Source: an optimization exercise on an open RTL-to-GDS flow (aim: a short achievable clock period and few clock cycles). Production flows keep margins and buffers that such runs may drop.
In this exercise RTL edits were held to simulation tests only and were not proved equivalent to the original.
The series may have gaps, and a smaller design here may also do less where the tests do not look.
Power and IR drop assume default switching activity.

Figure 1. Signal wires on met1 (run 1).
The bar under the picture is 200 microns long. Supply wires on this layer in gray.
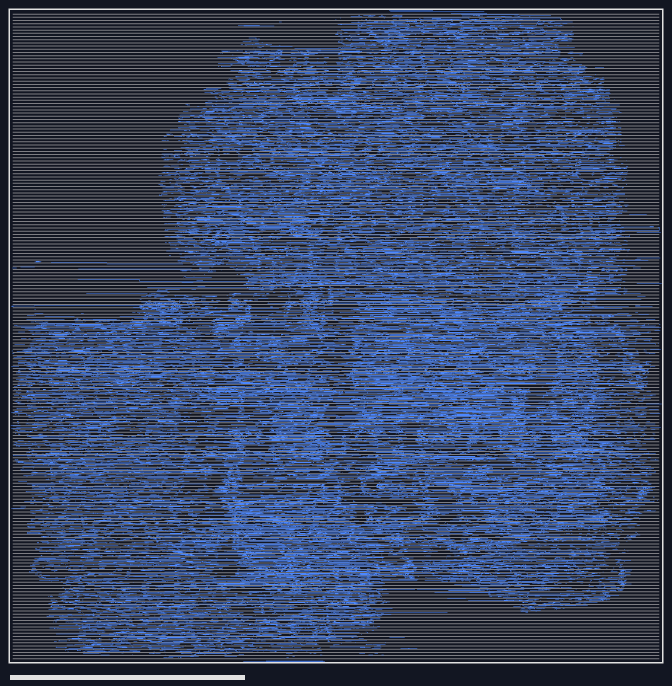
Figure 2. Met2 routing (run 1).
The bar under the picture is 200 microns long.
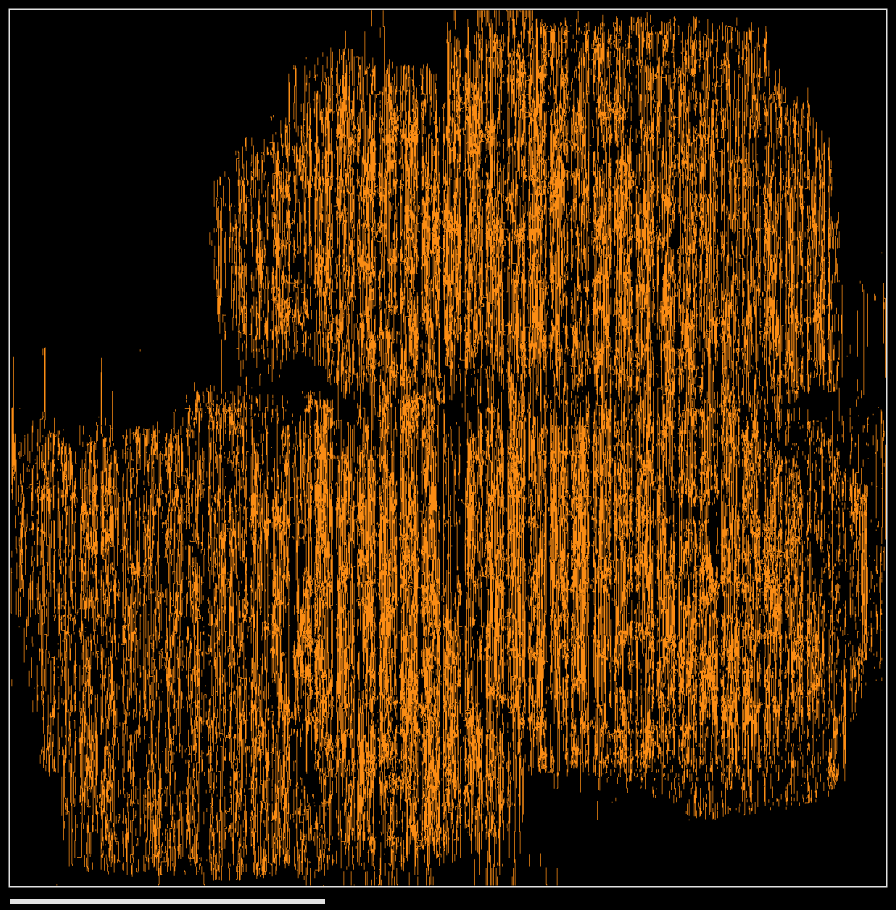
Figure 3. Metal 3 (run 1).
The bar under the picture is 200 microns long. Cells faint in the background.
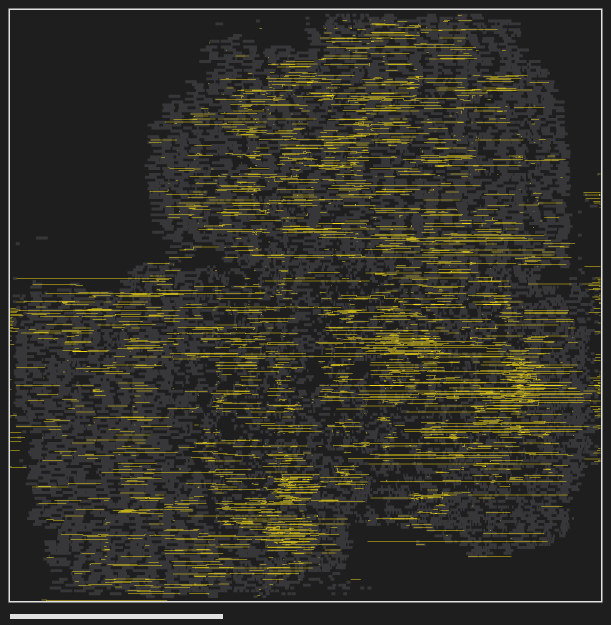
Figure 4. Met4 routing (run 1).
Supply wires on this layer in gray. Cells faint in the background.
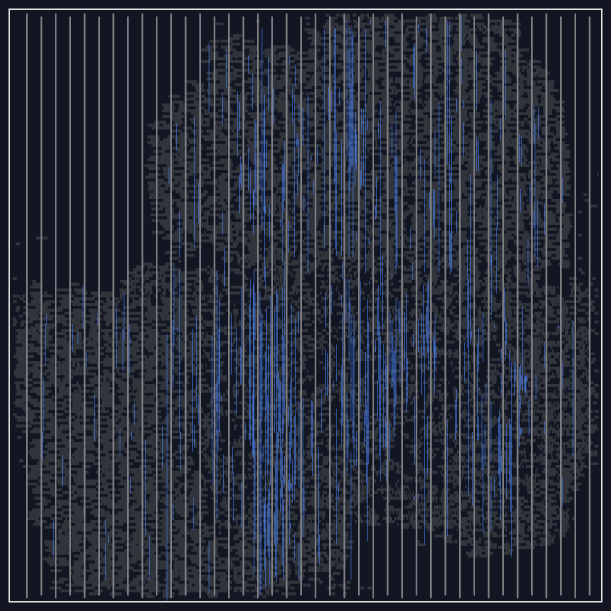
--- config.mk ---
export PLATFORM = sky130hd
export DESIGN_NAME = mips
export DESIGN_NICKNAME = mips
export VERILOG_FILES = /design/flow/design.v
export SDC_FILE = /design/flow/constraint.sdc
export NUM_CORES = 4
export LEC_CHECK = 0
export CAP_MARGIN = 20
export CORE_MARGIN = 2
export CORE_UTILIZATION = 40
export PLACE_DENSITY = 0.6
export SLEW_MARGIN = 20
--- constraint.sdc ---
create_clock -name core_clock -period 15.0 [get_ports {clk}]
set_input_delay 3.0000 -clock core_clock [delete_from_list [all_inputs] [get_ports {clk}]]
set_output_delay 3.0000 -clock core_clock [all_outputs]
set_load 0.01 [all_outputs]
--- design.v ---
module regfile(
		input [4:0] wr_num, input [31:0] wr_data, input wr_en,
		input [4:0] rd0_num, output [31:0] rd0_data,
		input [4:0] rd1_num, output [31:0] rd1_data,
		input clk, reset);
	parameter [31:0] sp_init = 0;
	parameter [31:0] ra_init = 0;
    wire [32*32-1:0] data;
    assign data[31:0] = 32'h00000000;
    genvar i;
    generate
        for (i = 1; i < 32; i = i + 1) begin : g_reg
            reg [31:0] q;
            if (i == 29 || i == 31) begin : g_rst
                always @(posedge clk or posedge reset)
                if(reset)
                    q <= (i == 29) ? sp_init : ra_init;
                else if(wr_en && wr_num == i)
                    q <= wr_data;
            end
            else begin : g_norst
                always @(posedge clk)
                if(wr_en && wr_num == i)
                    q <= wr_data;
            end
            assign data[i*32 +: 32] = q;
        end
    endgenerate
   	assign rd0_data = data[rd0_num*32 +: 32];
   	assign rd1_data = data[rd1_num*32 +: 32];
endmodule
module mul_s1(input [31:0] a, input [31:0] b, output [159:0] rows);
    wire [31:0] p0 = b[0] ? (a << 0) : 32'd0;
    wire [31:0] p1 = b[1] ? (a << 1) : 32'd0;
    wire [31:0] p2 = b[2] ? (a << 2) : 32'd0;
    wire [31:0] p3 = b[3] ? (a << 3) : 32'd0;
    wire [31:0] p4 = b[4] ? (a << 4) : 32'd0;
    wire [31:0] p5 = b[5] ? (a << 5) : 32'd0;
    wire [31:0] p6 = b[6] ? (a << 6) : 32'd0;
    wire [31:0] p7 = b[7] ? (a << 7) : 32'd0;
    wire [31:0] p8 = b[8] ? (a << 8) : 32'd0;
    wire [31:0] p9 = b[9] ? (a << 9) : 32'd0;
    wire [31:0] p10 = b[10] ? (a << 10) : 32'd0;
    wire [31:0] p11 = b[11] ? (a << 11) : 32'd0;
    wire [31:0] p12 = b[12] ? (a << 12) : 32'd0;
    wire [31:0] p13 = b[13] ? (a << 13) : 32'd0;
    wire [31:0] p14 = b[14] ? (a << 14) : 32'd0;
    wire [31:0] p15 = b[15] ? (a << 15) : 32'd0;
    wire [31:0] p16 = b[16] ? (a << 16) : 32'd0;
    wire [31:0] p17 = b[17] ? (a << 17) : 32'd0;
    wire [31:0] p18 = b[18] ? (a << 18) : 32'd0;
    wire [31:0] p19 = b[19] ? (a << 19) : 32'd0;
    wire [31:0] p20 = b[20] ? (a << 20) : 32'd0;
    wire [31:0] p21 = b[21] ? (a << 21) : 32'd0;
    wire [31:0] p22 = b[22] ? (a << 22) : 32'd0;
    wire [31:0] p23 = b[23] ? (a << 23) : 32'd0;
    wire [31:0] p24 = b[24] ? (a << 24) : 32'd0;
    wire [31:0] p25 = b[25] ? (a << 25) : 32'd0;
    wire [31:0] p26 = b[26] ? (a << 26) : 32'd0;
    wire [31:0] p27 = b[27] ? (a << 27) : 32'd0;
    wire [31:0] p28 = b[28] ? (a << 28) : 32'd0;
    wire [31:0] p29 = b[29] ? (a << 29) : 32'd0;
    wire [31:0] p30 = b[30] ? (a << 30) : 32'd0;
    wire [31:0] p31 = b[31] ? (a << 31) : 32'd0;
    wire [31:0] s0_0 = p0 ^ p1 ^ p2;
    wire [31:0] s0_1 = ((p0 & p1) | (p0 & p2) | (p1 & p2)) << 1;
    wire [31:0] s0_2 = p3 ^ p4 ^ p5;
    wire [31:0] s0_3 = ((p3 & p4) | (p3 & p5) | (p4 & p5)) << 1;
    wire [31:0] s0_4 = p6 ^ p7 ^ p8;
    wire [31:0] s0_5 = ((p6 & p7) | (p6 & p8) | (p7 & p8)) << 1;
    wire [31:0] s0_6 = p9 ^ p10 ^ p11;
    wire [31:0] s0_7 = ((p9 & p10) | (p9 & p11) | (p10 & p11)) << 1;
    wire [31:0] s0_8 = p12 ^ p13 ^ p14;
    wire [31:0] s0_9 = ((p12 & p13) | (p12 & p14) | (p13 & p14)) << 1;
    wire [31:0] s0_10 = p15 ^ p16 ^ p17;
    wire [31:0] s0_11 = ((p15 & p16) | (p15 & p17) | (p16 & p17)) << 1;
    wire [31:0] s0_12 = p18 ^ p19 ^ p20;
    wire [31:0] s0_13 = ((p18 & p19) | (p18 & p20) | (p19 & p20)) << 1;
    wire [31:0] s0_14 = p21 ^ p22 ^ p23;
    wire [31:0] s0_15 = ((p21 & p22) | (p21 & p23) | (p22 & p23)) << 1;
    wire [31:0] s0_16 = p24 ^ p25 ^ p26;
    wire [31:0] s0_17 = ((p24 & p25) | (p24 & p26) | (p25 & p26)) << 1;
    wire [31:0] s0_18 = p27 ^ p28 ^ p29;
    wire [31:0] s0_19 = ((p27 & p28) | (p27 & p29) | (p28 & p29)) << 1;
    wire [31:0] s1_0 = s0_0 ^ s0_1 ^ s0_2;
    wire [31:0] s1_1 = ((s0_0 & s0_1) | (s0_0 & s0_2) | (s0_1 & s0_2)) << 1;
    wire [31:0] s1_2 = s0_3 ^ s0_4 ^ s0_5;
    wire [31:0] s1_3 = ((s0_3 & s0_4) | (s0_3 & s0_5) | (s0_4 & s0_5)) << 1;
    wire [31:0] s1_4 = s0_6 ^ s0_7 ^ s0_8;
    wire [31:0] s1_5 = ((s0_6 & s0_7) | (s0_6 & s0_8) | (s0_7 & s0_8)) << 1;
    wire [31:0] s1_6 = s0_9 ^ s0_10 ^ s0_11;
    wire [31:0] s1_7 = ((s0_9 & s0_10) | (s0_9 & s0_11) | (s0_10 & s0_11)) << 1;
    wire [31:0] s1_8 = s0_12 ^ s0_13 ^ s0_14;
    wire [31:0] s1_9 = ((s0_12 & s0_13) | (s0_12 & s0_14) | (s0_13 & s0_14)) << 1;
    wire [31:0] s1_10 = s0_15 ^ s0_16 ^ s0_17;
    wire [31:0] s1_11 = ((s0_15 & s0_16) | (s0_15 & s0_17) | (s0_16 & s0_17)) << 1;
    wire [31:0] s1_12 = s0_18 ^ s0_19 ^ p30;
    wire [31:0] s1_13 = ((s0_18 & s0_19) | (s0_18 & p30) | (s0_19 & p30)) << 1;
    wire [31:0] s2_0 = s1_0 ^ s1_1 ^ s1_2;
    wire [31:0] s2_1 = ((s1_0 & s1_1) | (s1_0 & s1_2) | (s1_1 & s1_2)) << 1;
    wire [31:0] s2_2 = s1_3 ^ s1_4 ^ s1_5;
    wire [31:0] s2_3 = ((s1_3 & s1_4) | (s1_3 & s1_5) | (s1_4 & s1_5)) << 1;
    wire [31:0] s2_4 = s1_6 ^ s1_7 ^ s1_8;
    wire [31:0] s2_5 = ((s1_6 & s1_7) | (s1_6 & s1_8) | (s1_7 & s1_8)) << 1;
    wire [31:0] s2_6 = s1_9 ^ s1_10 ^ s1_11;
    wire [31:0] s2_7 = ((s1_9 & s1_10) | (s1_9 & s1_11) | (s1_10 & s1_11)) << 1;
    wire [31:0] s2_8 = s1_12 ^ s1_13 ^ p31;
    wire [31:0] s2_9 = ((s1_12 & s1_13) | (s1_12 & p31) | (s1_13 & p31)) << 1;
    wire [31:0] s3_0 = s2_0 ^ s2_1 ^ s2_2;
    wire [31:0] s3_1 = ((s2_0 & s2_1) | (s2_0 & s2_2) | (s2_1 & s2_2)) << 1;
    wire [31:0] s3_2 = s2_3 ^ s2_4 ^ s2_5;
    wire [31:0] s3_3 = ((s2_3 & s2_4) | (s2_3 & s2_5) | (s2_4 & s2_5)) << 1;
    wire [31:0] s3_4 = s2_6 ^ s2_7 ^ s2_8;
    wire [31:0] s3_5 = ((s2_6 & s2_7) | (s2_6 & s2_8) | (s2_7 & s2_8)) << 1;
    wire [31:0] s4_0 = s3_0 ^ s3_1 ^ s3_2;
    wire [31:0] s4_1 = ((s3_0 & s3_1) | (s3_0 & s3_2) | (s3_1 & s3_2)) << 1;
    wire [31:0] s4_2 = s3_3 ^ s3_4 ^ s3_5;
    wire [31:0] s4_3 = ((s3_3 & s3_4) | (s3_3 & s3_5) | (s3_4 & s3_5)) << 1;
    assign rows = {s2_9, s4_3, s4_2, s4_1, s4_0};
endmodule
module mul_s2(input [159:0] rows, output [31:0] y);
    wire [31:0] r0 = rows[31:0];
    wire [31:0] r1 = rows[63:32];
    wire [31:0] r2 = rows[95:64];
    wire [31:0] r3 = rows[127:96];
    wire [31:0] r4 = rows[159:128];
    wire [31:0] t0_0 = r0 ^ r1 ^ r2;
    wire [31:0] t0_1 = ((r0 & r1) | (r0 & r2) | (r1 & r2)) << 1;
    wire [31:0] t1_0 = t0_0 ^ t0_1 ^ r3;
    wire [31:0] t1_1 = ((t0_0 & t0_1) | (t0_0 & r3) | (t0_1 & r3)) << 1;
    wire [31:0] t2_0 = t1_0 ^ t1_1 ^ r4;
    wire [31:0] t2_1 = ((t1_0 & t1_1) | (t1_0 & r4) | (t1_1 & r4)) << 1;
    assign y = t2_0 + t2_1;
endmodule
module mips(
	input clk, reset,
    output [31:0] instr_addr,
    input [31:0] instr_in,
    output [31:0] data_addr,
    input [31:0] data_in,
    output logic [31:0] data_out,
    output logic [1:0] data_access_size,
    output data_rd_wr);
	parameter [31:0] pc_init = 0;
	parameter [31:0] sp_init = 0;
	parameter [31:0] ra_init = 0;
	localparam BI = 4;                
	localparam BN = 1 << BI;
	localparam BT = 8;                
	logic [31:0] pc;
	assign instr_addr = pc;
	logic [31:0] pc_plus4;
	assign pc_plus4 = pc + 32'd4;
	logic [BN-1:0] btb_v;
	logic [BT-1:0] btb_tag [0:BN-1];
	logic [31:0] btb_tgt [0:BN-1];
	wire [BI-1:0] f_idx = pc[BI+1:2];
	wire f_hit = btb_v[f_idx] && (btb_tag[f_idx] == pc[BT+BI+1:BI+2]);
	wire [31:0] f_pred = f_hit ? btb_tgt[f_idx] : pc_plus4;
	logic i_v;
	logic [31:0] i_pc, i_pc4;
	logic d_v;
	logic [31:0] ir, d_pc, d_pc4, d_pnpc;
	logic [31:0] ras;
	wire [5:0] op = ir[31:26];
	wire [5:0] fn = ir[5:0];
	wire [4:0] rs = ir[25:21];
	wire [4:0] rt = ir[20:16];
	wire [4:0] rd = ir[15:11];
	wire [15:0] imm = ir[15:0];
	wire is_r    = (op == 6'h00);
	wire is_sll  = is_r && (fn == 6'h00);
	wire is_addu = is_r && (fn == 6'h21);
	wire is_subu = is_r && (fn == 6'h23);
	wire is_jr   = is_r && (fn == 6'h08);
	wire is_mul  = (op == 6'h1c) && (fn == 6'h02);
	wire is_addiu = (op == 6'h09);
	wire is_lui  = (op == 6'h0f);
	wire is_slti = (op == 6'h0a);
	wire is_lw   = (op == 6'h23);
	wire is_lbu  = (op == 6'h24);
	wire is_sw   = (op == 6'h2b);
	wire is_sb   = (op == 6'h28);
	wire is_j    = (op == 6'h02);
	wire is_jal  = (op == 6'h03);
	wire is_beq  = (op == 6'h04);
	wire is_bne  = (op == 6'h05);
	wire is_br   = is_beq || is_bne;
	wire is_ld   = is_lw || is_lbu;
	wire is_st   = is_sw || is_sb;
	wire [4:0] d_dst = (is_sll || is_addu || is_subu || is_mul) ? rd :
	                   (is_addiu || is_lui || is_slti || is_ld) ? rt :
	                   is_jal ? 5'd31 : 5'd0;
	wire d_wen = (d_dst != 5'd0);
	wire use_rs = is_addu || is_subu || is_mul || is_addiu || is_slti || is_ld || is_st || is_br || is_jr;
	wire use_rt = is_sll || is_addu || is_subu || is_mul || is_st || is_br;
	logic e_v;
	logic [31:0] e_a, e_b, e_imm, e_k, e_pc4, e_btgt, e_dnpc, e_pc;
	logic [4:0] e_sh, e_dst;
	logic e_faM, e_faW, e_fbM, e_fbW;
	logic e_sel_add, e_sel_sub, e_sel_shl, e_sel_slt, e_sel_k;
	logic e_use_imm, e_wen, e_ld, e_lbu, e_st, e_sb, e_mul, e_br, e_bne, e_jr, e_ptk;
	logic m_v;
	logic [31:0] m_res, m_addr, m_dout;
	logic [1:0] m_size;
	logic m_st;
	logic [4:0] m_dst;
	logic m_wen, m_ld, m_lbu, m_mul;
	logic [159:0] m_rows;
	assign data_addr = m_addr;
	assign data_out = m_dout;
	assign data_access_size = m_size;
	assign data_rd_wr = ~m_st;
	logic w_v;
	logic [31:0] w_res;
	logic [4:0] w_dst;
	logic w_wen, w_ld, w_lbu;
	wire [31:0] w_val = w_ld ? (w_lbu ? {24'b0, data_in[7:0]} : data_in) : w_res;
	wire w_we = w_v && w_wen;
	wire [31:0] rf_rs, rf_rt;
	regfile #(.sp_init(sp_init), .ra_init(ra_init)) regs(
		.wr_num(w_dst), .wr_data(w_val), .wr_en(w_we),
		.rd0_num(rs), .rd0_data(rf_rs),
		.rd1_num(rt), .rd1_data(rf_rt),
		.clk(clk), .reset(reset));
	wire [31:0] rs_val = (w_we && w_dst == rs) ? w_val : rf_rs;
	wire [31:0] rt_val = (w_we && w_dst == rt) ? w_val : rf_rt;
	wire e_wr = e_v && e_wen;
	wire m_wr = m_v && m_wen;
	wire rs_e = e_wr && (e_dst == rs);
	wire rt_e = e_wr && (e_dst == rt);
	wire rs_m = m_wr && (m_dst == rs);
	wire rt_m = m_wr && (m_dst == rt);
	wire haz_rs = use_rs && ((rs_e && (e_ld || e_mul)) || (!rs_e && rs_m && m_ld));
	wire haz_rt = use_rt && ((rt_e && (e_ld || e_mul)) || (!rt_e && rt_m && m_ld));
	wire stall = d_v && (haz_rs || haz_rt);
	wire [31:0] d_sext = {{16{imm[15]}}, imm};
	wire [31:0] d_btgt = d_pc4 + {d_sext[29:0], 2'b00};
	wire [31:0] d_jtgt = {d_pc4[31:28], ir[25:0], 2'b00};
	wire eq_pc4 = (d_pnpc == d_pc4);
	wire eq_bt = (d_pnpc == d_btgt);
	wire eq_jt = (d_pnpc == d_jtgt);
	wire eq_ras = (d_pnpc == ras);
	wire d_ptk = is_br && (imm[15] || !eq_pc4);      
	wire jr_ras = is_jr && (rs == 5'd31);
	wire d_mis = (is_j || is_jal) ? !eq_jt :
	             is_br ? (d_ptk ? !eq_bt : !eq_pc4) :
	             jr_ras ? !eq_ras :
	             is_jr ? 1'b0 : !eq_pc4;
	wire [31:0] d_npc = (is_j || is_jal) ? d_jtgt :
	                    is_br ? (d_ptk ? d_btgt : d_pc4) :
	                    jr_ras ? ras :
	                    is_jr ? d_pnpc : d_pc4;
	wire [31:0] a = e_faM ? m_res : e_faW ? w_res : e_a;
	wire [31:0] b = e_fbM ? m_res : e_fbW ? w_res : e_b;
	wire [31:0] add = a + (e_use_imm ? e_imm : b);
	wire [31:0] sub = a - b;
	wire [31:0] shl = b << e_sh;
	wire slt = (a < e_imm);
	wire [31:0] res = e_sel_add ? add : e_sel_sub ? sub : e_sel_shl ? shl :
	                  e_sel_slt ? {31'b0, slt} : e_k;
	wire taken = (a == b) ^ e_bne;
	wire redir_e = e_v && ((e_br && (taken != e_ptk)) || (e_jr && (a != e_dnpc)));
	wire [31:0] e_npc = e_jr ? a : (taken ? e_btgt : e_pc4);
	wire [159:0] mul_rows;
	mul_s1 mul1(.a(a), .b(b), .rows(mul_rows));
	wire [31:0] mul_y;
	mul_s2 mul2(.rows(m_rows), .y(mul_y));
	wire redir_d = d_v && !stall && d_mis;
	wire rewind = stall && i_v;
	always @(posedge clk or posedge reset) begin
		if (reset) begin
			pc <= pc_init;
			i_v <= 1'b0;
			d_v <= 1'b0;
			e_v <= 1'b0;
			m_v <= 1'b0;
			w_v <= 1'b0;
			m_st <= 1'b0;
			btb_v <= '0;
			ras <= ra_init;
		end else begin
			if (redir_e) pc <= e_npc;
			else if (rewind) pc <= i_pc;
			else if (redir_d) pc <= d_npc;
			else pc <= f_pred;
			i_v <= !(redir_e || rewind || redir_d);
			d_v <= redir_e ? 1'b0 : stall ? 1'b1 : (i_v && !redir_d);
			e_v <= d_v && !stall && !redir_e;
			m_v <= e_v;
			w_v <= m_v;
			m_st <= e_v && e_st;
			if (e_v && e_br) begin
				if (taken) btb_v[e_pc[BI+1:2]] <= 1'b1;
				else if (btb_tag[e_pc[BI+1:2]] == e_pc[BT+BI+1:BI+2]) btb_v[e_pc[BI+1:2]] <= 1'b0;
			end
			if (d_v && is_jal && !redir_e) ras <= d_pc4 + 32'd4;
		end
	end
	always @(posedge clk) begin
		if (e_v && e_br && taken) begin
			btb_tag[e_pc[BI+1:2]] <= e_pc[BT+BI+1:BI+2];
			btb_tgt[e_pc[BI+1:2]] <= e_btgt;
		end
		i_pc <= pc;
		i_pc4 <= pc_plus4;
		if (!stall) begin
			ir <= instr_in;
			d_pc <= i_pc;
			d_pc4 <= i_pc4;
			d_pnpc <= pc;
		end
		e_a <= rs_val;
		e_b <= rt_val;
		e_imm <= d_sext;
		e_k <= is_lui ? {imm, 16'b0} : (d_pc4 + 32'd4);
		e_pc <= d_pc;
		e_pc4 <= d_pc4;
		e_btgt <= d_btgt;
		e_dnpc <= d_npc;
		e_sh <= ir[10:6];
		e_dst <= d_dst;
		e_wen <= d_wen;
		e_faM <= rs_e;
		e_faW <= !rs_e && rs_m;
		e_fbM <= rt_e;
		e_fbW <= !rt_e && rt_m;
		e_sel_add <= is_addu || is_addiu || is_ld || is_st;
		e_sel_sub <= is_subu;
		e_sel_shl <= is_sll;
		e_sel_slt <= is_slti;
		e_sel_k <= is_lui || is_jal;
		e_use_imm <= !(is_addu || is_subu);
		e_ld <= is_ld;
		e_lbu <= is_lbu;
		e_st <= is_st;
		e_sb <= is_sb;
		e_mul <= is_mul;
		e_br <= is_br;
		e_bne <= is_bne;
		e_jr <= is_jr;
		e_ptk <= d_ptk;
		m_res <= res;
		m_addr <= add;
		m_dout <= b;
		m_size <= (e_lbu || e_sb) ? 2'd0 : 2'd1;
		m_dst <= e_dst;
		m_wen <= e_wen;
		m_ld <= e_ld;
		m_lbu <= e_lbu;
		m_mul <= e_mul;
		m_rows <= mul_rows;
		w_res <= m_mul ? mul_y : m_res;
		w_dst <= m_dst;
		w_wen <= m_wen;
		w_ld <= m_ld;
		w_lbu <= m_lbu;
	end
endmodule
--- run.sh ---
#!/bin/bash
# synth_recipe.tcl (not shown) runs the flow's synth.tcl, then flattens the netlist and writes it again
# the make line also repeats each setting of config.mk as NAME=value (left out here)
make -C /OpenROAD-flow-scripts/flow DESIGN_CONFIG=/design/flow/config.mk WORK_HOME=/design/flow/orfs CLKGATE_MAP_FILE= SYNTH_SCRIPT=/design/flow/synth_recipe.tcl finish
==> results.txt, run 1 <==
Net Sw Frac=40.4%; mean post-synth cell area=between 10 and 15 sq um; crit path DAT=8050 ps; final setup violation count=0; crit path max-delay cell type=or2_2; clk root buf=clkbuf_16; total CTS buffers=267; Netlist cell types=96; Synthesized Nets=9,388; Slew headroom=~18%; CP dominant cell by count=buf_4; CP Capture Type=register; Seq power=9.51 mW; Peak VDD IR=between 300 and 400 uV; Synth top area share=41.3%; Die Width=556 microns; Critical R2R Capture=pc[8]; R2R setup slack=7630 ps; largest net degree at the start of global routing=138; CP Class=register to register; Hold Path Sink=e_pc[3]; Clock Tree Buf Depth=4; fin crit share=around half; Pint=16.8 mW; part of the power in registers=33.7%; Final Hold Viols=0; Layout Cells excl Fill=12,919; Netlist Area Pre-Place=122,000 sq um; share of cells above drive strength 1=about a fifth; Logic pwr share=42.7%; setup repair after global routing missed its margin=false; area of the die=about 310,000 sq um; Clock Power=6.65 mW; later-pin clock latency in the skew report=just over 900 ps; Pwr top=combinational cells; hold-fix buffers at CTS=0; clock-pin slew on the worst setup and hold paths=about 60 ps; Yosys reg bits=2,362; nets=9,457; DP Worst Slack=7870 ps; post-synthesis sequential area ratio=53.2%; fmax=136 MHz; pwr/cell area=205 nW/um^2; Inst Count DP=about 12,000; Max Fanout on Critical Path=48; Largest stage delay, worst path=730 ps; Residual DRC=0; Finished Cell Area=137,000 sq um; fraction of registers with async set/reset=under 10%; worst hold stages=0; DIE HEIGHT=556 microns; Warnings, synthesis=2; core area=303,000 sq um; Max-Cap Viols=0; crit path launch=e_faW; IO Port Bufs=163; Buf/Inv on CP=5; total power=roughly 28 mW; hold path start=d_pc[3]; GRT Total Usage=roughly 27%; Initial Utilization=40.2%; setup TNS=0 ps; DP HPWL=286,000 microns; initial DRC count=slightly above 10,000; Antenna Nets Post-Route=0; Syn Inst Count=8,644; sw power=between 10 and 15 mW; final core occ=a little under half; Worst Hold Class=register to register; Via density=6.06; clock sinks=~2,400; I/O pin count=165; Area after DPL=around 130,000 sq um; Top delay family on crit path=buffers and inverters; r2r worst-path depth=17; Layout area overhead=12.8%; CP required=around 16,000 ps; CTS tree=built; main flop type after synthesis=edfxtp_1; Worst setup SP type=register; hold_ws=329 ps; Synth area leaders=edfxtp_1 (41%), mux4_2 (15%), dfxtp_1 (8.8%), fa_1 (6.9%), dfrtp_1 (3.1%); H-tree depth=5; clock power share=23.6%; top cell type by total area after synthesis=edfxtp_1; initial antenna violation count=41; Leak Pwr=between 40 and 50 nW; crit-path cells=buf_4, mux2i_1, o21a_1, buf_4, clkinv_1, ha_1, nand4_1, nor4_1, and3_1, xnor2_2, buf_4, xnor2_1, a22oi_1, nor2b_4, buf_4, or2_2, o221ai_1; RR Startpoint=e_faW; min cycle time layout=7370 ps; Post-synth EDFFs=1,676; final routed wire length divided by cell count=32.8 microns; drt pass-1 iters=6; fin. max-slew vios=0; post-cts sizing count=0; outcome=no timing/DRC/antenna violations; global route overflow=0; first-pass GRT wire length=595,000 microns; clock skew=between 90 and 100 ps; Post-CTS Setup Bufs=0; number of cell rows=202; vias in the first global route=just under 80,000; Setup WS post-layout=between 7000 and 8000 ps; worst slew pin tran=1220 ps; Power Combinational=12.0 mW; Placer Congestion=0.986
Testbench counts for the RTL of run 1, summed over its fixed seeds: cycles 181,283.
Back to the opening pictures, Figure 1:
- main direction: horizontal
- share of all routed wire: 40%

Back to the opening pictures, Figure 2:
- longest straight run: 214 microns
- main direction: vertical
- nets with wire on the layer: 8,223
- wire length on this layer: 195 mm
- share of all routed wire: 46%
drt total wl: 424,000 microns
total number of vias: 78,321

Back to the opening pictures, Figure 3:
- main direction: horizontal
- wire length on this layer: 37.6 mm
- share of all routed wire: 8.9%
- nets with wire on the layer: 1,137

Back to the opening pictures, Figure 4:
- share of all routed wire: 5.4%
- nets with wire on the layer: 258
- main direction: vertical
- longest straight run: 286 microns

run 1: layer usage:
metal  track usage [%]  up-vias  routed length, microns  part of all wire [%]
met2              42.1     4209                  195000                    46
li1                  -    32267                       -                     -
met4              12.9       18                   22700                   5.4
met5                 0        -                     114                 0.027
met1              36.8    40937                  169000                    40
met3              5.04      890                   37600                   8.9
run 1: worst max-delay path by stage:
stage                      endpoint  cells past startpoint
final                         pc[8]                     17
after global placement        pc[7]                     17
after detailed placement      pc[7]                     17
after floorplan           async pin                      1
after global routing          pc[7]                     16
after CTS                     pc[8]                     17
run 1: final cells by class:
class	count	area, sq um
Clock inverter	125	1430
Tap cell	3978	4980
Sequential cell	2362	64800
Antenna cell	20	50.0
Fill cell	26466	165000
Timing Repair Buffer	380	3370
Clock buffer	352	7420
Inverter	502	1890
Multi-Input combinational cell	5200	53300
run 1: cells in the final DEF (no fill, tap or decap), drive strengths merged, types with 70 or more instances in the layout:
master         count
mux2i            266
nand2            464
nor2             790
clkinv           100
a21oi            483
inv              506
clkdlybuf4s50    163
dfrtp            150
dfxtp            536
mux4             836
clkbuf           352
nand2b            80
o21ai            285
buf              217
mux2              97
ha               261
xnor2            287
xor2             125
edfxtp          1676
fa               417
nand4             70
run 1: cells in the mapped netlist (10+ instances only):
cell type	count
edfxtp_1	1676
mux4_2	836
nor2_1	790
dfxtp_1	536
inv_1	488
a21oi_1	479
nand2_1	464
fa_1	417
clkbuf_1	400
xnor2_1	286
mux2i_1	266
ha_1	261
o21ai_0	256
dfrtp_1	150
xor2_1	125
buf_1	114
mux2_2	97
nand2b_1	80
nand4_1	70
o211ai_1	69
o21a_1	60
nand3_1	59
a21o_1	56
nor3_1	56
buf_2	52
nor2b_1	51
a211oi_1	33
and3_1	30
o21ai_1	29
a31oi_1	28
nor4_1	27
a221oi_1	26
or3_1	21
and2_1	18
o22ai_1	17
o221ai_1	16
a221o_1	11
buf_4	11
clkinv_1	11
o21bai_1	10
run 1: logic make-up after synthesis:
kind of cell / after synthesis / synth area share [%]
flops: 2362 / 53.2
simple gates: 1714 / 6.21
mux: 1199 / 18.5
compound gates: 1189 / 5.92
buf+inv: 1082 / 3.45
fa+ha+maj: 678 / 9.54
xor+xnor: 419 / 3.10
other cells: 1 / 0.00308
run 1: sequential cells by signal, summed over array words and instances, names as in the netlist, 86 cells and up, named ones only:
name	flops
regs.g.q	992
btb_tag	128
btb_tgt	512
m_rows	86
Figure 5. Wires after detailed routing (run 1).
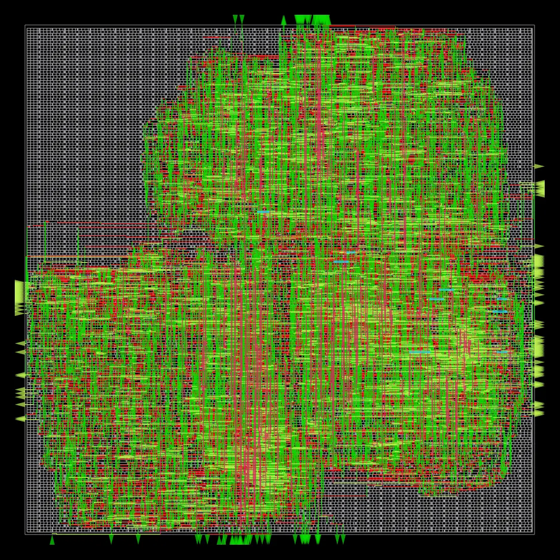

==> run 1 -> run 2 <==
==> flow/run.sh (new file) <==
#!/bin/bash
set -euo pipefail
bash standard.sh SETUP_SLACK_MARGIN=10.5 finish > standard_flow.log 2>&1
==> standard.sh (new file) <==
#!/bin/bash
# synth_recipe.tcl (not shown) runs the flow's synth.tcl, then flattens the netlist and writes it again
# the make line also repeats each setting of config.mk as NAME=value (left out here)
make -C /OpenROAD-flow-scripts/flow DESIGN_CONFIG=/design/flow/config.mk WORK_HOME=/design/flow/orfs CLKGATE_MAP_FILE= SYNTH_SCRIPT=/design/flow/synth_recipe.tcl "${@:-finish}"
removed: run.sh
Figure 6. Wires after detailed routing (run 2).
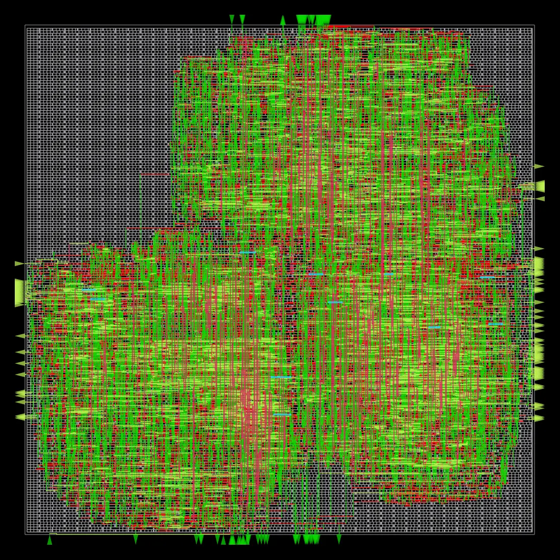
drt total wl: 454,000 microns
total number of vias: 81,983
Top Metal Used: met5

Figure 7. Metal 3 (run 2).
The bar under the picture is 200 microns long. Cells faint in the background.
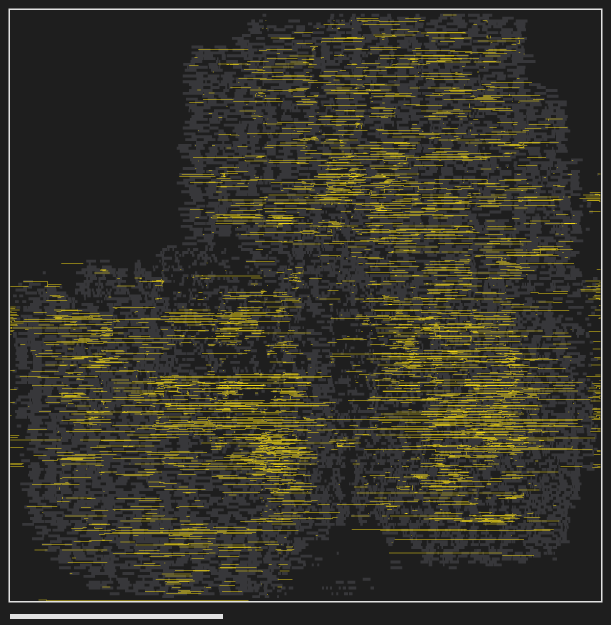
met3 Usage GRT: 5.66%

Figure 8. Met2 routing (run 2).
The bar under the picture is 200 microns long.
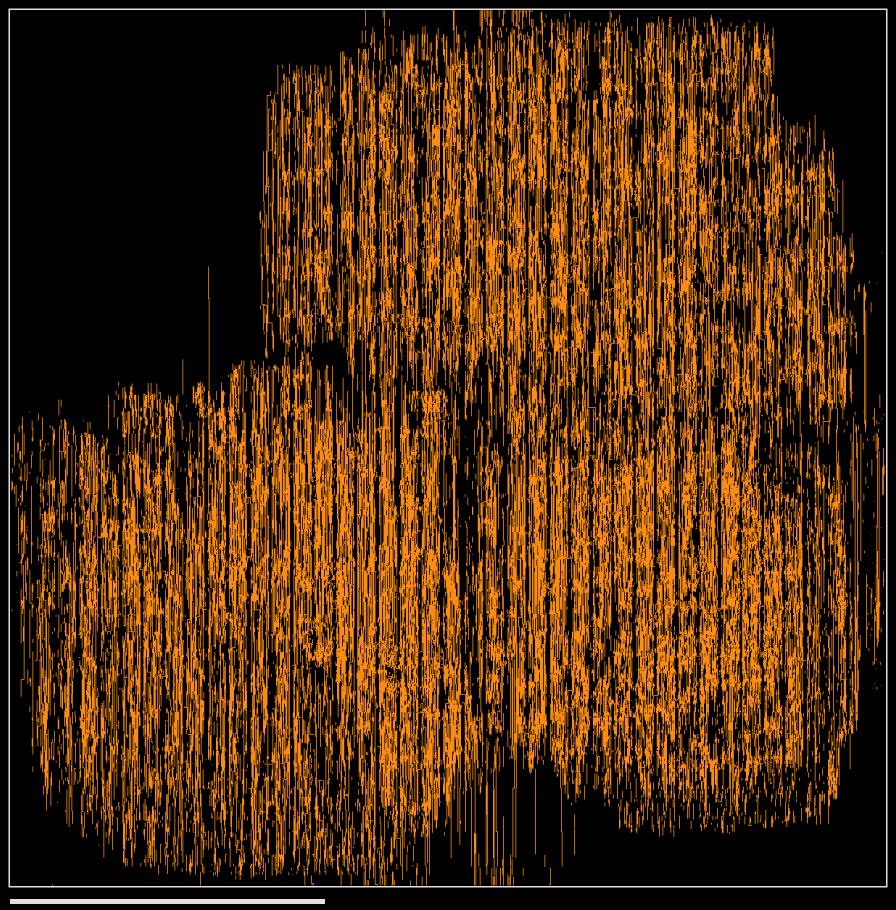
- main direction: vertical
- nets with wire on the layer: 8,714
- wire length on this layer: 206 mm
- longest straight run: 195 microns
GR Util met2: 43.9%

==> run 2 against run 1 <==
  * First-iteration DRC count rose by 7.9%
  * Global-route usage up 1.4 points
  * Critical path type unchanged
  * Register-to-register slack improved by 2700 ps
  * Total power grew 5.0%
  * Sequential cell count is the same
  * Cell count is 3.3% higher
  * Core utilization increased by 2.6 points
  * Die area did not move
  * Clock power decreased by 1%
  * Largest cell class unchanged
  * Clock skew down 44 ps
  * Still clean
  * Worst hold slack got worse by 4.8 ps
==> results.txt, run 2 <==
R2R setup slack=10,320 ps (+2700 ps); commonest non-fill, non-tap cells in the layout=edfxtp_1 (1,676), mux4_2 (836), nor2_1 (730); clock sinks=2,362 (unchanged); clock-pin slew on the worst setup and hold paths=60 ps (about the same); part of the power in registers=31.8% (-1.9 points); CTS tree=built; Pint=17.5 mW (+4.3%); final setup violation count=0 (unchanged); Netlist cell types=96 (unchanged); Logic pwr share=46.1% (+3.4 points); DP HPWL=290,000 microns (+1.3%); mean post-synth cell area=14.1 sq um (unchanged); Area after DPL=129,000 sq um (+0.21%); Finished Cell Area=145,000 sq um (+5.7%); initial DRC count=10,909 (+7.9%); fraction of registers with async set/reset=6.35% (unchanged); fin crit share=31.2% (-18 points); clk root buf=clkbuf_16; Final Hold Viols=0 (unchanged); clock power share=22.2% (-1.4 points); Post-synth EDFFs=1,676 (unchanged); Netlist Area Pre-Place=122,000 sq um (unchanged); H-tree depth=5 (unchanged); crit path DAT=5460 ps (-2590 ps); most common cell after layout, fill and taps aside=edfxtp_1; Die Width=556 microns (unchanged); Residual DRC=0 (unchanged); Largest stage delay, worst path=520 ps (-210 ps); area of the die=309,000 sq um (unchanged); worst slew pin tran=1260 ps (+38.7 ps); fmax=214 MHz (+58%); top cell type by total area after synthesis=edfxtp_1; Max Fanout on Critical Path=3 (-94%); final core occ=47.9% (+2.6 points); Placer Congestion=0.983 (-0.26%); fin. max-slew vios=0 (unchanged); r2r worst-path depth=18 (+1); worst hold stages=0 (unchanged); main flop type after synthesis=edfxtp_1; Buf/Inv on CP=1 (-4); Layout area overhead=19.2%; RR Startpoint=m_rows[41]; CP required=15,780 ps (+110 ps); first-pass GRT wire length=621,000 microns (+4.3%); outcome=no timing/DRC/antenna violations; Leak Pwr=52.6 nW (+6.3%); Yosys reg bits=2,362 (unchanged); core area=303,000 sq um (unchanged); nets=9,887 (+4.5%); Slew headroom=15.1% (-2.9 points); global route overflow=0 (unchanged); Net Sw Frac=40.8% (+0.38 points); Critical R2R Capture=w_res[31]; most frequently used cell type in the post-synthesis netlist=edfxtp_1; final routed wire length divided by cell count=34.0 microns (+3.7%); post-synthesis sequential area ratio=53.2% (unchanged); Synth area leaders=edfxtp_1 (41%), mux4_2 (15%), dfxtp_1 (8.8%), fa_1 (6.9%), dfrtp_1 (3.1%); CP Capture Type=register; Worst setup SP type=register; total CTS buffers=264 (-1.1%); initial antenna violation count=42 (+2.4%); hold-fix buffers at CTS=0 (unchanged); hold path start=m_lbu; Worst Hold Class=register to register; number of cell rows=202 (unchanged); max reg flops=992 (unchanged); Inst Count DP=12,442 (+0.16%); Hold Path Sink=w_lbu; Biggest register=regs.g.q; CP Class=register to register; setup TNS=0 ps (unchanged); largest net degree at the start of global routing=127 (-8.0%); Synthesized Nets=9,388 (unchanged)
-- run 2: layer usage --
metal | global-route usage (%) | wire [microns]
met2 | 43.9 | 206000
met1 | 37.9 | 173000
met4 | 15.6 | 30600
met5 | 0 | 153
met3 | 5.66 | 44500
-- run 2: repair_timing --
| action | in CTS | in global routing |
|---|---|---|
| pin swaps | 89 | 206 |
| cloned | 31 | 31 |
| endpoints found under the setup margin | 1046 | 868 |
| buffers inserted | 226 | 125 |
| gates resized for setup | 832 | 372 |
-- run 2: power groups by stage --
stage / Combinational, mW / Clock (mW) / Sequential, mW
after global placement: 11.9 / 0 / 9.60
final: 13.6 / 6.56 / 9.40
after floorplan: 7.17 / 0 / 8.91
after detailed placement: 12.1 / 0 / 9.63
after global routing: 14.6 / 6.89 / 9.44
after CTS: 13.0 / 6.64 / 9.37
-- run 2: how the worst max path moves through the flow --
stage                from         end  slack [ps]  cells past startpoint
5_1_grt             e_faW  m_rows[31]       10180                     21
3_3_place_gp        e_faW      ras[3]        8490                     18
2_1_floorplan       reset   async pin       10110                      1
3_5_place_dp        e_faW      ras[0]        8440                     18
6_report       m_rows[41]   w_res[31]       10320                     18
4_1_cts             e_faW  m_rows[31]       10310                     20
-- run 2: metrics by stage --
stage	worst slack, ps	total power [mW]
after CTS	10310	29.0
final	10320	29.6
after floorplan	10110	16.1
after detailed placement	8440	21.7
after global routing	10180	30.9
after global placement	8490	21.5
-- run 2: cell type report --
class                      count  area [sq um]
timing repair inverter         3          22.5
fill                       25873        158000
antenna                       14          35.0
clock inverter               122          1450
multi-input combinational   5201         55200
clock buffer                 356          7190
timing repair buffer         809          9270
sequential                  2362         64900
tap                         3978          4980
inverter                     502          2030
-- run 2: kinds of logic (layout without fill, tap and decap cells) --
logic type | Yosys count | count (layout) | share of synthesized area [%]
and+or+nand+nor | 1714 | 1715 | 6.21
muxes | 1199 | 1199 | 18.5
adders and majority gates | 678 | 678 | 9.54
other | 1 | 15 | 0.00308
DFF | 2362 | 2362 | 53.2
AOI/OAI and AO/OA | 1189 | 1189 | 5.92
buffers and inverters | 1082 | 1792 | 3.45
xor gates and xnor gates | 419 | 419 | 3.10
Figure 9. Signal wires on met1 (run 2).
The bar under the picture is 200 microns long. Supply wires on this layer in gray.
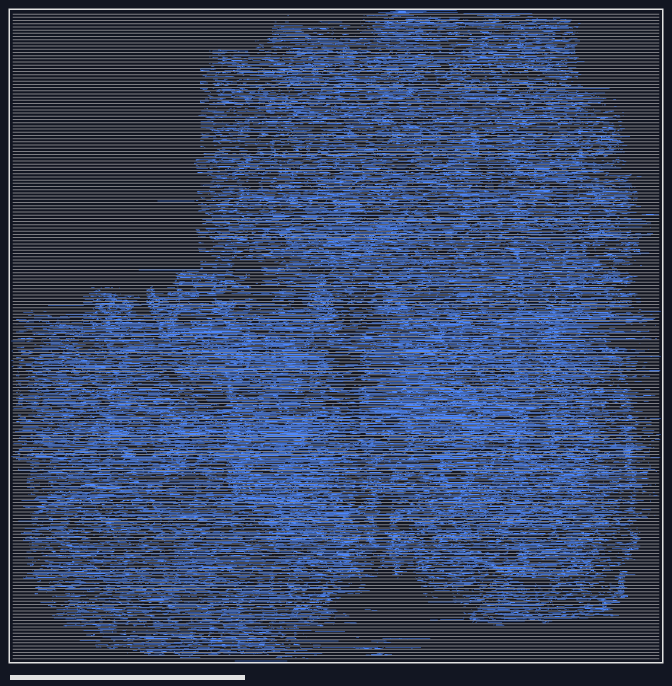

==> run 2 -> run 3 <==
--- a/design.v
+++ b/design.v
@@ -144,24 +144,23 @@
 	parameter [31:0] pc_init = 0;
 	parameter [31:0] sp_init = 0;
 	parameter [31:0] ra_init = 0;
-	localparam BI = 4;                
+	localparam BI = 3;                
 	localparam BN = 1 << BI;
-	localparam BT = 8;                
+	localparam BT = 6;                
+	localparam BW = 14;               
 	logic [31:0] pc;
 	assign instr_addr = pc;
-	logic [31:0] pc_plus4;
-	assign pc_plus4 = pc + 32'd4;
+	wire [31:0] pc_plus4 = pc + 32'd4;
 	logic [BN-1:0] btb_v;
 	logic [BT-1:0] btb_tag [0:BN-1];
-	logic [31:0] btb_tgt [0:BN-1];
+	logic [BW-1:0] btb_tgt [0:BN-1];
 	wire [BI-1:0] f_idx = pc[BI+1:2];
 	wire f_hit = btb_v[f_idx] && (btb_tag[f_idx] == pc[BT+BI+1:BI+2]);
-	wire [31:0] f_pred = f_hit ? btb_tgt[f_idx] : pc_plus4;
-	logic i_v;
-	logic [31:0] i_pc, i_pc4;
-	logic d_v;
-	logic [31:0] ir, d_pc, d_pc4, d_pnpc;
+	wire [31:0] f_pred = f_hit ? {pc[31:BW+2], btb_tgt[f_idx], pc[1:0]} : pc_plus4;
+	logic id_v, id_ptk, hold_v;
+	logic [31:0] id_pc, id_pc4, hold_ir;
 	logic [31:0] ras;
+	wire [31:0] ir = hold_v ? hold_ir : instr_in;
 	wire [5:0] op = ir[31:26];
 	wire [5:0] fn = ir[5:0];
 	wire [4:0] rs = ir[25:21];
@@ -186,20 +185,21 @@
 	wire is_beq  = (op == 6'h04);
 	wire is_bne  = (op == 6'h05);
 	wire is_br   = is_beq || is_bne;
+	wire is_jmp  = is_j || is_jal;
 	wire is_ld   = is_lw || is_lbu;
 	wire is_st   = is_sw || is_sb;
-	wire [4:0] d_dst = (is_sll || is_addu || is_subu || is_mul) ? rd :
-	                   (is_addiu || is_lui || is_slti || is_ld) ? rt :
-	                   is_jal ? 5'd31 : 5'd0;
-	wire d_wen = (d_dst != 5'd0);
+	wire [4:0] id_dst = (is_sll || is_addu || is_subu || is_mul) ? rd :
+	                    (is_addiu || is_lui || is_slti || is_ld) ? rt :
+	                    is_jal ? 5'd31 : 5'd0;
+	wire id_wen = (id_dst != 5'd0);
 	wire use_rs = is_addu || is_subu || is_mul || is_addiu || is_slti || is_ld || is_st || is_br || is_jr;
 	wire use_rt = is_sll || is_addu || is_subu || is_mul || is_st || is_br;
 	logic e_v;
-	logic [31:0] e_a, e_b, e_imm, e_k, e_pc4, e_btgt, e_dnpc, e_pc;
+	logic [31:0] e_a, e_b, e_imm, e_k, e_pc, e_pc4, e_jt, e_pnpc;
 	logic [4:0] e_sh, e_dst;
-	logic e_faM, e_faW, e_fbM, e_fbW;
-	logic e_sel_add, e_sel_sub, e_sel_shl, e_sel_slt, e_sel_k;
-	logic e_use_imm, e_wen, e_ld, e_lbu, e_st, e_sb, e_mul, e_br, e_bne, e_jr, e_ptk;
+	logic e_faM, e_faW, e_fbM, e_fbW, e_addop;
+	logic e_sel_add, e_sel_sub, e_sel_shl, e_sel_slt;
+	logic e_use_imm, e_wen, e_ld, e_lbu, e_st, e_sb, e_mul, e_br, e_bne, e_jmp, e_jr;
 	logic m_v;
 	logic [31:0] m_res, m_addr, m_dout;
 	logic [1:0] m_size;
@@ -233,24 +233,14 @@
 	wire rt_m = m_wr && (m_dst == rt);
 	wire haz_rs = use_rs && ((rs_e && (e_ld || e_mul)) || (!rs_e && rs_m && m_ld));
 	wire haz_rt = use_rt && ((rt_e && (e_ld || e_mul)) || (!rt_e && rt_m && m_ld));
-	wire stall = d_v && (haz_rs || haz_rt);
-	wire [31:0] d_sext = {{16{imm[15]}}, imm};
-	wire [31:0] d_btgt = d_pc4 + {d_sext[29:0], 2'b00};
-	wire [31:0] d_jtgt = {d_pc4[31:28], ir[25:0], 2'b00};
-	wire eq_pc4 = (d_pnpc == d_pc4);
-	wire eq_bt = (d_pnpc == d_btgt);
-	wire eq_jt = (d_pnpc == d_jtgt);
-	wire eq_ras = (d_pnpc == ras);
-	wire d_ptk = is_br && (imm[15] || !eq_pc4);      
+	wire stall = id_v && (haz_rs || haz_rt);
+	wire [31:0] id_sext = {{16{imm[15]}}, imm};
+	wire [31:0] id_jtgt = {id_pc4[31:28], ir[25:0], 2'b00};
 	wire jr_ras = is_jr && (rs == 5'd31);
-	wire d_mis = (is_j || is_jal) ? !eq_jt :
-	             is_br ? (d_ptk ? !eq_bt : !eq_pc4) :
-	             jr_ras ? !eq_ras :
-	             is_jr ? 1'b0 : !eq_pc4;
-	wire [31:0] d_npc = (is_j || is_jal) ? d_jtgt :
-	                    is_br ? (d_ptk ? d_btgt : d_pc4) :
-	                    jr_ras ? ras :
-	                    is_jr ? d_pnpc : d_pc4;
+	wire jr_e = is_jr && rs_e && e_addop;
+	wire br_nt = is_br && (rt == 5'd0) && rs_e && e_addop && (e_addz == is_bne);
+	wire redir_id = id_v && !stall && (id_ptk ? br_nt : (is_jmp || jr_e || jr_ras));
+	wire [31:0] id_tgt = id_ptk ? id_pc4 : jr_e ? add_nl : jr_ras ? ras : id_jtgt;
 	wire [31:0] a = e_faM ? m_res : e_faW ? w_res : e_a;
 	wire [31:0] b = e_fbM ? m_res : e_fbW ? w_res : e_b;
 	wire [31:0] add = a + (e_use_imm ? e_imm : b);
@@ -259,20 +249,25 @@
 	wire slt = (a < e_imm);
 	wire [31:0] res = e_sel_add ? add : e_sel_sub ? sub : e_sel_shl ? shl :
 	                  e_sel_slt ? {31'b0, slt} : e_k;
-	wire taken = (a == b) ^ e_bne;
-	wire redir_e = e_v && ((e_br && (taken != e_ptk)) || (e_jr && (a != e_dnpc)));
-	wire [31:0] e_npc = e_jr ? a : (taken ? e_btgt : e_pc4);
+	wire [31:0] nb = e_use_imm ? e_imm : b;
+	wire [31:0] add_nl = a + nb;
+	wire e_addz = ((a ^ nb) == {a[30:0] | nb[30:0], 1'b0});
+	wire [31:0] e_tgt = e_br ? (e_pc4 + {e_imm[29:0], 2'b00}) : e_jt;
+	wire taken = e_jmp || (e_br && ((a == b) ^ e_bne));
+	wire eq_tgt = (e_pnpc == e_tgt);
+	wire eq_pc4 = (e_pnpc == e_pc4);
+	wire redir_e = e_v && (e_jr ? (a != e_pnpc) : taken ? !eq_tgt : !eq_pc4);
+	wire [31:0] e_npc = e_jr ? a : (taken ? e_tgt : e_pc4);
 	wire [159:0] mul_rows;
 	mul_s1 mul1(.a(a), .b(b), .rows(mul_rows));
 	wire [31:0] mul_y;
 	mul_s2 mul2(.rows(m_rows), .y(mul_y));
-	wire redir_d = d_v && !stall && d_mis;
-	wire rewind = stall && i_v;
+	wire [BI-1:0] e_idx = e_pc[BI+1:2];
 	always @(posedge clk or posedge reset) begin
 		if (reset) begin
 			pc <= pc_init;
-			i_v <= 1'b0;
-			d_v <= 1'b0;
+			id_v <= 1'b0;
+			hold_v <= 1'b0;
 			e_v <= 1'b0;
 			m_v <= 1'b0;
 			w_v <= 1'b0;
@@ -281,55 +276,54 @@
 			ras <= ra_init;
 		end else begin
 			if (redir_e) pc <= e_npc;
-			else if (rewind) pc <= i_pc;
-			else if (redir_d) pc <= d_npc;
+			else if (stall) pc <= pc;
+			else if (redir_id) pc <= id_tgt;
 			else pc <= f_pred;
-			i_v <= !(redir_e || rewind || redir_d);
-			d_v <= redir_e ? 1'b0 : stall ? 1'b1 : (i_v && !redir_d);
-			e_v <= d_v && !stall && !redir_e;
+			id_v <= redir_e ? 1'b0 : stall ? 1'b1 : !redir_id;
+			hold_v <= stall && !redir_e;
+			e_v <= id_v && !stall && !redir_e;
 			m_v <= e_v;
 			w_v <= m_v;
 			m_st <= e_v && e_st;
-			if (e_v && e_br) begin
-				if (taken) btb_v[e_pc[BI+1:2]] <= 1'b1;
-				else if (btb_tag[e_pc[BI+1:2]] == e_pc[BT+BI+1:BI+2]) btb_v[e_pc[BI+1:2]] <= 1'b0;
+			if (e_v && (e_br || e_jmp)) begin
+				if (taken) btb_v[e_idx] <= 1'b1;
+				else if (btb_tag[e_idx] == e_pc[BT+BI+1:BI+2]) btb_v[e_idx] <= 1'b0;
 			end
-			if (d_v && is_jal && !redir_e) ras <= d_pc4 + 32'd4;
+			if (id_v && is_jal) ras <= id_pc4 + 32'd4;
 		end
 	end
 	always @(posedge clk) begin
-		if (e_v && e_br && taken) begin
-			btb_tag[e_pc[BI+1:2]] <= e_pc[BT+BI+1:BI+2];
-			btb_tgt[e_pc[BI+1:2]] <= e_btgt;
+		if (e_v && (e_br || e_jmp) && taken) begin
+			btb_tag[e_idx] <= e_pc[BT+BI+1:BI+2];
+			btb_tgt[e_idx] <= e_tgt[BW+1:2];
 		end
-		i_pc <= pc;
-		i_pc4 <= pc_plus4;
-		if (!stall) begin
-			ir <= instr_in;
-			d_pc <= i_pc;
-			d_pc4 <= i_pc4;
-			d_pnpc <= pc;
+		if (stall)
+			hold_ir <= ir;
+		else begin
+			id_pc <= pc;
+			id_pc4 <= pc_plus4;
+			id_ptk <= f_hit;
 		end
 		e_a <= rs_val;
 		e_b <= rt_val;
-		e_imm <= d_sext;
-		e_k <= is_lui ? {imm, 16'b0} : (d_pc4 + 32'd4);
-		e_pc <= d_pc;
-		e_pc4 <= d_pc4;
-		e_btgt <= d_btgt;
-		e_dnpc <= d_npc;
+		e_imm <= id_sext;
+		e_k <= is_lui ? {imm, 16'b0} : (id_pc4 + 32'd4);
+		e_pc <= id_pc;
+		e_pc4 <= id_pc4;
+		e_jt <= id_jtgt;
+		e_pnpc <= redir_id ? id_tgt : pc;
 		e_sh <= ir[10:6];
-		e_dst <= d_dst;
-		e_wen <= d_wen;
+		e_dst <= id_dst;
+		e_wen <= id_wen;
 		e_faM <= rs_e;
 		e_faW <= !rs_e && rs_m;
 		e_fbM <= rt_e;
 		e_fbW <= !rt_e && rt_m;
+		e_addop <= is_addu || is_addiu;
 		e_sel_add <= is_addu || is_addiu || is_ld || is_st;
 		e_sel_sub <= is_subu;
 		e_sel_shl <= is_sll;
 		e_sel_slt <= is_slti;
-		e_sel_k <= is_lui || is_jal;
 		e_use_imm <= !(is_addu || is_subu);
 		e_ld <= is_ld;
 		e_lbu <= is_lbu;
@@ -338,8 +332,8 @@
 		e_mul <= is_mul;
 		e_br <= is_br;
 		e_bne <= is_bne;
+		e_jmp <= is_jmp;
 		e_jr <= is_jr;
-		e_ptk <= d_ptk;
 		m_res <= res;
 		m_addr <= add;
 		m_dout <= b;
Figure 10. Signal wires on met1 (run 3).
The bar under the picture is 200 microns long. Supply wires on this layer in gray.
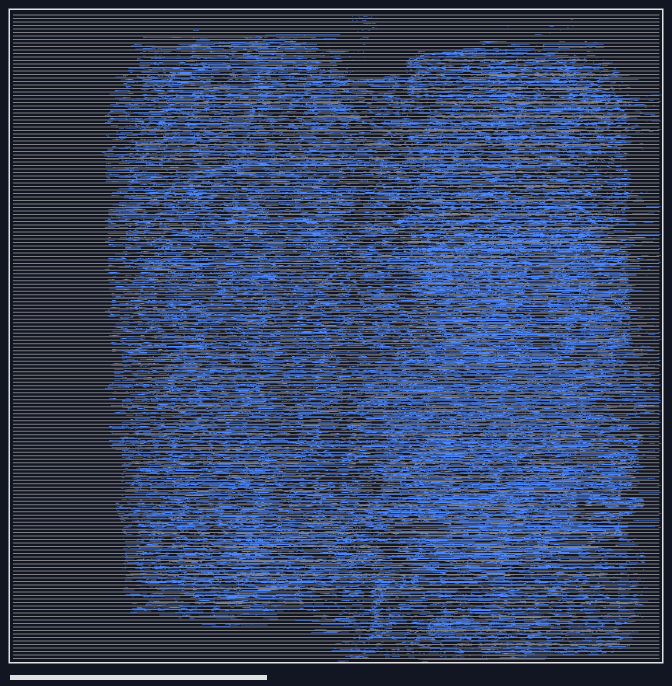
met1 Use GR: 40.9%
drt total wl: 456,000 microns
total number of vias: 82,356

Figure 11. Wires after detailed routing (run 3).
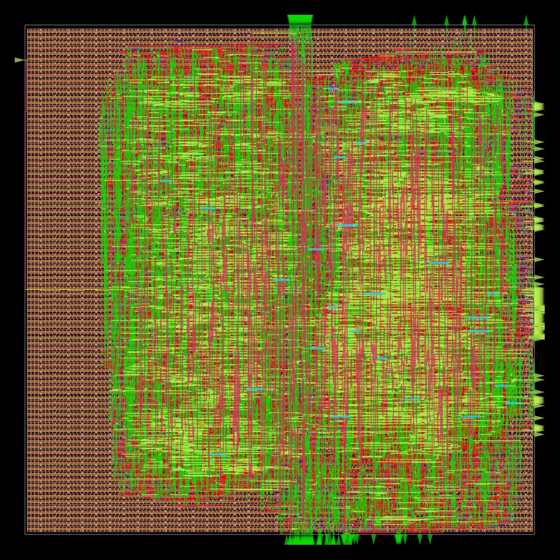
Metal-1 WL: 153,000 microns
GRT Total Usage: 34.1%
wire length on met3: 60,200 microns
final routed wire length divided by cell count: 35.4 microns

==> run 3 against run 2 <==
  * Core utilization increased by 3.1 points
  * Fmax decreased by 9.0%
  * Total power decreased by 27%
  * Largest cell class is now multi-input combinational cells
==> results.txt, run 3 <==
outcome=no timing/DRC/antenna violations; Max Fanout on Critical Path=2 (-1); Biggest register=regs.g.q; Synthesized Nets=9,381 (-0.075%); r2r worst-path depth=20 (+2); final setup violation count=0 (unchanged); CP Capture Type=register; Final Hold Viols=0 (unchanged); post-synthesis sequential area ratio=46.9% (-6.3 points); worst hold stages=0 (unchanged); global route overflow=0 (unchanged); DP HPWL=256,000 microns (-12%); initial DRC count=12,928 (+19%); Logic pwr share=47.1% (+1.0 points); first-pass GRT wire length=617,000 microns (-0.65%); setup TNS=0 ps (unchanged); Net Sw Frac=41.5% (+0.70 points); Finished Cell Area=128,000 sq um (-12%); Yosys reg bits=1,756 (-26%); Placer Congestion=1.01 (+2.4%); Synth area leaders=edfxtp_1 (34%), mux4_2 (11%), dfxtp_1 (8.9%), fa_1 (8.2%), ha_1 (3.6%); clock-pin slew on the worst setup and hold paths=70 ps (about the same); part of the power in registers=30.5% (-1.3 points); Largest stage delay, worst path=290 ps (-230 ps); mean post-synth cell area=11.8 sq um (-16%); most frequently used cell type in the post-synthesis netlist=edfxtp_1; fmax=195 MHz (-9.0%); DIE HEIGHT=507 microns; Netlist Area Pre-Place=101,000 sq um (-17%); later-pin clock latency in the skew report=900 ps; Netlist cell types=105 (+9.4%); crit path DAT=5910 ps (+450 ps); min cycle time layout=5140 ps; vias in the first global route=around 80,000; Stages on worst setup path=22 (+4); Area after DPL=108,000 sq um (-16%); Die Width=507 microns (-8.7%); largest net degree at the start of global routing=134 (+5.5%); clock skew=37.7 ps; worst slew pin tran=1370 ps (+111 ps); CP Class=primary input to register; area of the die=257,000 sq um (-17%); share of cells above drive strength 1=29.1%; crit path max-delay cell type=nand4_1; initial antenna violation count=44 (+4.8%); nets=10,114 (+2.3%); Pint=12.7 mW (-28%); most common cell after layout, fill and taps aside=edfxtp_1; main flop type after synthesis=edfxtp_1; max reg flops=992 (unchanged); CTS tree=built; IO Port Bufs=163; setup repair after global routing missed its margin=true; fraction of registers with async set/reset=8.09% (+1.7 points); fin. max-slew vios=0 (unchanged); drt pass-1 iters=6; fin crit share=34.3% (+3.1 points); FF+latch area=47,600 sq um (-27%); Filler Cell Count=21,213 (-18%); Worst setup SP type=primary input; clock power share=22.4% (+0.2 points); I/O pin count=165; Post-synth EDFFs=1,162 (-31%); CP required=15,780 ps (about the same); hold-fix buffers at CTS=0 (unchanged); core area=252,000 sq um (-17%); Residual DRC=0 (unchanged); Worst Hold Class=register to register; area of the multi-input gates=53,700 sq um (-2.8%); Buf/Inv on CP=16 (+15); Layout area overhead=26.8%; number of cell rows=184 (-8.9%); Post-CTS Setup Bufs=463 (+100%); Slew headroom=7.64% (-7.4 points); Leak Pwr=48.3 nW (-8.1%); Top delay family on crit path=buffers and inverters; commonest non-fill, non-tap cells in the layout=edfxtp_1 (1,162), nand2_1 (869), nor2_1 (801); post-cts sizing count=1,370 (+65%); top cell type by total area after synthesis=edfxtp_1
Testbench counts for the RTL of run 3, summed over its fixed seeds: cycles 169,266.
Figure 12. Clock tree after CTS (run 3).
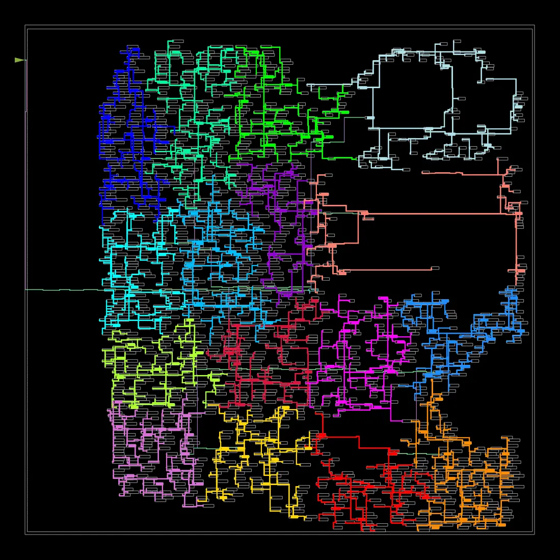
clock sinks: 1,756
H-tree depth: 4
clk root buf: clkbuf_16
total CTS buffers: 183

==> run 3: changes by cell type in the layout (fill, tap and decap cells not counted), sizes merged, moves of 69 or more <==
cell / delta
a211oi: +78
buf: +288
clkbuf: -106
dfxtp: -84
edfxtp: -514
inv: +69
mux4: -322
nand2: +456
nand3: +104
nor2: +117
o21ai: -90
==> run 3: metrics by stage <==
stage | worst slack, ps | hold slack, ps | instances | util (%) | power (mW)
after floorplan | 9630 | 310 | 8608 | - | 11.4
after detailed placement | 6920 | 319 | 11767 | 42.7 | 14.9
after CTS | 10110 | 341 | 12668 | 49.4 | 20.8
after global placement | 6880 | 317 | 11767 | 42.7 | 14.8
final | 9860 | 340 | 12863 | 51.0 | 21.6
after global routing | 9820 | 347 | 12853 | 51.0 | 22.4
==> run 3: path summary, 6_finish.rpt <==
kind | end | from | slack [ps]
min in group asynchronous | m_st | reset | 2410
worst min register to register | e_pc[5] | id_pc[5] | 340
worst max-delay path | e_fbW | instr_in[16] | 9860
max in group asynchronous | regs.g_reg[31].q[1] | reset | 11210
worst max register to register | pc[17] | e_faW | 10020
worst min-delay path | e_pc[5] | id_pc[5] | 340
==> run 3: logic make-up after synthesis <==
logic type | count (synthesis) | synth area share, %
other cells | 1 | 0.00370
compound gates | 1431 | 9.10
mux | 804 | 14.4
xor+xnor | 393 | 3.43
buf+inv | 1164 | 4.48
simple gates | 2352 | 9.86
fa+ha+maj | 707 | 11.8
flops | 1756 | 46.9
==> run 3: metal layers <==
| layer | vias up | share of wire, % | global-route usage [%] |
|---|---|---|---|
| li1 | 32523 | - | - |
| met1 | 41239 | 34 | 40.9 |
| met5 | - | 0.071 | 0 |
| met4 | 50 | 9.7 | 26.5 |
| met3 | 1828 | 13 | 10.5 |
| met2 | 6716 | 43 | 51.2 |
==> run 3: layout make-up <==
class | instances | area share [%]
repair inverters | 19 | 0.163
repair buffers | 1101 | 10.8
clock buffers | 254 | 4.02
inverters | 581 | 1.99
multi-input cells | 5699 | 41.8
well taps | 3348 | 3.26
clock inverters | 92 | 0.916
diodes | 13 | 0.0253
flip-flops and latches | 1756 | 37.1
==> run 3: power by group through the flow <==
stage          Combinational, mW  Clock, mW  Sequential, mW
5_1_grt                     10.7       5.05            6.62
4_1_cts                     9.36       4.86            6.56
2_1_floorplan               5.04          0            6.37
6_report                    10.2       4.85            6.60
3_5_place_dp                8.21          0            6.69
3_3_place_gp                8.12          0            6.68
Figure 13. Met2 routing (run 3).
The bar under the picture is 200 microns long.
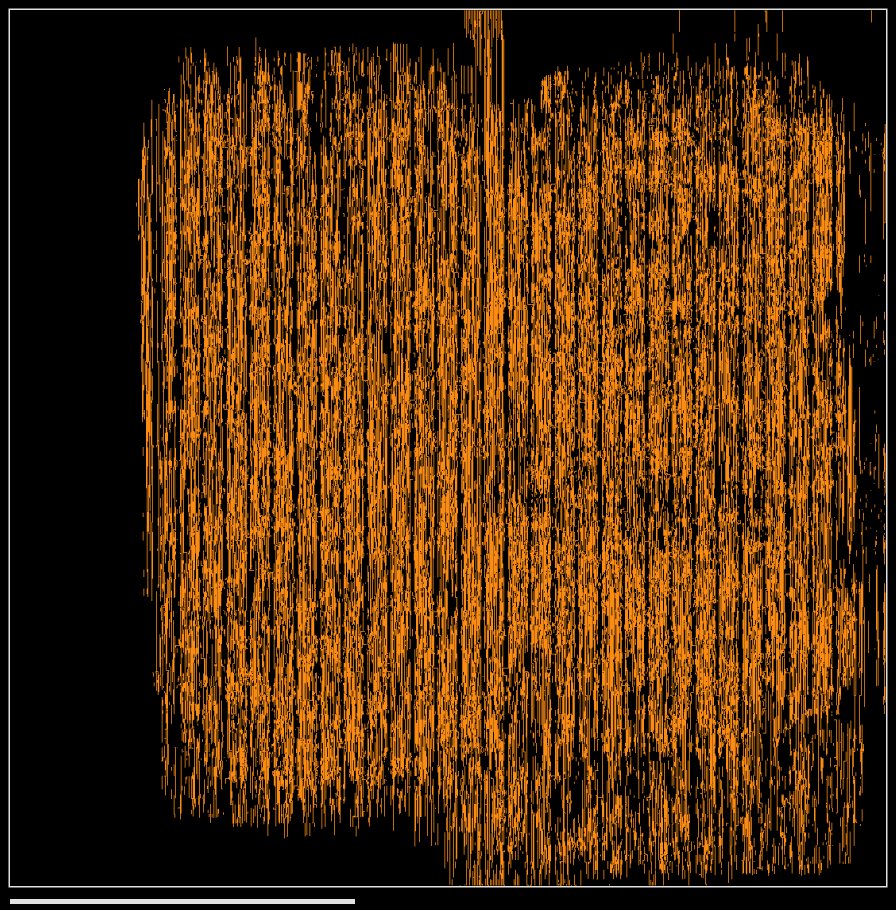

==> run 3 -> run 4 <==
--- a/design.v
+++ b/design.v
@@ -157,10 +157,19 @@
 	wire [BI-1:0] f_idx = pc[BI+1:2];
 	wire f_hit = btb_v[f_idx] && (btb_tag[f_idx] == pc[BT+BI+1:BI+2]);
 	wire [31:0] f_pred = f_hit ? {pc[31:BW+2], btb_tgt[f_idx], pc[1:0]} : pc_plus4;
-	logic id_v, id_ptk, hold_v;
-	logic [31:0] id_pc, id_pc4, hold_ir;
+	logic iv, iw_ptk;                           
+	logic [31:0] iw_pc, iw_pc4, iw_pnpc;
+	logic hold_v, hold_ptk, skid_v, skid_ptk;
+	logic [31:0] hold_ir, hold_pc, hold_pc4, hold_pnpc;
+	logic [31:0] skid_ir, skid_pc, skid_pc4, skid_pnpc;
 	logic [31:0] ras;
-	wire [31:0] ir = hold_v ? hold_ir : instr_in;
+	wire [31:0] ir = hold_v ? hold_ir : skid_v ? skid_ir : instr_in;
+	wire [31:0] id_pc = hold_v ? hold_pc : skid_v ? skid_pc : iw_pc;
+	wire [31:0] id_pc4 = hold_v ? hold_pc4 : skid_v ? skid_pc4 : iw_pc4;
+	wire [31:0] id_pnpc = hold_v ? hold_pnpc : skid_v ? skid_pnpc : iw_pnpc;
+	wire id_ptk = hold_v ? hold_ptk : skid_v ? skid_ptk : iw_ptk;
+	wire id_v = hold_v || skid_v || iv;
+	wire pc_stay = hold_v && (skid_v || iv);
 	wire [5:0] op = ir[31:26];
 	wire [5:0] fn = ir[5:0];
 	wire [4:0] rs = ir[25:21];
@@ -196,6 +205,9 @@
 	wire use_rt = is_sll || is_addu || is_subu || is_mul || is_st || is_br;
 	logic e_v;
 	logic [31:0] e_a, e_b, e_imm, e_k, e_pc, e_pc4, e_jt, e_pnpc;
+	logic [15:0] e_tlo;
+	logic [13:0] e_hip1, e_him1;
+	logic e_tc;
 	logic [4:0] e_sh, e_dst;
 	logic e_faM, e_faW, e_fbM, e_fbW, e_addop;
 	logic e_sel_add, e_sel_sub, e_sel_shl, e_sel_slt;
@@ -239,7 +251,7 @@
 	wire jr_ras = is_jr && (rs == 5'd31);
 	wire jr_e = is_jr && rs_e && e_addop;
 	wire br_nt = is_br && (rt == 5'd0) && rs_e && e_addop && (e_addz == is_bne);
-	wire redir_id = id_v && !stall && (id_ptk ? br_nt : (is_jmp || jr_e || jr_ras));
+	wire redir_id = id_v && (id_ptk ? br_nt : (is_jmp || jr_e || jr_ras));
 	wire [31:0] id_tgt = id_ptk ? id_pc4 : jr_e ? add_nl : jr_ras ? ras : id_jtgt;
 	wire [31:0] a = e_faM ? m_res : e_faW ? w_res : e_a;
 	wire [31:0] b = e_fbM ? m_res : e_fbW ? w_res : e_b;
@@ -252,7 +264,8 @@
 	wire [31:0] nb = e_use_imm ? e_imm : b;
 	wire [31:0] add_nl = a + nb;
 	wire e_addz = ((a ^ nb) == {a[30:0] | nb[30:0], 1'b0});
-	wire [31:0] e_tgt = e_br ? (e_pc4 + {e_imm[29:0], 2'b00}) : e_jt;
+	wire [13:0] e_thi = (e_imm[15] ^ e_tc) ? (e_tc ? e_hip1 : e_him1) : e_pc4[31:18];
+	wire [31:0] e_tgt = e_br ? {e_thi, e_tlo, e_pc4[1:0]} : e_jt;
 	wire taken = e_jmp || (e_br && ((a == b) ^ e_bne));
 	wire eq_tgt = (e_pnpc == e_tgt);
 	wire eq_pc4 = (e_pnpc == e_pc4);
@@ -266,8 +279,9 @@
 	always @(posedge clk or posedge reset) begin
 		if (reset) begin
 			pc <= pc_init;
-			id_v <= 1'b0;
+			iv <= 1'b0;
 			hold_v <= 1'b0;
+			skid_v <= 1'b0;
 			e_v <= 1'b0;
 			m_v <= 1'b0;
 			w_v <= 1'b0;
@@ -276,11 +290,12 @@
 			ras <= ra_init;
 		end else begin
 			if (redir_e) pc <= e_npc;
-			else if (stall) pc <= pc;
 			else if (redir_id) pc <= id_tgt;
+			else if (pc_stay) pc <= pc;
 			else pc <= f_pred;
-			id_v <= redir_e ? 1'b0 : stall ? 1'b1 : !redir_id;
+			iv <= !(redir_e || redir_id);
 			hold_v <= stall && !redir_e;
+			skid_v <= !(redir_e || redir_id) && hold_v && (skid_v || iv);
 			e_v <= id_v && !stall && !redir_e;
 			m_v <= e_v;
 			w_v <= m_v;
@@ -297,12 +312,23 @@
 			btb_tag[e_idx] <= e_pc[BT+BI+1:BI+2];
 			btb_tgt[e_idx] <= e_tgt[BW+1:2];
 		end
-		if (stall)
+		iw_pc <= pc;
+		iw_pc4 <= pc_plus4;
+		iw_ptk <= f_hit;
+		iw_pnpc <= f_pred;
+		if (stall) begin
 			hold_ir <= ir;
-		else begin
-			id_pc <= pc;
-			id_pc4 <= pc_plus4;
-			id_ptk <= f_hit;
+			hold_pc <= id_pc;
+			hold_pc4 <= id_pc4;
+			hold_ptk <= id_ptk || redir_id;
+			hold_pnpc <= redir_id ? id_tgt : id_pnpc;
+		end
+		if (hold_v && !skid_v) begin
+			skid_ir <= instr_in;
+			skid_pc <= iw_pc;
+			skid_pc4 <= iw_pc4;
+			skid_ptk <= iw_ptk;
+			skid_pnpc <= iw_pnpc;
 		end
 		e_a <= rs_val;
 		e_b <= rt_val;
@@ -311,7 +337,10 @@
 		e_pc <= id_pc;
 		e_pc4 <= id_pc4;
 		e_jt <= id_jtgt;
-		e_pnpc <= redir_id ? id_tgt : pc;
+		{e_tc, e_tlo} <= {1'b0, id_pc4[17:2]} + {1'b0, imm};
+		e_hip1 <= id_pc4[31:18] + 14'd1;
+		e_him1 <= id_pc4[31:18] - 14'd1;
+		e_pnpc <= redir_id ? id_tgt : id_pnpc;
 		e_sh <= ir[10:6];
 		e_dst <= id_dst;
 		e_wen <= id_wen;
Figure 14. Met2 routing (run 4).
The bar under the picture is 200 microns long.
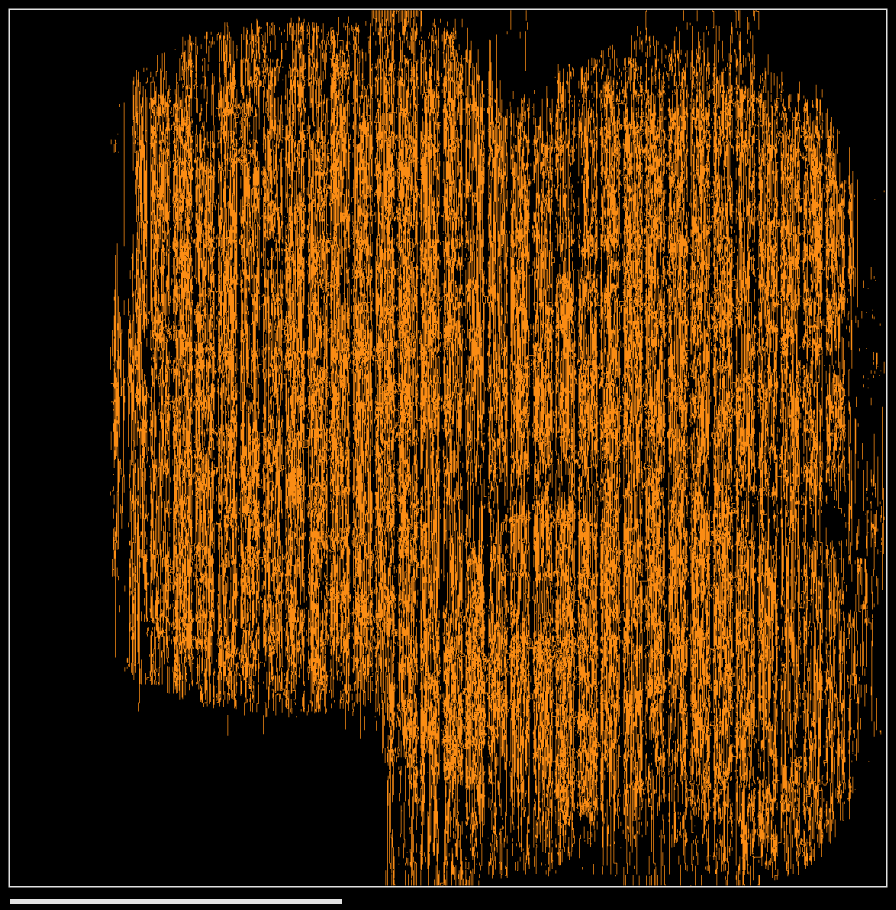
total number of vias: 89,088
GR Util met2: 52.4%
drt total wl: 500,000 microns

Figure 15. Met4 routing (run 4).
Supply wires on this layer in gray. Cells faint in the background.
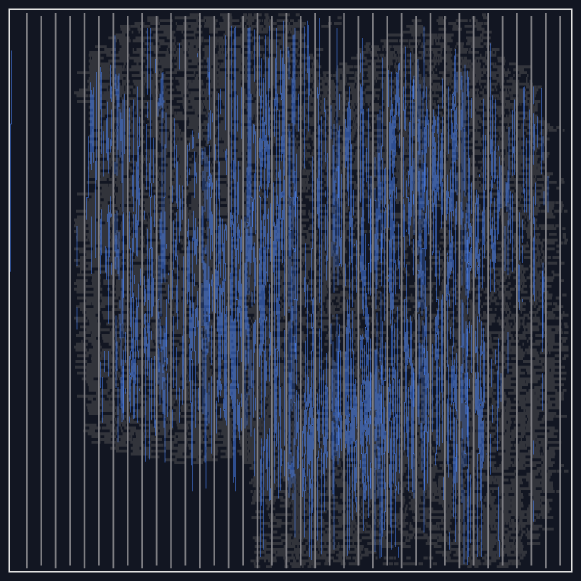
- longest straight run: 271 microns
- share of all routed wire: 11%

Figure 16. Metal 3 (run 4).
The bar under the picture is 200 microns long. Cells faint in the background.
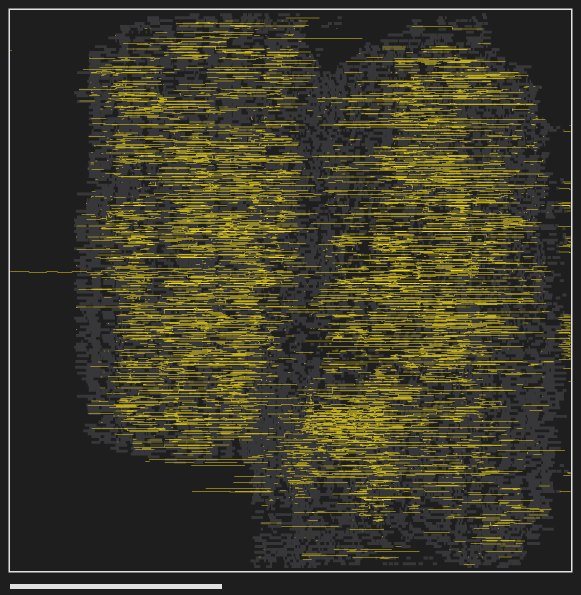
- wire length on this layer: 63.6 mm
- longest straight run: 181 microns
- main direction: horizontal
- share of all routed wire: 13%
- nets with wire on the layer: 1,775

==> run 4 against run 3 <==
  * Critical path type unchanged
  * First-iteration DRC count is 4.1% higher
  * Critical path depth is 8 lower
  * Synthesized cell count is 7.3% higher
  * Highest routed layer unchanged
  * Core utilization is 0.70 points higher
==> results.txt, run 4 <==
DIE HEIGHT=528 microns (+4.1%); Layout area overhead=28.7%; Die Width=528 microns (+4.1%); CP required=15,620 ps (-160 ps); DP Worst Slack=6890 ps (-24.0 ps); Synthesized Nets=9,999 (+6.6%); vias in the first global route=86,849 (+8.4%); clock skew=94.4 ps (+56.7 ps); global route overflow=0 (unchanged); CP Capture Type=register; hold_ws=367 ps (+27.4 ps); clock-pin slew on the worst setup and hold paths=70 ps (about the same); share of cells above drive strength 1=29.5% (+0.41 points); Layout Cells excl Fill=13,928 (+8.3%); final core occ=51.7% (+0.70 points); nets=10,894 (+7.7%); Netlist cell types=103 (-1.9%); min cycle time layout=5010 ps (-132 ps); clock sinks=2,009 (+14%); commonest non-fill, non-tap cells in the layout=edfxtp_1 (1,298), nand2_1 (1,084), nor2_1 (668); IO Port Bufs=163 (unchanged); outcome=no timing/DRC/antenna violations; max reg flops=992 (unchanged); hold-fix buffers at CTS=0 (unchanged); Final Hold Viols=0 (unchanged); R2R setup slack=10,000 ps (-20 ps); post-synthesis sequential area ratio=49.1% (+2.2 points); drt pass-1 iters=12 (+6); fin crit share=33.4% (-0.88 points); mean post-synth cell area=11.9 sq um (+1.1%); total power=23.1 mW (+6.9%); setup TNS=0 ps (unchanged); Yosys reg bits=2,009 (+14%); Synth area leaders=edfxtp_1 (35%), mux4_2 (11%), dfxtp_1 (10%), fa_1 (7.6%), nand2_1 (3.9%); Leak Pwr=53.2 nW (+10%); worst slew pin tran=1320 ps (-48.5 ps); most frequently used cell type in the post-synthesis netlist=edfxtp_1; CP Class=primary input to register; H-tree depth=4 (unchanged); fraction of registers with async set/reset=7.12% (-0.97 points); Residual DRC=0 (unchanged); top cell type by total area after synthesis=edfxtp_1; Post-synth EDFFs=1,298 (+12%); core area=273,000 sq um (+8.6%); first-pass GRT wire length=678,000 microns (+9.9%); clk root buf=clkbuf_16; Filler Cell Count=22,629 (+6.7%); Worst setup SP type=primary input; I/O pin count=165 (unchanged); later-pin clock latency in the skew report=930 ps (+30 ps); setup repair after global routing missed its margin=true; final setup violation count=0 (unchanged); GRT Total Usage=34.5% (+0.44 points); Placer Congestion=1.01 (about the same); initial antenna violation count=39 (-11%); Area after DPL=117,000 sq um (+8.6%); area of the die=279,000 sq um (+8.4%); fmax=200 MHz (+2.6%); largest net degree at the start of global routing=71 (-47%); pwr/cell area=164 nW/um^2; Inst Count DP=12,647 (+7.5%); crit path DAT=5620 ps (-290 ps); CTS tree=built; Setup WS post-layout=9990 ps (+132 ps); Worst Hold Class=register to register; fin. max-slew vios=0 (unchanged); DP HPWL=277,000 microns (+8.2%); Finished Cell Area=141,000 sq um (+10%); number of cell rows=192 (+4.3%); final routed wire length divided by cell count=35.9 microns (+1.3%)
Testbench counts for the RTL of run 4, summed over its fixed seeds: cycles 169,266.
## run 4: changes by cell type in the layout (fill, tap and decap cells not counted), moves of 39 or more
cell / delta
buf_16: +43
fa_2: -43
nor2_1: -133
o21ai_1: +45
nand2_1: +215
buf_6: +56
fa_1: +43
edfxtp_1: +136
a311oi_1: -39
inv_1: +71
nand3_1: +71
dfxtp_1: +117
## run 4: layout make-up
| cell class | instances | area (sq um) | area share (%) |
|---|---|---|---|
| sequential | 2009 | 54000 | 38.2 |
| timing repair buffer | 1235 | 16300 | 11.5 |
| clock inverter | 107 | 1050 | 0.743 |
| timing repair inverter | 29 | 538 | 0.380 |
| inverter | 645 | 2780 | 1.96 |
| multi-input combinational | 5996 | 56200 | 39.7 |
| clock buffer | 288 | 5990 | 4.24 |
| tap | 3589 | 4490 | 3.18 |
| antenna | 30 | 75.1 | 0.0531 |
## run 4: cell families (layout without fill, tap and decap cells)
kind of cell / count (synthesis) / in the layout / synth area share [%]
AND/OR/NAND/NOR: 2524 / 2528 / 9.75
flip-flops: 2009 / 2009 / 49.1
multiplexers: 880 / 880 / 14.1
buffers and inverters: 1237 / 2304 / 4.41
XOR/XNOR: 405 / 405 / 3.24
other: 1 / 31 / 0.00341
adder cells (fa/ha/maj): 697 / 697 / 10.8
AO/OA/AOI/OAI: 1483 / 1485 / 8.59
## run 4: metal layers
metal	vias up	part of all wire [%]	track usage, %
li1	35037	-	-
met4	32	11	28.7
met1	44286	33	40.6
met3	2360	13	9.84
met5	-	0.044	0
met2	7373	43	52.4
## run 4: path summary, 6_finish.rpt
kind | startpoint | to | cells past startpoint
min in group asynchronous | reset | ras[15] | 2
worst max register to register | e_fbW | m_rows[20] | 19
worst min register to register | m_wen | w_wen | 0
worst max-delay path | instr_in[23] | hold_pc4[22] | 14
worst min-delay path | m_wen | w_wen | 0
max in group asynchronous | reset | regs.g_reg[29].q[1] | 4
## run 4: worst max-delay path: stages
cell	delay, ps
buf_6	90
mux2_4	300
a211o_1	270
a22oi_2	190
nand2_2	110
nor4b_4	440
nor4_2	90
a22o_1	260
a21oi_2	250
nor2_4	90
buf_6	120
buf_6	110
buf_12	140
buf_16	150
## run 4: power by group
| part | switching [mW] | total [mW] | internal (mW) |
|---|---|---|---|
| combinational | 6.31 | 10.3 | 3.94 |
| clock | 2.34 | 5.41 | 3.06 |
| sequential | 0.576 | 7.48 | 6.90 |
| total | 9.23 | 23.1 | 13.9 |
Figure 17. Clock tree after CTS (run 4).
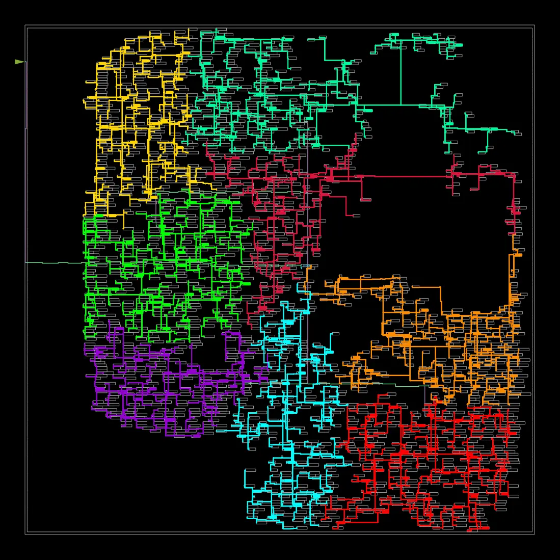

--- run 5 (changed files replaced; the others as in run 4) ---
==> design.v <==
module regfile(
		input [4:0] wr_num, input [31:0] wr_data, input wr_en,
		input [4:0] rd0_num, output [31:0] rd0_data,
		input [4:0] rd1_num, output [31:0] rd1_data,
		input clk, reset);
	parameter [31:0] sp_init = 0;
	parameter [31:0] ra_init = 0;
    wire [32*32-1:0] data;
    assign data[31:0] = 32'h00000000;
    genvar i;
    generate
        for (i = 1; i < 32; i = i + 1) begin : g_reg
            reg [31:0] q;
            if (i == 29 || i == 31) begin : g_rst
                always @(posedge clk or posedge reset)
                if(reset)
                    q <= (i == 29) ? sp_init : ra_init;
                else if(wr_en && wr_num == i)
                    q <= wr_data;
            end
            else begin : g_norst
                always @(posedge clk)
                if(wr_en && wr_num == i)
                    q <= wr_data;
            end
            assign data[i*32 +: 32] = q;
        end
    endgenerate
   	assign rd0_data = data[rd0_num*32 +: 32];
   	assign rd1_data = data[rd1_num*32 +: 32];
endmodule
module mul_s1(input [31:0] a, input [31:0] b, output [191:0] rows);
    wire [32:0] bx = {b, 1'b0};
    wire [31:0] a2 = a << 1;
    wire [15:0] neg, one, two;
    genvar j;
    generate for (j = 0; j < 16; j = j + 1) begin : g_booth
        assign neg[j] = bx[2*j+2];
        assign one[j] = bx[2*j+1] ^ bx[2*j];
        assign two[j] = (bx[2*j+2] & ~bx[2*j+1] & ~bx[2*j]) | (~bx[2*j+2] & bx[2*j+1] & bx[2*j]);
    end endgenerate
    wire [31:0] x0 = ({32{one[0]}} & a) | ({32{two[0]}} & a2);
    wire [31:0] p0 = (x0 ^ {32{neg[0]}}) << 0;
    wire [31:0] x1 = ({32{one[1]}} & a) | ({32{two[1]}} & a2);
    wire [31:0] p1 = (x1 ^ {32{neg[1]}}) << 2;
    wire [31:0] x2 = ({32{one[2]}} & a) | ({32{two[2]}} & a2);
    wire [31:0] p2 = (x2 ^ {32{neg[2]}}) << 4;
    wire [31:0] x3 = ({32{one[3]}} & a) | ({32{two[3]}} & a2);
    wire [31:0] p3 = (x3 ^ {32{neg[3]}}) << 6;
    wire [31:0] x4 = ({32{one[4]}} & a) | ({32{two[4]}} & a2);
    wire [31:0] p4 = (x4 ^ {32{neg[4]}}) << 8;
    wire [31:0] x5 = ({32{one[5]}} & a) | ({32{two[5]}} & a2);
    wire [31:0] p5 = (x5 ^ {32{neg[5]}}) << 10;
    wire [31:0] x6 = ({32{one[6]}} & a) | ({32{two[6]}} & a2);
    wire [31:0] p6 = (x6 ^ {32{neg[6]}}) << 12;
    wire [31:0] x7 = ({32{one[7]}} & a) | ({32{two[7]}} & a2);
    wire [31:0] p7 = (x7 ^ {32{neg[7]}}) << 14;
    wire [31:0] x8 = ({32{one[8]}} & a) | ({32{two[8]}} & a2);
    wire [31:0] p8 = (x8 ^ {32{neg[8]}}) << 16;
    wire [31:0] x9 = ({32{one[9]}} & a) | ({32{two[9]}} & a2);
    wire [31:0] p9 = (x9 ^ {32{neg[9]}}) << 18;
    wire [31:0] x10 = ({32{one[10]}} & a) | ({32{two[10]}} & a2);
    wire [31:0] p10 = (x10 ^ {32{neg[10]}}) << 20;
    wire [31:0] x11 = ({32{one[11]}} & a) | ({32{two[11]}} & a2);
    wire [31:0] p11 = (x11 ^ {32{neg[11]}}) << 22;
    wire [31:0] x12 = ({32{one[12]}} & a) | ({32{two[12]}} & a2);
    wire [31:0] p12 = (x12 ^ {32{neg[12]}}) << 24;
    wire [31:0] x13 = ({32{one[13]}} & a) | ({32{two[13]}} & a2);
    wire [31:0] p13 = (x13 ^ {32{neg[13]}}) << 26;
    wire [31:0] x14 = ({32{one[14]}} & a) | ({32{two[14]}} & a2);
    wire [31:0] p14 = (x14 ^ {32{neg[14]}}) << 28;
    wire [31:0] x15 = ({32{one[15]}} & a) | ({32{two[15]}} & a2);
    wire [31:0] p15 = (x15 ^ {32{neg[15]}}) << 30;
    wire [31:0] pc = {1'b0, neg[15], 1'b0, neg[14], 1'b0, neg[13], 1'b0, neg[12], 1'b0, neg[11], 1'b0, neg[10], 1'b0, neg[9], 1'b0, neg[8], 1'b0, neg[7], 1'b0, neg[6], 1'b0, neg[5], 1'b0, neg[4], 1'b0, neg[3], 1'b0, neg[2], 1'b0, neg[1], 1'b0, neg[0]};
    wire [31:0] s0_0 = p0 ^ p1 ^ p2;
    wire [31:0] s0_1 = ((p0 & p1) | (p0 & p2) | (p1 & p2)) << 1;
    wire [31:0] s0_2 = p3 ^ p4 ^ p5;
    wire [31:0] s0_3 = ((p3 & p4) | (p3 & p5) | (p4 & p5)) << 1;
    wire [31:0] s0_4 = p6 ^ p7 ^ p8;
    wire [31:0] s0_5 = ((p6 & p7) | (p6 & p8) | (p7 & p8)) << 1;
    wire [31:0] s0_6 = p9 ^ p10 ^ p11;
    wire [31:0] s0_7 = ((p9 & p10) | (p9 & p11) | (p10 & p11)) << 1;
    wire [31:0] s0_8 = p12 ^ p13 ^ p14;
    wire [31:0] s0_9 = ((p12 & p13) | (p12 & p14) | (p13 & p14)) << 1;
    wire [31:0] s1_0 = s0_0 ^ s0_1 ^ s0_2;
    wire [31:0] s1_1 = ((s0_0 & s0_1) | (s0_0 & s0_2) | (s0_1 & s0_2)) << 1;
    wire [31:0] s1_2 = s0_3 ^ s0_4 ^ s0_5;
    wire [31:0] s1_3 = ((s0_3 & s0_4) | (s0_3 & s0_5) | (s0_4 & s0_5)) << 1;
    wire [31:0] s1_4 = s0_6 ^ s0_7 ^ s0_8;
    wire [31:0] s1_5 = ((s0_6 & s0_7) | (s0_6 & s0_8) | (s0_7 & s0_8)) << 1;
    wire [31:0] s1_6 = s0_9 ^ p15 ^ pc;
    wire [31:0] s1_7 = ((s0_9 & p15) | (s0_9 & pc) | (p15 & pc)) << 1;
    wire [31:0] s2_0 = s1_0 ^ s1_1 ^ s1_2;
    wire [31:0] s2_1 = ((s1_0 & s1_1) | (s1_0 & s1_2) | (s1_1 & s1_2)) << 1;
    wire [31:0] s2_2 = s1_3 ^ s1_4 ^ s1_5;
    wire [31:0] s2_3 = ((s1_3 & s1_4) | (s1_3 & s1_5) | (s1_4 & s1_5)) << 1;
    assign rows = {s1_7, s1_6, s2_3, s2_2, s2_1, s2_0};
endmodule
module mul_s2(input [191:0] rows, output [31:0] y);
    wire [31:0] r0 = rows[31:0];
    wire [31:0] r1 = rows[63:32];
    wire [31:0] r2 = rows[95:64];
    wire [31:0] r3 = rows[127:96];
    wire [31:0] r4 = rows[159:128];
    wire [31:0] r5 = rows[191:160];
    wire [31:0] t0_0 = r0 ^ r1 ^ r2;
    wire [31:0] t0_1 = ((r0 & r1) | (r0 & r2) | (r1 & r2)) << 1;
    wire [31:0] t0_2 = r3 ^ r4 ^ r5;
    wire [31:0] t0_3 = ((r3 & r4) | (r3 & r5) | (r4 & r5)) << 1;
    wire [31:0] t1_0 = t0_0 ^ t0_1 ^ t0_2;
    wire [31:0] t1_1 = ((t0_0 & t0_1) | (t0_0 & t0_2) | (t0_1 & t0_2)) << 1;
    wire [31:0] t2_0 = t1_0 ^ t1_1 ^ t0_3;
    wire [31:0] t2_1 = ((t1_0 & t1_1) | (t1_0 & t0_3) | (t1_1 & t0_3)) << 1;
    assign y = t2_0 + t2_1;
endmodule
module mips(
	input clk, reset,
    output [31:0] instr_addr,
    input [31:0] instr_in,
    output [31:0] data_addr,
    input [31:0] data_in,
    output logic [31:0] data_out,
    output logic [1:0] data_access_size,
    output data_rd_wr);
	parameter [31:0] pc_init = 0;
	parameter [31:0] sp_init = 0;
	parameter [31:0] ra_init = 0;
	localparam BI = 3;                
	localparam BN = 1 << BI;
	localparam BT = 6;                
	localparam BW = 14;               
	logic [31:0] pc, pc_out, pc_next;
	assign instr_addr = pc_out;
	wire [31:0] pc_plus4 = pc + 32'd4;
	logic [BN-1:0] btb_v;
	logic [BT-1:0] btb_tag [0:BN-1];
	logic [BW-1:0] btb_tgt [0:BN-1];
	wire [BI-1:0] f_idx = pc[BI+1:2];
	wire f_hit = btb_v[f_idx] && (btb_tag[f_idx] == pc[BT+BI+1:BI+2]);
	wire [31:0] f_pred = f_hit ? {pc[31:BW+2], btb_tgt[f_idx], pc[1:0]} : pc_plus4;
	logic iv, iw_ptk;                           
	logic [31:0] iw_pc, iw_pc4, iw_pnpc;
	logic hold_v, hold_ptk, skid_v, skid_ptk;
	logic [31:0] hold_ir, hold_pc, hold_pc4, hold_pnpc;
	logic [31:0] skid_ir, skid_pc, skid_pc4, skid_pnpc;
	logic [31:0] ras;
	wire use_in = !(hold_v || skid_v);
	wire [31:0] q_ir = hold_v ? hold_ir : skid_ir;
	wire [31:0] ir = use_in ? instr_in : q_ir;
	wire [31:0] id_pc = hold_v ? hold_pc : skid_v ? skid_pc : iw_pc;
	wire [31:0] id_pc4 = hold_v ? hold_pc4 : skid_v ? skid_pc4 : iw_pc4;
	wire [31:0] id_pnpc = hold_v ? hold_pnpc : skid_v ? skid_pnpc : iw_pnpc;
	wire id_ptk = hold_v ? hold_ptk : skid_v ? skid_ptk : iw_ptk;
	wire id_v = hold_v || skid_v || iv;
	wire pc_stay = hold_v && (skid_v || iv);
	wire [5:0] op = ir[31:26];
	wire [5:0] fn = ir[5:0];
	wire [4:0] rs = ir[25:21];
	wire [4:0] rt = ir[20:16];
	wire [4:0] rd = ir[15:11];
	wire [15:0] imm = ir[15:0];
	wire is_r    = (op == 6'h00);
	wire is_sll  = is_r && (fn == 6'h00);
	wire is_addu = is_r && (fn == 6'h21);
	wire is_subu = is_r && (fn == 6'h23);
	wire is_jr   = is_r && (fn == 6'h08);
	wire is_mul  = (op == 6'h1c) && (fn == 6'h02);
	wire is_addiu = (op == 6'h09);
	wire is_lui  = (op == 6'h0f);
	wire is_slti = (op == 6'h0a);
	wire is_lw   = (op == 6'h23);
	wire is_lbu  = (op == 6'h24);
	wire is_sw   = (op == 6'h2b);
	wire is_sb   = (op == 6'h28);
	wire is_j    = (op == 6'h02);
	wire is_jal  = (op == 6'h03);
	wire is_beq  = (op == 6'h04);
	wire is_bne  = (op == 6'h05);
	wire is_br   = is_beq || is_bne;
	wire is_jmp  = is_j || is_jal;
	wire is_ld   = is_lw || is_lbu;
	wire is_st   = is_sw || is_sb;
	wire [4:0] id_dst = (is_sll || is_addu || is_subu || is_mul) ? rd :
	                    (is_addiu || is_lui || is_slti || is_ld) ? rt :
	                    is_jal ? 5'd31 : 5'd0;
	wire id_wen = (id_dst != 5'd0);
	wire use_rs = is_addu || is_subu || is_mul || is_addiu || is_slti || is_ld || is_st || is_br || is_jr;
	wire use_rt = is_sll || is_addu || is_subu || is_mul || is_st || is_br;
	logic e_v;
	logic [31:0] e_a, e_b, e_imm, e_k, e_pc, e_pc4, e_jt, e_pnpc;
	logic [31:0] e_tokv;
	wire e_tok = &e_tokv;
	logic [4:0] e_sh, e_dst;
	logic e_faM, e_faW, e_faX, e_fbM, e_fbW, e_fbX;
	logic e_sel_add, e_sel_sub, e_sel_shl, e_sel_slt;
	logic e_use_imm, e_wen, e_ld, e_lbu, e_st, e_sb, e_mul, e_br, e_bne, e_jmp, e_jr;
	logic m_v;
	logic [31:0] m_res, m_addr, m_dout;
	logic [1:0] m_size;
	logic m_rd;
	logic [4:0] m_dst;
	logic m_wen, m_ld, m_lbu, m_mul;
	logic [191:0] m_rows;
	assign data_addr = m_addr;
	assign data_out = m_dout;
	assign data_access_size = m_size;
	assign data_rd_wr = m_rd;
	logic w_v;
	logic [31:0] w_res;
	logic [4:0] w_dst;
	logic w_wen, w_ld, w_lbu;
	wire [31:0] w_val = w_ld ? (w_lbu ? {24'b0, data_in[7:0]} : data_in) : w_res;
	wire w_we = w_v && w_wen;
	wire [31:0] rf_rs, rf_rt;
	regfile #(.sp_init(sp_init), .ra_init(ra_init)) regs(
		.wr_num(w_dst), .wr_data(w_val), .wr_en(w_we),
		.rd0_num(rs), .rd0_data(rf_rs),
		.rd1_num(rt), .rd1_data(rf_rt),
		.clk(clk), .reset(reset));
	logic [31:0] x_val;
	wire e_wr = e_v && e_wen;
	wire m_wr = m_v && m_wen;
	wire rs_e = e_wr && (e_dst == rs);
	wire rt_e = e_wr && (e_dst == rt);
	wire rs_m = m_wr && (m_dst == rs);
	wire rt_m = m_wr && (m_dst == rt);
	wire haz_rs = use_rs && ((rs_e && (e_ld || e_mul)) || (!rs_e && rs_m && m_ld));
	wire haz_rt = use_rt && ((rt_e && (e_ld || e_mul)) || (!rt_e && rt_m && m_ld));
	wire stall = id_v && (haz_rs || haz_rt);
	wire [31:0] id_sext = {{16{imm[15]}}, imm};
	wire [31:0] id_jtgt = {id_pc4[31:28], ir[25:0], 2'b00};
	wire [31:0] ta = id_pc4;
	wire [31:0] tb = {id_sext[29:0], 2'b00};
	wire [31:0] tk = id_pnpc;
	wire [31:0] tneed = ta ^ tb ^ tk;
	wire [31:0] tgen = {(ta[30:0] & tb[30:0]) | ((ta[30:0] | tb[30:0]) & ~tk[30:0]), 1'b0};
	wire [31:0] tgt_okv = ~(tneed ^ tgen);
	wire jr_ras = is_jr && (rs == 5'd31);
	wire br_back = is_br && (imm[15:6] == 10'h3ff);
	wire [6:0] bb_lo = {1'b0, id_pc4[7:2]} + {1'b0, imm[5:0]};
	wire [31:0] id_bbtgt = {id_pc4[31:8], bb_lo[5:0], id_pc4[1:0]};
	wire redir_id = id_v && !id_ptk && (is_jmp || jr_ras || br_back);
	wire [31:0] id_tgt = jr_ras ? ras : is_br ? id_bbtgt : id_jtgt;
	wire [31:0] a = e_faM ? m_res : e_faW ? w_res : e_faX ? x_val : e_a;
	wire [31:0] b = e_fbM ? m_res : e_fbW ? w_res : e_fbX ? x_val : e_b;
	wire [31:0] add = a + (e_use_imm ? e_imm : b);
	wire [31:0] sub = a - b;
	wire [31:0] shl = b << e_sh;
	wire slt = (a < e_imm);
	wire [31:0] res = e_sel_add ? add : e_sel_sub ? sub : e_sel_shl ? shl :
	                  e_sel_slt ? {31'b0, slt} : e_k;
	wire [31:0] e_tgt = e_br ? (e_pc4 + {e_imm[29:0], 2'b00}) : e_jt;
	wire taken = e_jmp || (e_br && ((a == b) ^ e_bne));
	wire eq_pc4 = (e_pnpc == e_pc4);
	wire redir_e = e_v && (e_jr ? (a != e_pnpc) : taken ? !e_tok : !eq_pc4);
	wire [31:0] e_npc = e_jr ? a : (taken ? e_tgt : e_pc4);
	wire [191:0] mul_rows;
	mul_s1 mul1(.a(a), .b(b), .rows(mul_rows));
	wire [31:0] mul_y;
	mul_s2 mul2(.rows(m_rows), .y(mul_y));
	wire [BI-1:0] e_idx = e_pc[BI+1:2];
	always @(*) begin
		if (redir_id && !redir_e) pc_next = id_tgt;
		else if (redir_e) pc_next = e_npc;
		else if (pc_stay) pc_next = pc;
		else pc_next = f_pred;
	end
	always @(posedge clk or posedge reset) begin
		if (reset) begin
			pc <= pc_init;
			iv <= 1'b0;
			hold_v <= 1'b0;
			skid_v <= 1'b0;
			e_v <= 1'b0;
			m_v <= 1'b0;
			w_v <= 1'b0;
			btb_v <= '0;
			ras <= ra_init;
		end else begin
			pc <= pc_next;
			iv <= !(redir_e || redir_id);
			hold_v <= stall && !redir_e;
			skid_v <= !(redir_e || redir_id) && hold_v && (skid_v || iv);
			e_v <= id_v && !stall && !redir_e;
			m_v <= e_v;
			w_v <= m_v;
			if (e_v && (e_br || e_jmp)) begin
				if (taken) btb_v[e_idx] <= 1'b1;
				else if (btb_tag[e_idx] == e_pc[BT+BI+1:BI+2]) btb_v[e_idx] <= 1'b0;
			end
			if (id_v && is_jal) ras <= id_pc4 + 32'd4;
		end
	end
	always @(posedge clk) begin
		if (e_v && (e_br || e_jmp) && taken) begin
			btb_tag[e_idx] <= e_pc[BT+BI+1:BI+2];
			btb_tgt[e_idx] <= e_tgt[BW+1:2];
		end
		pc_out <= reset ? pc_init : pc_next;
		m_rd <= !(e_v && e_st);
		iw_pc <= pc;
		iw_pc4 <= pc_plus4;
		iw_ptk <= f_hit;
		iw_pnpc <= f_pred;
		hold_ir <= ir;
		hold_pc <= id_pc;
		hold_pc4 <= id_pc4;
		hold_ptk <= id_ptk || redir_id;
		hold_pnpc <= redir_id ? id_tgt : id_pnpc;
		if (hold_v && !skid_v) begin
			skid_ir <= instr_in;
			skid_pc <= iw_pc;
			skid_pc4 <= iw_pc4;
			skid_ptk <= iw_ptk;
			skid_pnpc <= iw_pnpc;
		end
		e_a <= rf_rs;
		e_b <= rf_rt;
		x_val <= w_val;
		e_imm <= id_sext;
		e_k <= is_lui ? {imm, 16'b0} : (id_pc4 + 32'd4);
		e_pc <= id_pc;
		e_pc4 <= id_pc4;
		e_jt <= id_jtgt;
		e_tokv <= redir_id ? {32{!is_br || bb_lo[6]}} : is_br ? tgt_okv : ~(id_pnpc ^ id_jtgt);
		e_pnpc <= redir_id ? id_tgt : id_pnpc;
		e_sh <= ir[10:6];
		e_dst <= id_dst;
		e_wen <= id_wen;
		e_faM <= rs_e;
		e_faW <= !rs_e && rs_m;
		e_fbM <= rt_e;
		e_fbW <= !rt_e && rt_m;
		e_faX <= !rs_e && !rs_m && w_we && (w_dst == rs);
		e_fbX <= !rt_e && !rt_m && w_we && (w_dst == rt);
		e_sel_add <= is_addu || is_addiu || is_ld || is_st;
		e_sel_sub <= is_subu;
		e_sel_shl <= is_sll;
		e_sel_slt <= is_slti;
		e_use_imm <= !(is_addu || is_subu);
		e_ld <= is_ld;
		e_lbu <= is_lbu;
		e_st <= is_st;
		e_sb <= is_sb;
		e_mul <= is_mul;
		e_br <= is_br;
		e_bne <= is_bne;
		e_jmp <= is_jmp;
		e_jr <= is_jr;
		m_res <= res;
		m_addr <= add;
		m_dout <= b;
		m_size <= (e_lbu || e_sb) ? 2'd0 : 2'd1;
		m_dst <= e_dst;
		m_wen <= e_wen;
		m_ld <= e_ld;
		m_lbu <= e_lbu;
		m_mul <= e_mul;
		m_rows <= mul_rows;
		w_res <= m_mul ? mul_y : m_res;
		w_dst <= m_dst;
		w_wen <= m_wen;
		w_ld <= m_ld;
		w_lbu <= m_lbu;
	end
endmodule
==> flow/run.sh <==
#!/bin/bash
set -euo pipefail
bash standard.sh SETUP_SLACK_MARGIN=10.5 "BUFFER_PORTS_ARGS=-buffer_cell sky130_fd_sc_hd__buf_8" finish > standard_flow.log 2>&1
Figure 18. Clock tree after CTS (run 5).
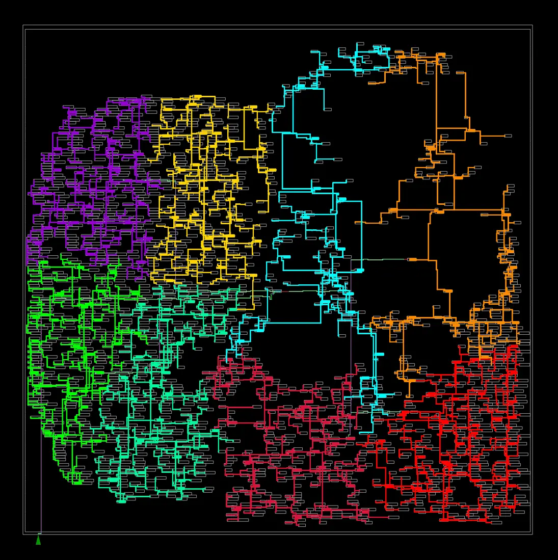
total CTS buffers: 219
clock sinks: 1,978
Seq cells: 1,978

Figure 19. Signal wires on met1 (run 5).
The bar under the picture is 200 microns long. Supply wires on this layer in gray.
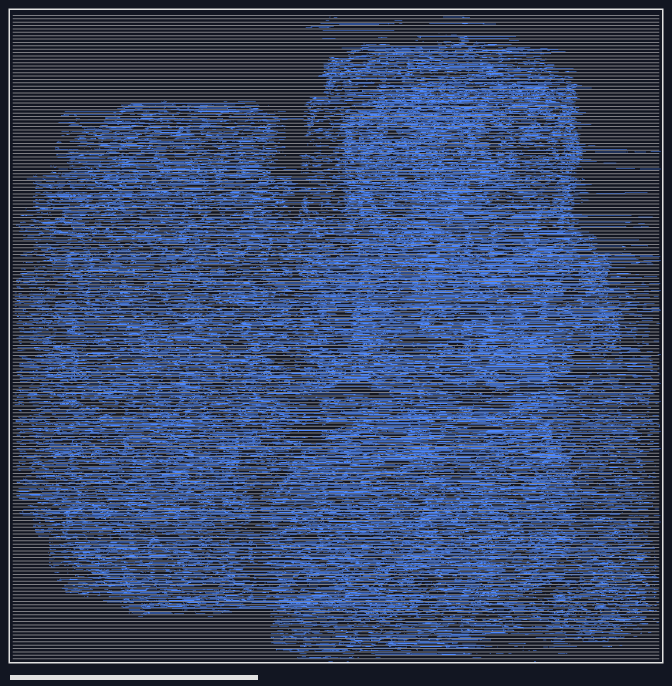
- wire length on this layer: 183 mm
- main direction: horizontal
- nets with wire on the layer: 10,357
- share of all routed wire: 36%
- longest straight run: 92.0 microns
drt total wl: 504,000 microns
total number of vias: 92,266
met1 Use GR: 44.3%

Figure 20. Met2 routing (run 5).
The bar under the picture is 200 microns long.
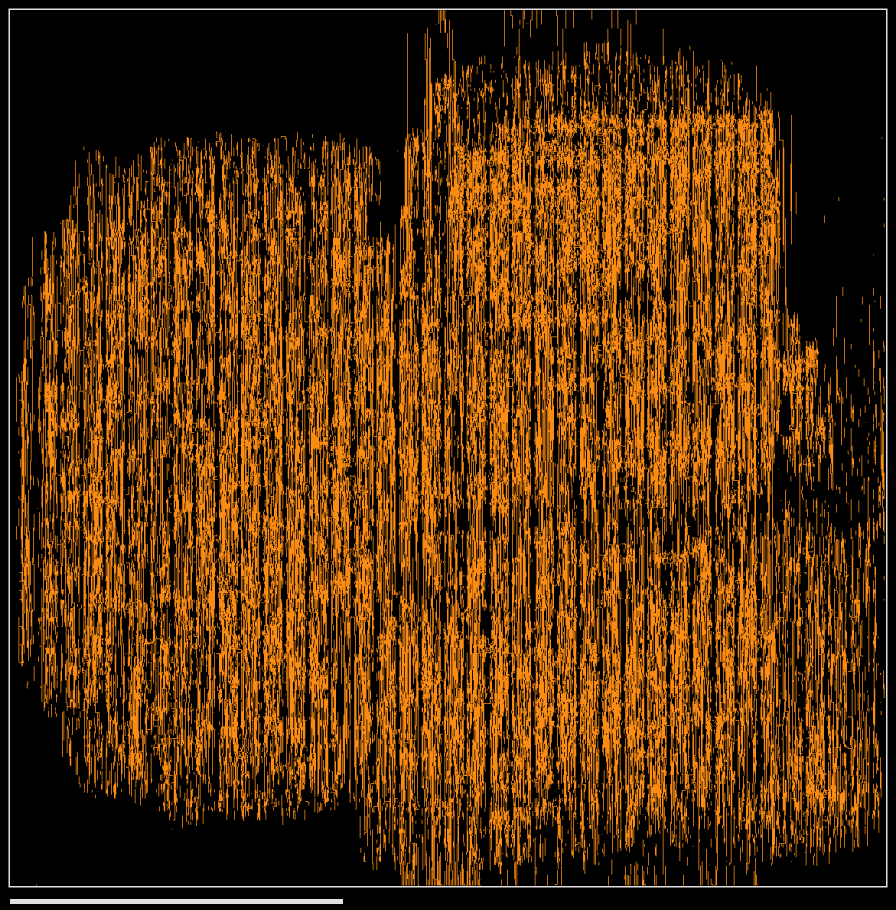
- main direction: vertical
- share of all routed wire: 42%
- longest straight run: 203 microns
- nets with wire on the layer: 9,210
GR Util met2: 50.4%

==> run 5 against run 4 <==
  * Still clean
  * Sequential power rose by 2%
  * Non-clock buffer count fell by 274
  * Core utilization fell by 1.5 points
  * Global-route usage rose by 0.17 points
  * Register-to-register slack improved by 250 ps
  * Final area fell by 3.7%
  * Critical path type is now register to register
  * Largest cell class unchanged
==> results.txt, run 5 <==
outcome=no timing/DRC/antenna violations; Layout area overhead=24.6%; max reg flops=992 (unchanged); initial antenna violation count=33 (-15%); worst slew pin tran=1430 ps (+107 ps); Hold Path Sink=w_lbu; top cell type by total area after synthesis=edfxtp_1; hold-fix buffers at CTS=0 (unchanged); clock skew=70.8 ps (-23.6 ps); clk root buf=clkbuf_16; H-tree depth=4 (unchanged); fin crit share=31.7% (-1.7 points); r2r worst-path depth=24 (+5); global route overflow=0 (unchanged); DIE HEIGHT=527 microns (-0.27%); min cycle time layout=4750 ps (-257 ps); DP HPWL=300,000 microns (+8.4%); GRT Total Usage=34.7% (+0.17 points); Filler Cell Count=23,580 (+4.2%); first-pass GRT wire length=685,000 microns (+1.0%); CP required=15,820 ps (+200 ps); Layout Cells excl Fill=14,135 (+1.5%); Inst Count DP=13,117 (+3.7%); Critical R2R Capture=m_rows[31]; Setup WS post-layout=10,250 ps (+257 ps); area of the die=277,000 sq um (-0.55%); later-pin clock latency in the skew report=920 ps (about the same); post-synthesis sequential area ratio=47.9% (-1.2 points); DP Worst Slack=7560 ps (+669 ps); Final Hold Viols=0 (unchanged); hold path start=m_lbu; Worst setup SP type=register; fin. max-slew vios=0 (unchanged); share of cells above drive strength 1=25.7% (-3.7 points); most frequently used cell type in the post-synthesis netlist=edfxtp_1; vias in the first global route=87,878 (+1.2%); number of cell rows=191 (-0.52%); fmax=211 MHz (+5.4%); mean post-synth cell area=11.0 sq um (-7.2%); Placer Congestion=1.01 (about the same); CP Capture Type=register; Warnings, synthesis=2; I/O pin count=165 (unchanged); worst hold stages=0 (unchanged); final setup violation count=0 (unchanged); Netlist cell types=99 (-3.9%); pwr/cell area=192 nW/um^2 (+18%); Post-synth EDFFs=1,201 (-7.5%); crit path launch=e_fbX; Residual DRC=0 (unchanged); setup TNS=0 ps (unchanged); Biggest register=regs.g.q; nets=10,913 (+0.17%); RR Startpoint=e_fbX; Synthesized Nets=10,437 (+4.4%); IO Port Bufs=163 (unchanged); core area=271,000 sq um (-0.78%); Critical Path End=m_rows[31]; Yosys reg bits=1,978 (-1.5%); Antenna Nets Post-Route=0; setup repair after global routing missed its margin=true; CTS tree=built; clock-pin slew on the worst setup and hold paths=70 ps (about the same); fraction of registers with async set/reset=7.18% (+0.061 points); Worst Hold Class=register to register; R2R setup slack=10,250 ps (+250 ps); CP Class=register to register; Synth area leaders=edfxtp_1 (33%), dfxtp_1 (12%), mux4_2 (11%), a21oi_1 (4.3%), fa_1 (4.3%); final routed wire length divided by cell count=35.6 microns (-0.74%); largest net degree at the start of global routing=77 (+8.5%); Die Width=527 microns (-0.27%); commonest non-fill, non-tap cells in the layout=edfxtp_1 (1,201), nand2_1 (1,046), a21oi_1 (863); drt pass-1 iters=9 (-3); crit path DAT=5570 ps (-50 ps)
Testbench counts for the RTL of run 5, summed over its fixed seeds: cycles 170,066.
## run 5: cell types whose count changed in the layout (fill, tap and decap cells not counted), moves of 67 or more
| cell | change |
|---|---|
| o21a_1 | -79 |
| fa_1 | -168 |
| o21ai_0 | +261 |
| inv_1 | -111 |
| nand3_1 | +88 |
| buf_12 | -67 |
| buf_8 | +130 |
| edfxtp_1 | -97 |
| buf_16 | -87 |
| buf_6 | -119 |
| o221ai_1 | +117 |
| o22ai_1 | +90 |
| nor2_1 | -82 |
| a21oi_1 | +423 |
## run 5: kinds of logic after synthesis
group	Yosys count	share of synthesized area, %
adders and majority gates	474	7.02
buffers and inverters	1274	4.62
muxes	869	13.9
AOI/OAI and AO/OA	2360	13.1
DFF	1978	47.9
other	1	0.00343
xor gates and xnor gates	454	3.64
and+or+nand+nor	2487	9.82
## run 5: worst max-delay path: stages (launching register included)
cell,delay (ps)
dfxtp_4,400
buf_16,160
mux2i_4,200
o21ai_4,260
mux2i_4,140
buf_6,160
buf_8,130
nand2_4,70
buf_12,90
o21ai_0,120
o21ai_2,170
o221ai_2,120
fa_1,560
inv_2,40
fa_2,400
xnor2_2,160
xnor2_2,200
xnor2_2,140
xnor2_1,110
xnor2_1,210
xnor2_1,110
xnor2_1,220
xnor2_1,170
xnor2_1,160
xnor2_1,150
## run 5: where the power goes
group / switching, mW / internal [mW]
combinational: 8.30 / 4.76
sequential: 0.821 / 6.81
clock: 2.34 / 3.17
## run 5: metal layers
metal | track usage (%) | wire length [microns]
met4 | 24.6 | 45400
met5 | 0.0519 | 198
met1 | 44.3 | 183000
met3 | 9.93 | 64200
met2 | 50.4 | 211000
## run 5: through the flow
step                util [%]  hold WS, ps  power, mW  cell area (sq um)
finish                  50.2          330       26.2             136000
global route            50.2          334       26.9             136000
CTS                     48.8          331       24.9             132000
detailed placement      42.8          320       18.4             116000
global placement        42.8          317       18.3             116000
floorplan                  -          310       13.5             111000
## run 5: final cells by class
type | instances | area [sq um] | share of cell area [%]
repair inverters | 15 | 170 | 0.125
clock buffers | 301 | 6240 | 4.58
well taps | 3570 | 4470 | 3.28
multi-input cells | 6674 | 56900 | 41.8
repair buffers | 961 | 12500 | 9.22
inverters | 524 | 2420 | 1.78
diodes | 8 | 20.0 | 0.0147
clock inverters | 104 | 997 | 0.732
flip-flops and latches | 1978 | 52400 | 38.5
Figure 21. Met4 routing (run 5).
Supply wires on this layer in gray. Cells faint in the background.
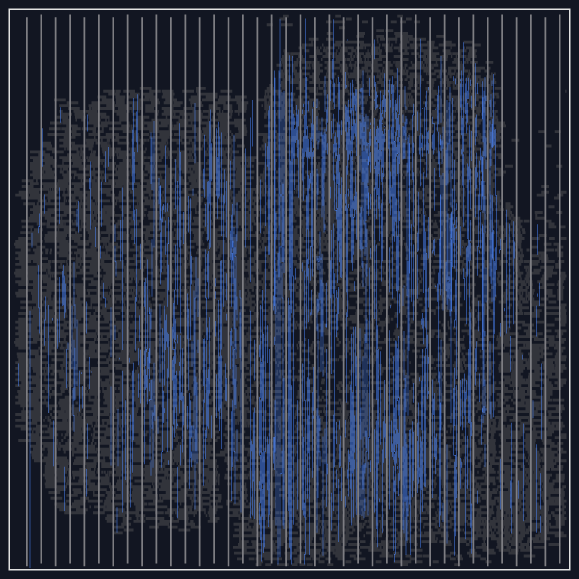

==> run 5 -> run 6 <==
--- a/design.v
+++ b/design.v
@@ -29,7 +29,7 @@
    	assign rd0_data = data[rd0_num*32 +: 32];
    	assign rd1_data = data[rd1_num*32 +: 32];
 endmodule
-module mul_s1(input [31:0] a, input [31:0] b, output [191:0] rows);
+module mul_s1(input [31:0] a, input [31:0] b, output [255:0] rows);
     wire [32:0] bx = {b, 1'b0};
     wire [31:0] a2 = a << 1;
     wire [15:0] neg, one, two;
@@ -90,28 +90,36 @@
     wire [31:0] s1_5 = ((s0_6 & s0_7) | (s0_6 & s0_8) | (s0_7 & s0_8)) << 1;
     wire [31:0] s1_6 = s0_9 ^ p15 ^ pc;
     wire [31:0] s1_7 = ((s0_9 & p15) | (s0_9 & pc) | (p15 & pc)) << 1;
-    wire [31:0] s2_0 = s1_0 ^ s1_1 ^ s1_2;
-    wire [31:0] s2_1 = ((s1_0 & s1_1) | (s1_0 & s1_2) | (s1_1 & s1_2)) << 1;
-    wire [31:0] s2_2 = s1_3 ^ s1_4 ^ s1_5;
-    wire [31:0] s2_3 = ((s1_3 & s1_4) | (s1_3 & s1_5) | (s1_4 & s1_5)) << 1;
-    assign rows = {s1_7, s1_6, s2_3, s2_2, s2_1, s2_0};
+    assign rows = {s1_7, s1_6, s1_5, s1_4, s1_3, s1_2, s1_1, s1_0};
 endmodule
-module mul_s2(input [191:0] rows, output [31:0] y);
+module mul_s2(input [255:0] rows, output [95:0] rows2);
     wire [31:0] r0 = rows[31:0];
     wire [31:0] r1 = rows[63:32];
     wire [31:0] r2 = rows[95:64];
     wire [31:0] r3 = rows[127:96];
     wire [31:0] r4 = rows[159:128];
     wire [31:0] r5 = rows[191:160];
+    wire [31:0] r6 = rows[223:192];
+    wire [31:0] r7 = rows[255:224];
     wire [31:0] t0_0 = r0 ^ r1 ^ r2;
     wire [31:0] t0_1 = ((r0 & r1) | (r0 & r2) | (r1 & r2)) << 1;
     wire [31:0] t0_2 = r3 ^ r4 ^ r5;
     wire [31:0] t0_3 = ((r3 & r4) | (r3 & r5) | (r4 & r5)) << 1;
     wire [31:0] t1_0 = t0_0 ^ t0_1 ^ t0_2;
     wire [31:0] t1_1 = ((t0_0 & t0_1) | (t0_0 & t0_2) | (t0_1 & t0_2)) << 1;
-    wire [31:0] t2_0 = t1_0 ^ t1_1 ^ t0_3;
-    wire [31:0] t2_1 = ((t1_0 & t1_1) | (t1_0 & t0_3) | (t1_1 & t0_3)) << 1;
-    assign y = t2_0 + t2_1;
+    wire [31:0] t1_2 = t0_3 ^ r6 ^ r7;
+    wire [31:0] t1_3 = ((t0_3 & r6) | (t0_3 & r7) | (r6 & r7)) << 1;
+    wire [31:0] t2_0 = t1_0 ^ t1_1 ^ t1_2;
+    wire [31:0] t2_1 = ((t1_0 & t1_1) | (t1_0 & t1_2) | (t1_1 & t1_2)) << 1;
+    assign rows2 = {t1_3, t2_1, t2_0};
+endmodule
+module mul_s3(input [95:0] rows, output [31:0] y);
+    wire [31:0] r0 = rows[31:0];
+    wire [31:0] r1 = rows[63:32];
+    wire [31:0] r2 = rows[95:64];
+    wire [31:0] u0_0 = r0 ^ r1 ^ r2;
+    wire [31:0] u0_1 = ((r0 & r1) | (r0 & r2) | (r1 & r2)) << 1;
+    assign y = u0_0 + u0_1;
 endmodule
 module mips(
 	input clk, reset,
@@ -129,8 +137,8 @@
 	localparam BN = 1 << BI;
 	localparam BT = 6;                
 	localparam BW = 14;               
-	logic [31:0] pc, pc_out, pc_next;
-	assign instr_addr = pc_out;
+	logic [31:0] pc, pc_next;
+	assign instr_addr = pc;
 	wire [31:0] pc_plus4 = pc + 32'd4;
 	logic [BN-1:0] btb_v;
 	logic [BT-1:0] btb_tag [0:BN-1];
@@ -141,7 +149,9 @@
 	logic iv, iw_ptk;                           
 	logic [31:0] iw_pc, iw_pc4, iw_pnpc;
 	logic hold_v, hold_ptk, skid_v, skid_ptk;
-	logic [31:0] hold_ir, hold_pc, hold_pc4, hold_pnpc;
+	logic [31:0] hold_ir, hold_pc, hold_pc4, hold_pnp, hold_tgt;
+	logic hold_rd;
+	wire [31:0] hold_pnpc = hold_rd ? hold_tgt : hold_pnp;
 	logic [31:0] skid_ir, skid_pc, skid_pc4, skid_pnpc;
 	logic [31:0] ras;
 	wire use_in = !(hold_v || skid_v);
@@ -187,9 +197,11 @@
 	wire use_rs = is_addu || is_subu || is_mul || is_addiu || is_slti || is_ld || is_st || is_br || is_jr;
 	wire use_rt = is_sll || is_addu || is_subu || is_mul || is_st || is_br;
 	logic e_v;
-	logic [31:0] e_a, e_b, e_imm, e_k, e_pc, e_pc4, e_jt, e_pnpc;
+	logic [31:0] e_a, e_b, e_imm, e_k, e_pc, e_pc4, e_jt, e_pn_t, e_pn_p;
 	logic [31:0] e_tokv;
-	wire e_tok = &e_tokv;
+	logic e_rd, e_tok_rv;
+	wire [31:0] e_pnpc = e_rd ? e_pn_t : e_pn_p;
+	wire e_tok = e_rd ? e_tok_rv : &e_tokv;
 	logic [4:0] e_sh, e_dst;
 	logic e_faM, e_faW, e_faX, e_fbM, e_fbW, e_fbX;
 	logic e_sel_add, e_sel_sub, e_sel_shl, e_sel_slt;
@@ -200,7 +212,11 @@
 	logic m_rd;
 	logic [4:0] m_dst;
 	logic m_wen, m_ld, m_lbu, m_mul;
-	logic [191:0] m_rows;
+	logic [255:0] m_rows;
+	logic m_bu, m_btk;
+	logic [BI-1:0] m_bidx;
+	logic [BT-1:0] m_btag;
+	logic [BW-1:0] m_btgt;
 	assign data_addr = m_addr;
 	assign data_out = m_dout;
 	assign data_access_size = m_size;
@@ -208,8 +224,10 @@
 	logic w_v;
 	logic [31:0] w_res;
 	logic [4:0] w_dst;
-	logic w_wen, w_ld, w_lbu;
-	wire [31:0] w_val = w_ld ? (w_lbu ? {24'b0, data_in[7:0]} : data_in) : w_res;
+	logic w_wen, w_ld, w_lbu, w_mul;
+	logic [95:0] w_rows;
+	wire [31:0] mul_y;
+	wire [31:0] w_val = w_ld ? (w_lbu ? {24'b0, data_in[7:0]} : data_in) : w_mul ? mul_y : w_res;
 	wire w_we = w_v && w_wen;
 	wire [31:0] rf_rs, rf_rt;
 	regfile #(.sp_init(sp_init), .ra_init(ra_init)) regs(
@@ -224,8 +242,8 @@
 	wire rt_e = e_wr && (e_dst == rt);
 	wire rs_m = m_wr && (m_dst == rs);
 	wire rt_m = m_wr && (m_dst == rt);
-	wire haz_rs = use_rs && ((rs_e && (e_ld || e_mul)) || (!rs_e && rs_m && m_ld));
-	wire haz_rt = use_rt && ((rt_e && (e_ld || e_mul)) || (!rt_e && rt_m && m_ld));
+	wire haz_rs = use_rs && ((rs_e && (e_ld || e_mul)) || (!rs_e && rs_m && (m_ld || m_mul)));
+	wire haz_rt = use_rt && ((rt_e && (e_ld || e_mul)) || (!rt_e && rt_m && (m_ld || m_mul)));
 	wire stall = id_v && (haz_rs || haz_rt);
 	wire [31:0] id_sext = {{16{imm[15]}}, imm};
 	wire [31:0] id_jtgt = {id_pc4[31:28], ir[25:0], 2'b00};
@@ -254,10 +272,11 @@
 	wire eq_pc4 = (e_pnpc == e_pc4);
 	wire redir_e = e_v && (e_jr ? (a != e_pnpc) : taken ? !e_tok : !eq_pc4);
 	wire [31:0] e_npc = e_jr ? a : (taken ? e_tgt : e_pc4);
-	wire [191:0] mul_rows;
+	wire [255:0] mul_rows;
 	mul_s1 mul1(.a(a), .b(b), .rows(mul_rows));
-	wire [31:0] mul_y;
-	mul_s2 mul2(.rows(m_rows), .y(mul_y));
+	wire [95:0] mul_rows2;
+	mul_s2 mul2(.rows(m_rows), .rows2(mul_rows2));
+	mul_s3 mul3(.rows(w_rows), .y(mul_y));
 	wire [BI-1:0] e_idx = e_pc[BI+1:2];
 	always @(*) begin
 		if (redir_id && !redir_e) pc_next = id_tgt;
@@ -274,6 +293,7 @@
 			e_v <= 1'b0;
 			m_v <= 1'b0;
 			w_v <= 1'b0;
+			m_bu <= 1'b0;
 			btb_v <= '0;
 			ras <= ra_init;
 		end else begin
@@ -284,19 +304,23 @@
 			e_v <= id_v && !stall && !redir_e;
 			m_v <= e_v;
 			w_v <= m_v;
-			if (e_v && (e_br || e_jmp)) begin
-				if (taken) btb_v[e_idx] <= 1'b1;
-				else if (btb_tag[e_idx] == e_pc[BT+BI+1:BI+2]) btb_v[e_idx] <= 1'b0;
+			m_bu <= e_v && (e_br || e_jmp);
+			if (m_bu) begin
+				if (m_btk) btb_v[m_bidx] <= 1'b1;
+				else if (btb_tag[m_bidx] == m_btag) btb_v[m_bidx] <= 1'b0;
 			end
 			if (id_v && is_jal) ras <= id_pc4 + 32'd4;
 		end
 	end
 	always @(posedge clk) begin
-		if (e_v && (e_br || e_jmp) && taken) begin
-			btb_tag[e_idx] <= e_pc[BT+BI+1:BI+2];
-			btb_tgt[e_idx] <= e_tgt[BW+1:2];
+		if (m_bu && m_btk) begin
+			btb_tag[m_bidx] <= m_btag;
+			btb_tgt[m_bidx] <= m_btgt;
 		end
-		pc_out <= reset ? pc_init : pc_next;
+		m_btk <= taken;
+		m_bidx <= e_idx;
+		m_btag <= e_pc[BT+BI+1:BI+2];
+		m_btgt <= e_tgt[BW+1:2];
 		m_rd <= !(e_v && e_st);
 		iw_pc <= pc;
 		iw_pc4 <= pc_plus4;
@@ -306,7 +330,9 @@
 		hold_pc <= id_pc;
 		hold_pc4 <= id_pc4;
 		hold_ptk <= id_ptk || redir_id;
-		hold_pnpc <= redir_id ? id_tgt : id_pnpc;
+		hold_rd <= redir_id;
+		hold_tgt <= id_tgt;
+		hold_pnp <= id_pnpc;
 		if (hold_v && !skid_v) begin
 			skid_ir <= instr_in;
 			skid_pc <= iw_pc;
@@ -322,8 +348,11 @@
 		e_pc <= id_pc;
 		e_pc4 <= id_pc4;
 		e_jt <= id_jtgt;
-		e_tokv <= redir_id ? {32{!is_br || bb_lo[6]}} : is_br ? tgt_okv : ~(id_pnpc ^ id_jtgt);
-		e_pnpc <= redir_id ? id_tgt : id_pnpc;
+		e_rd <= redir_id;
+		e_tok_rv <= !is_br || bb_lo[6];
+		e_tokv <= is_br ? tgt_okv : ~(id_pnpc ^ id_jtgt);
+		e_pn_t <= id_tgt;
+		e_pn_p <= id_pnpc;
 		e_sh <= ir[10:6];
 		e_dst <= id_dst;
 		e_wen <= id_wen;
@@ -357,7 +386,9 @@
 		m_lbu <= e_lbu;
 		m_mul <= e_mul;
 		m_rows <= mul_rows;
-		w_res <= m_mul ? mul_y : m_res;
+		w_res <= m_res;
+		w_mul <= m_mul;
+		w_rows <= mul_rows2;
 		w_dst <= m_dst;
 		w_wen <= m_wen;
 		w_ld <= m_ld;
Figure 22. Met4 routing (run 6).
Supply wires on this layer in gray. Cells faint in the background.
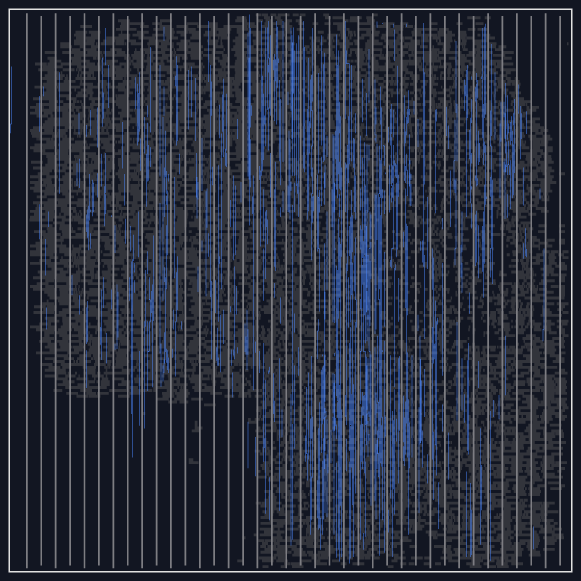
- longest straight run: 292 microns
- wire length on this layer: 33.4 mm
- share of all routed wire: 7.4%
- main direction: vertical
- nets with wire on the layer: 419

Figure 23. Signal wires on met1 (run 6).
The bar under the picture is 200 microns long. Supply wires on this layer in gray.
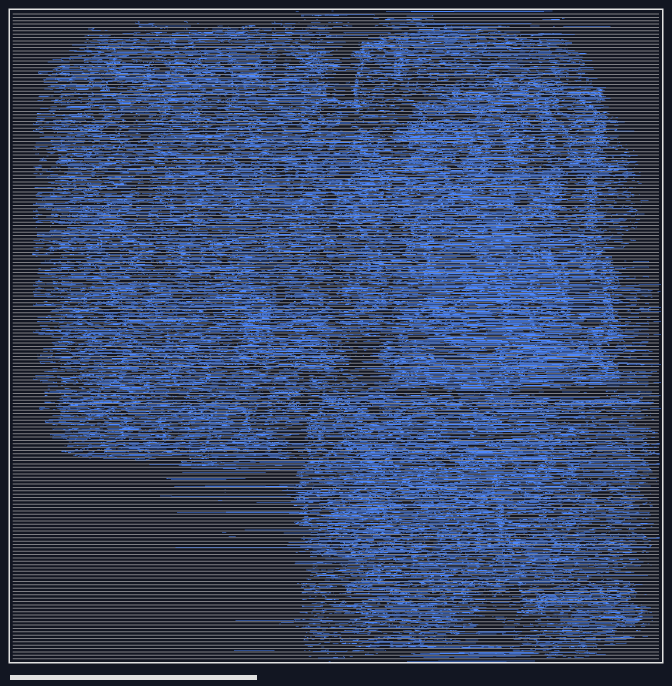
total number of vias: 85,840
drt total wl: 453,000 microns
met1 Use GR: 41.7%

Figure 24. Met2 routing (run 6).
The bar under the picture is 200 microns long.
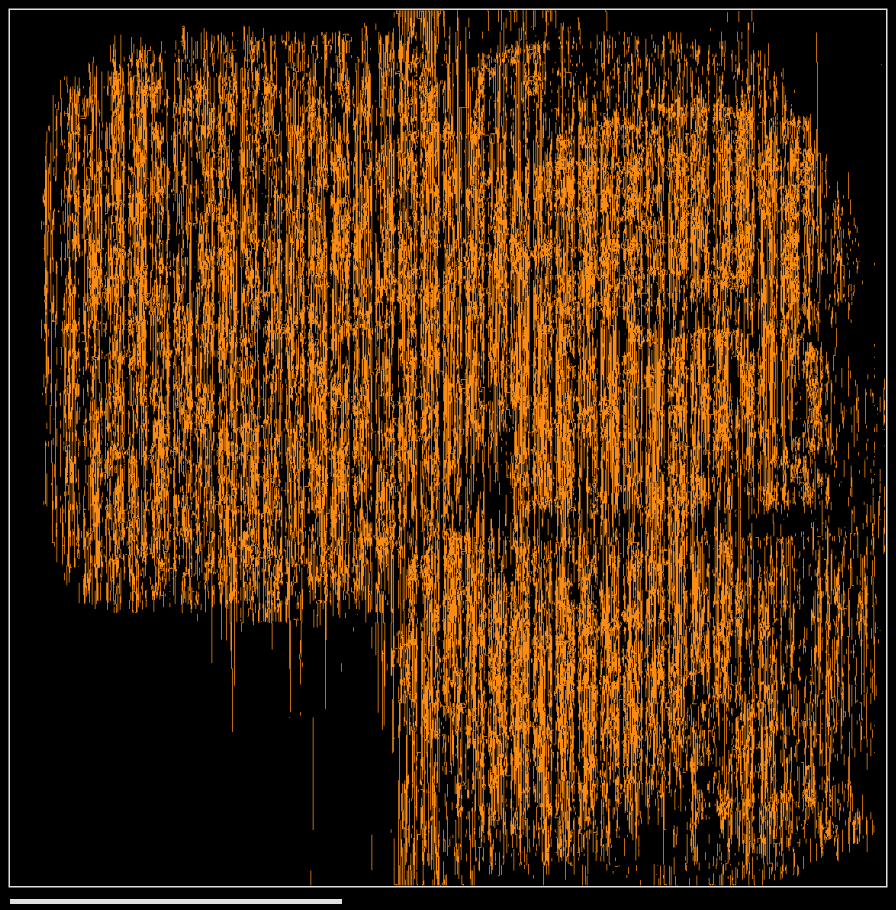
GR Util met2: 46.6%

==> run 6 against run 5 <==
  * Count of clock-buffer cells in the layout is 11 higher
  * Routed wire length is 10% lower
  * Core utilization is 2.2 points lower
  * Synthesized cell count is 4.4% lower
  * Sequential power is 5.5% higher
  * Sequential share of layout area is 3.4 points higher
  * Still clean on timing, DRC and antenna
  * Worst setup slack worse by 26 ps
  * Fmax is 0.55% lower
  * Via count is 7.0% lower
  * Worst hold slack worse by 2.0 ps
  * Critical path type is now primary input to register
  * Area after synthesis is 0.60% higher
==> results.txt, run 6 <==
final routed wire length divided by cell count=33.5 microns (-6.0%); Well Taps=3,589 (+0.53%); XOR/XNOR share of the synthesized area=3.46% (-0.17 points); Layout area overhead=19.3%; fraction of registers with async set/reset=6.79% (-0.39 points); Top delay family on crit path=simple AND/OR/NAND/NOR gates; total CTS buffers=229 (+4.6%); area of the die=279,000 sq um (+0.60%); area of the multi-input gates=53,000 sq um (-6.8%); initial antenna violation count=31 (-6.1%); n_diodes=11 (+3); drt pass-1 iters=7 (-2); later-pin clock latency in the skew report=950 ps (+30 ps); Net Sw Frac=37.5% (-6.3 points); mean post-synth cell area=11.6 sq um (+5.2%); DIE HEIGHT=528 microns (+0.30%); cell class ranked first by area=sequential cells; fraction of area in multi-input gates=40.4% (-1.3 points); setup repair after global routing missed its margin=true; outcome=no timing/DRC/antenna violations; clock power share=25.9% (+4.9 points); Biggest register=regs.g.q; clock skew=141 ps (+69.8 ps); Logic pwr share=38.5% (-11 points); Warnings, synthesis=2 (unchanged)
Testbench counts for the RTL of run 6, summed over its fixed seeds: cycles 172,473.
==> run 6: changes by cell type after synthesis, sizes merged, moves of 30 or more <==
cell / previous run / this run
inv: 505 / 319
a21oi: 947 / 772
dfxtp: 635 / 762
clkbuf: 530 / 416
buf: 220 / 297
nand3: 324 / 258
o21ai: 569 / 634
nor2: 670 / 610
a221oi: 68 / 121
o221ai: 139 / 93
nand2: 1079 / 1118
xor2: 117 / 85
mux2i: 256 / 286
==> run 6: metrics by stage <==
stage          worst slack, ps  hold slack, ps  util [%]  instance area, sq um  instances
3_5_place_dp              7760             314      42.6                117000      12762
3_3_place_gp              7850             313      42.6                116000      12759
4_1_cts                  10260             331      47.2                129000      13402
2_1_floorplan             9860             310         -                111000       9464
5_1_grt                  10240             331      48.0                131000      13525
6_report                 10220             328      48.0                131000      13535
==> run 6: final timing paths <==
kind / from / to / slack, ps / cells past startpoint
worst min register to register: m_lbu / w_lbu / 330 / 0
worst min-delay path: m_lbu / w_lbu / 330 / 0
worst max register to register: e_faX / pc[23] / 10400 / 18
max in group asynchronous: reset / regs.g_reg[31].q[9] / 11350 / 4
worst max-delay path: instr_in[30] / pc[22] / 10220 / 12
min in group asynchronous: reset / pc[29] / 2270 / 3
==> run 6: layer usage <==
layer,vias up,track usage [%],share of wire [%]
met4,14,18.9,7.4
met2,6022,46.6,43
li1,35464,-,-
met1,43003,41.7,38
met5,-,0,0.023
met3,1337,7.70,12

## what the ideal ports hide
No port has a modelled driver above. Below, the same layouts with a new extraction and two added sets of constraints. Step 1: set_driving_cell puts a clkbuf_16 on clk and a buf_2 on each other input, an assumption about the parent block. Step 2, shift: input delay + t, output delay - t, t = (earliest + latest rising clock arrival at the registers) / 2. This alone moves slack from input paths to output paths. Slacks: no drivers / after step 1 / after step 2; pairs: no drivers / after step 1.
run	shift t [ns]	setup WS [ns]
run 1	0.980	7.625 / 7.625 / 7.625
run 2	0.980	10.323 / 10.313 / 9.751
run 3	0.972	9.862 / 9.899 / 8.928
run 4	0.978	9.994 / 9.997 / 9.075
run 5	0.991	10.251 / 10.251 / 9.365
run 6	0.980	10.225 / 10.278 / 9.297
After both steps every run listed still meets setup and hold.
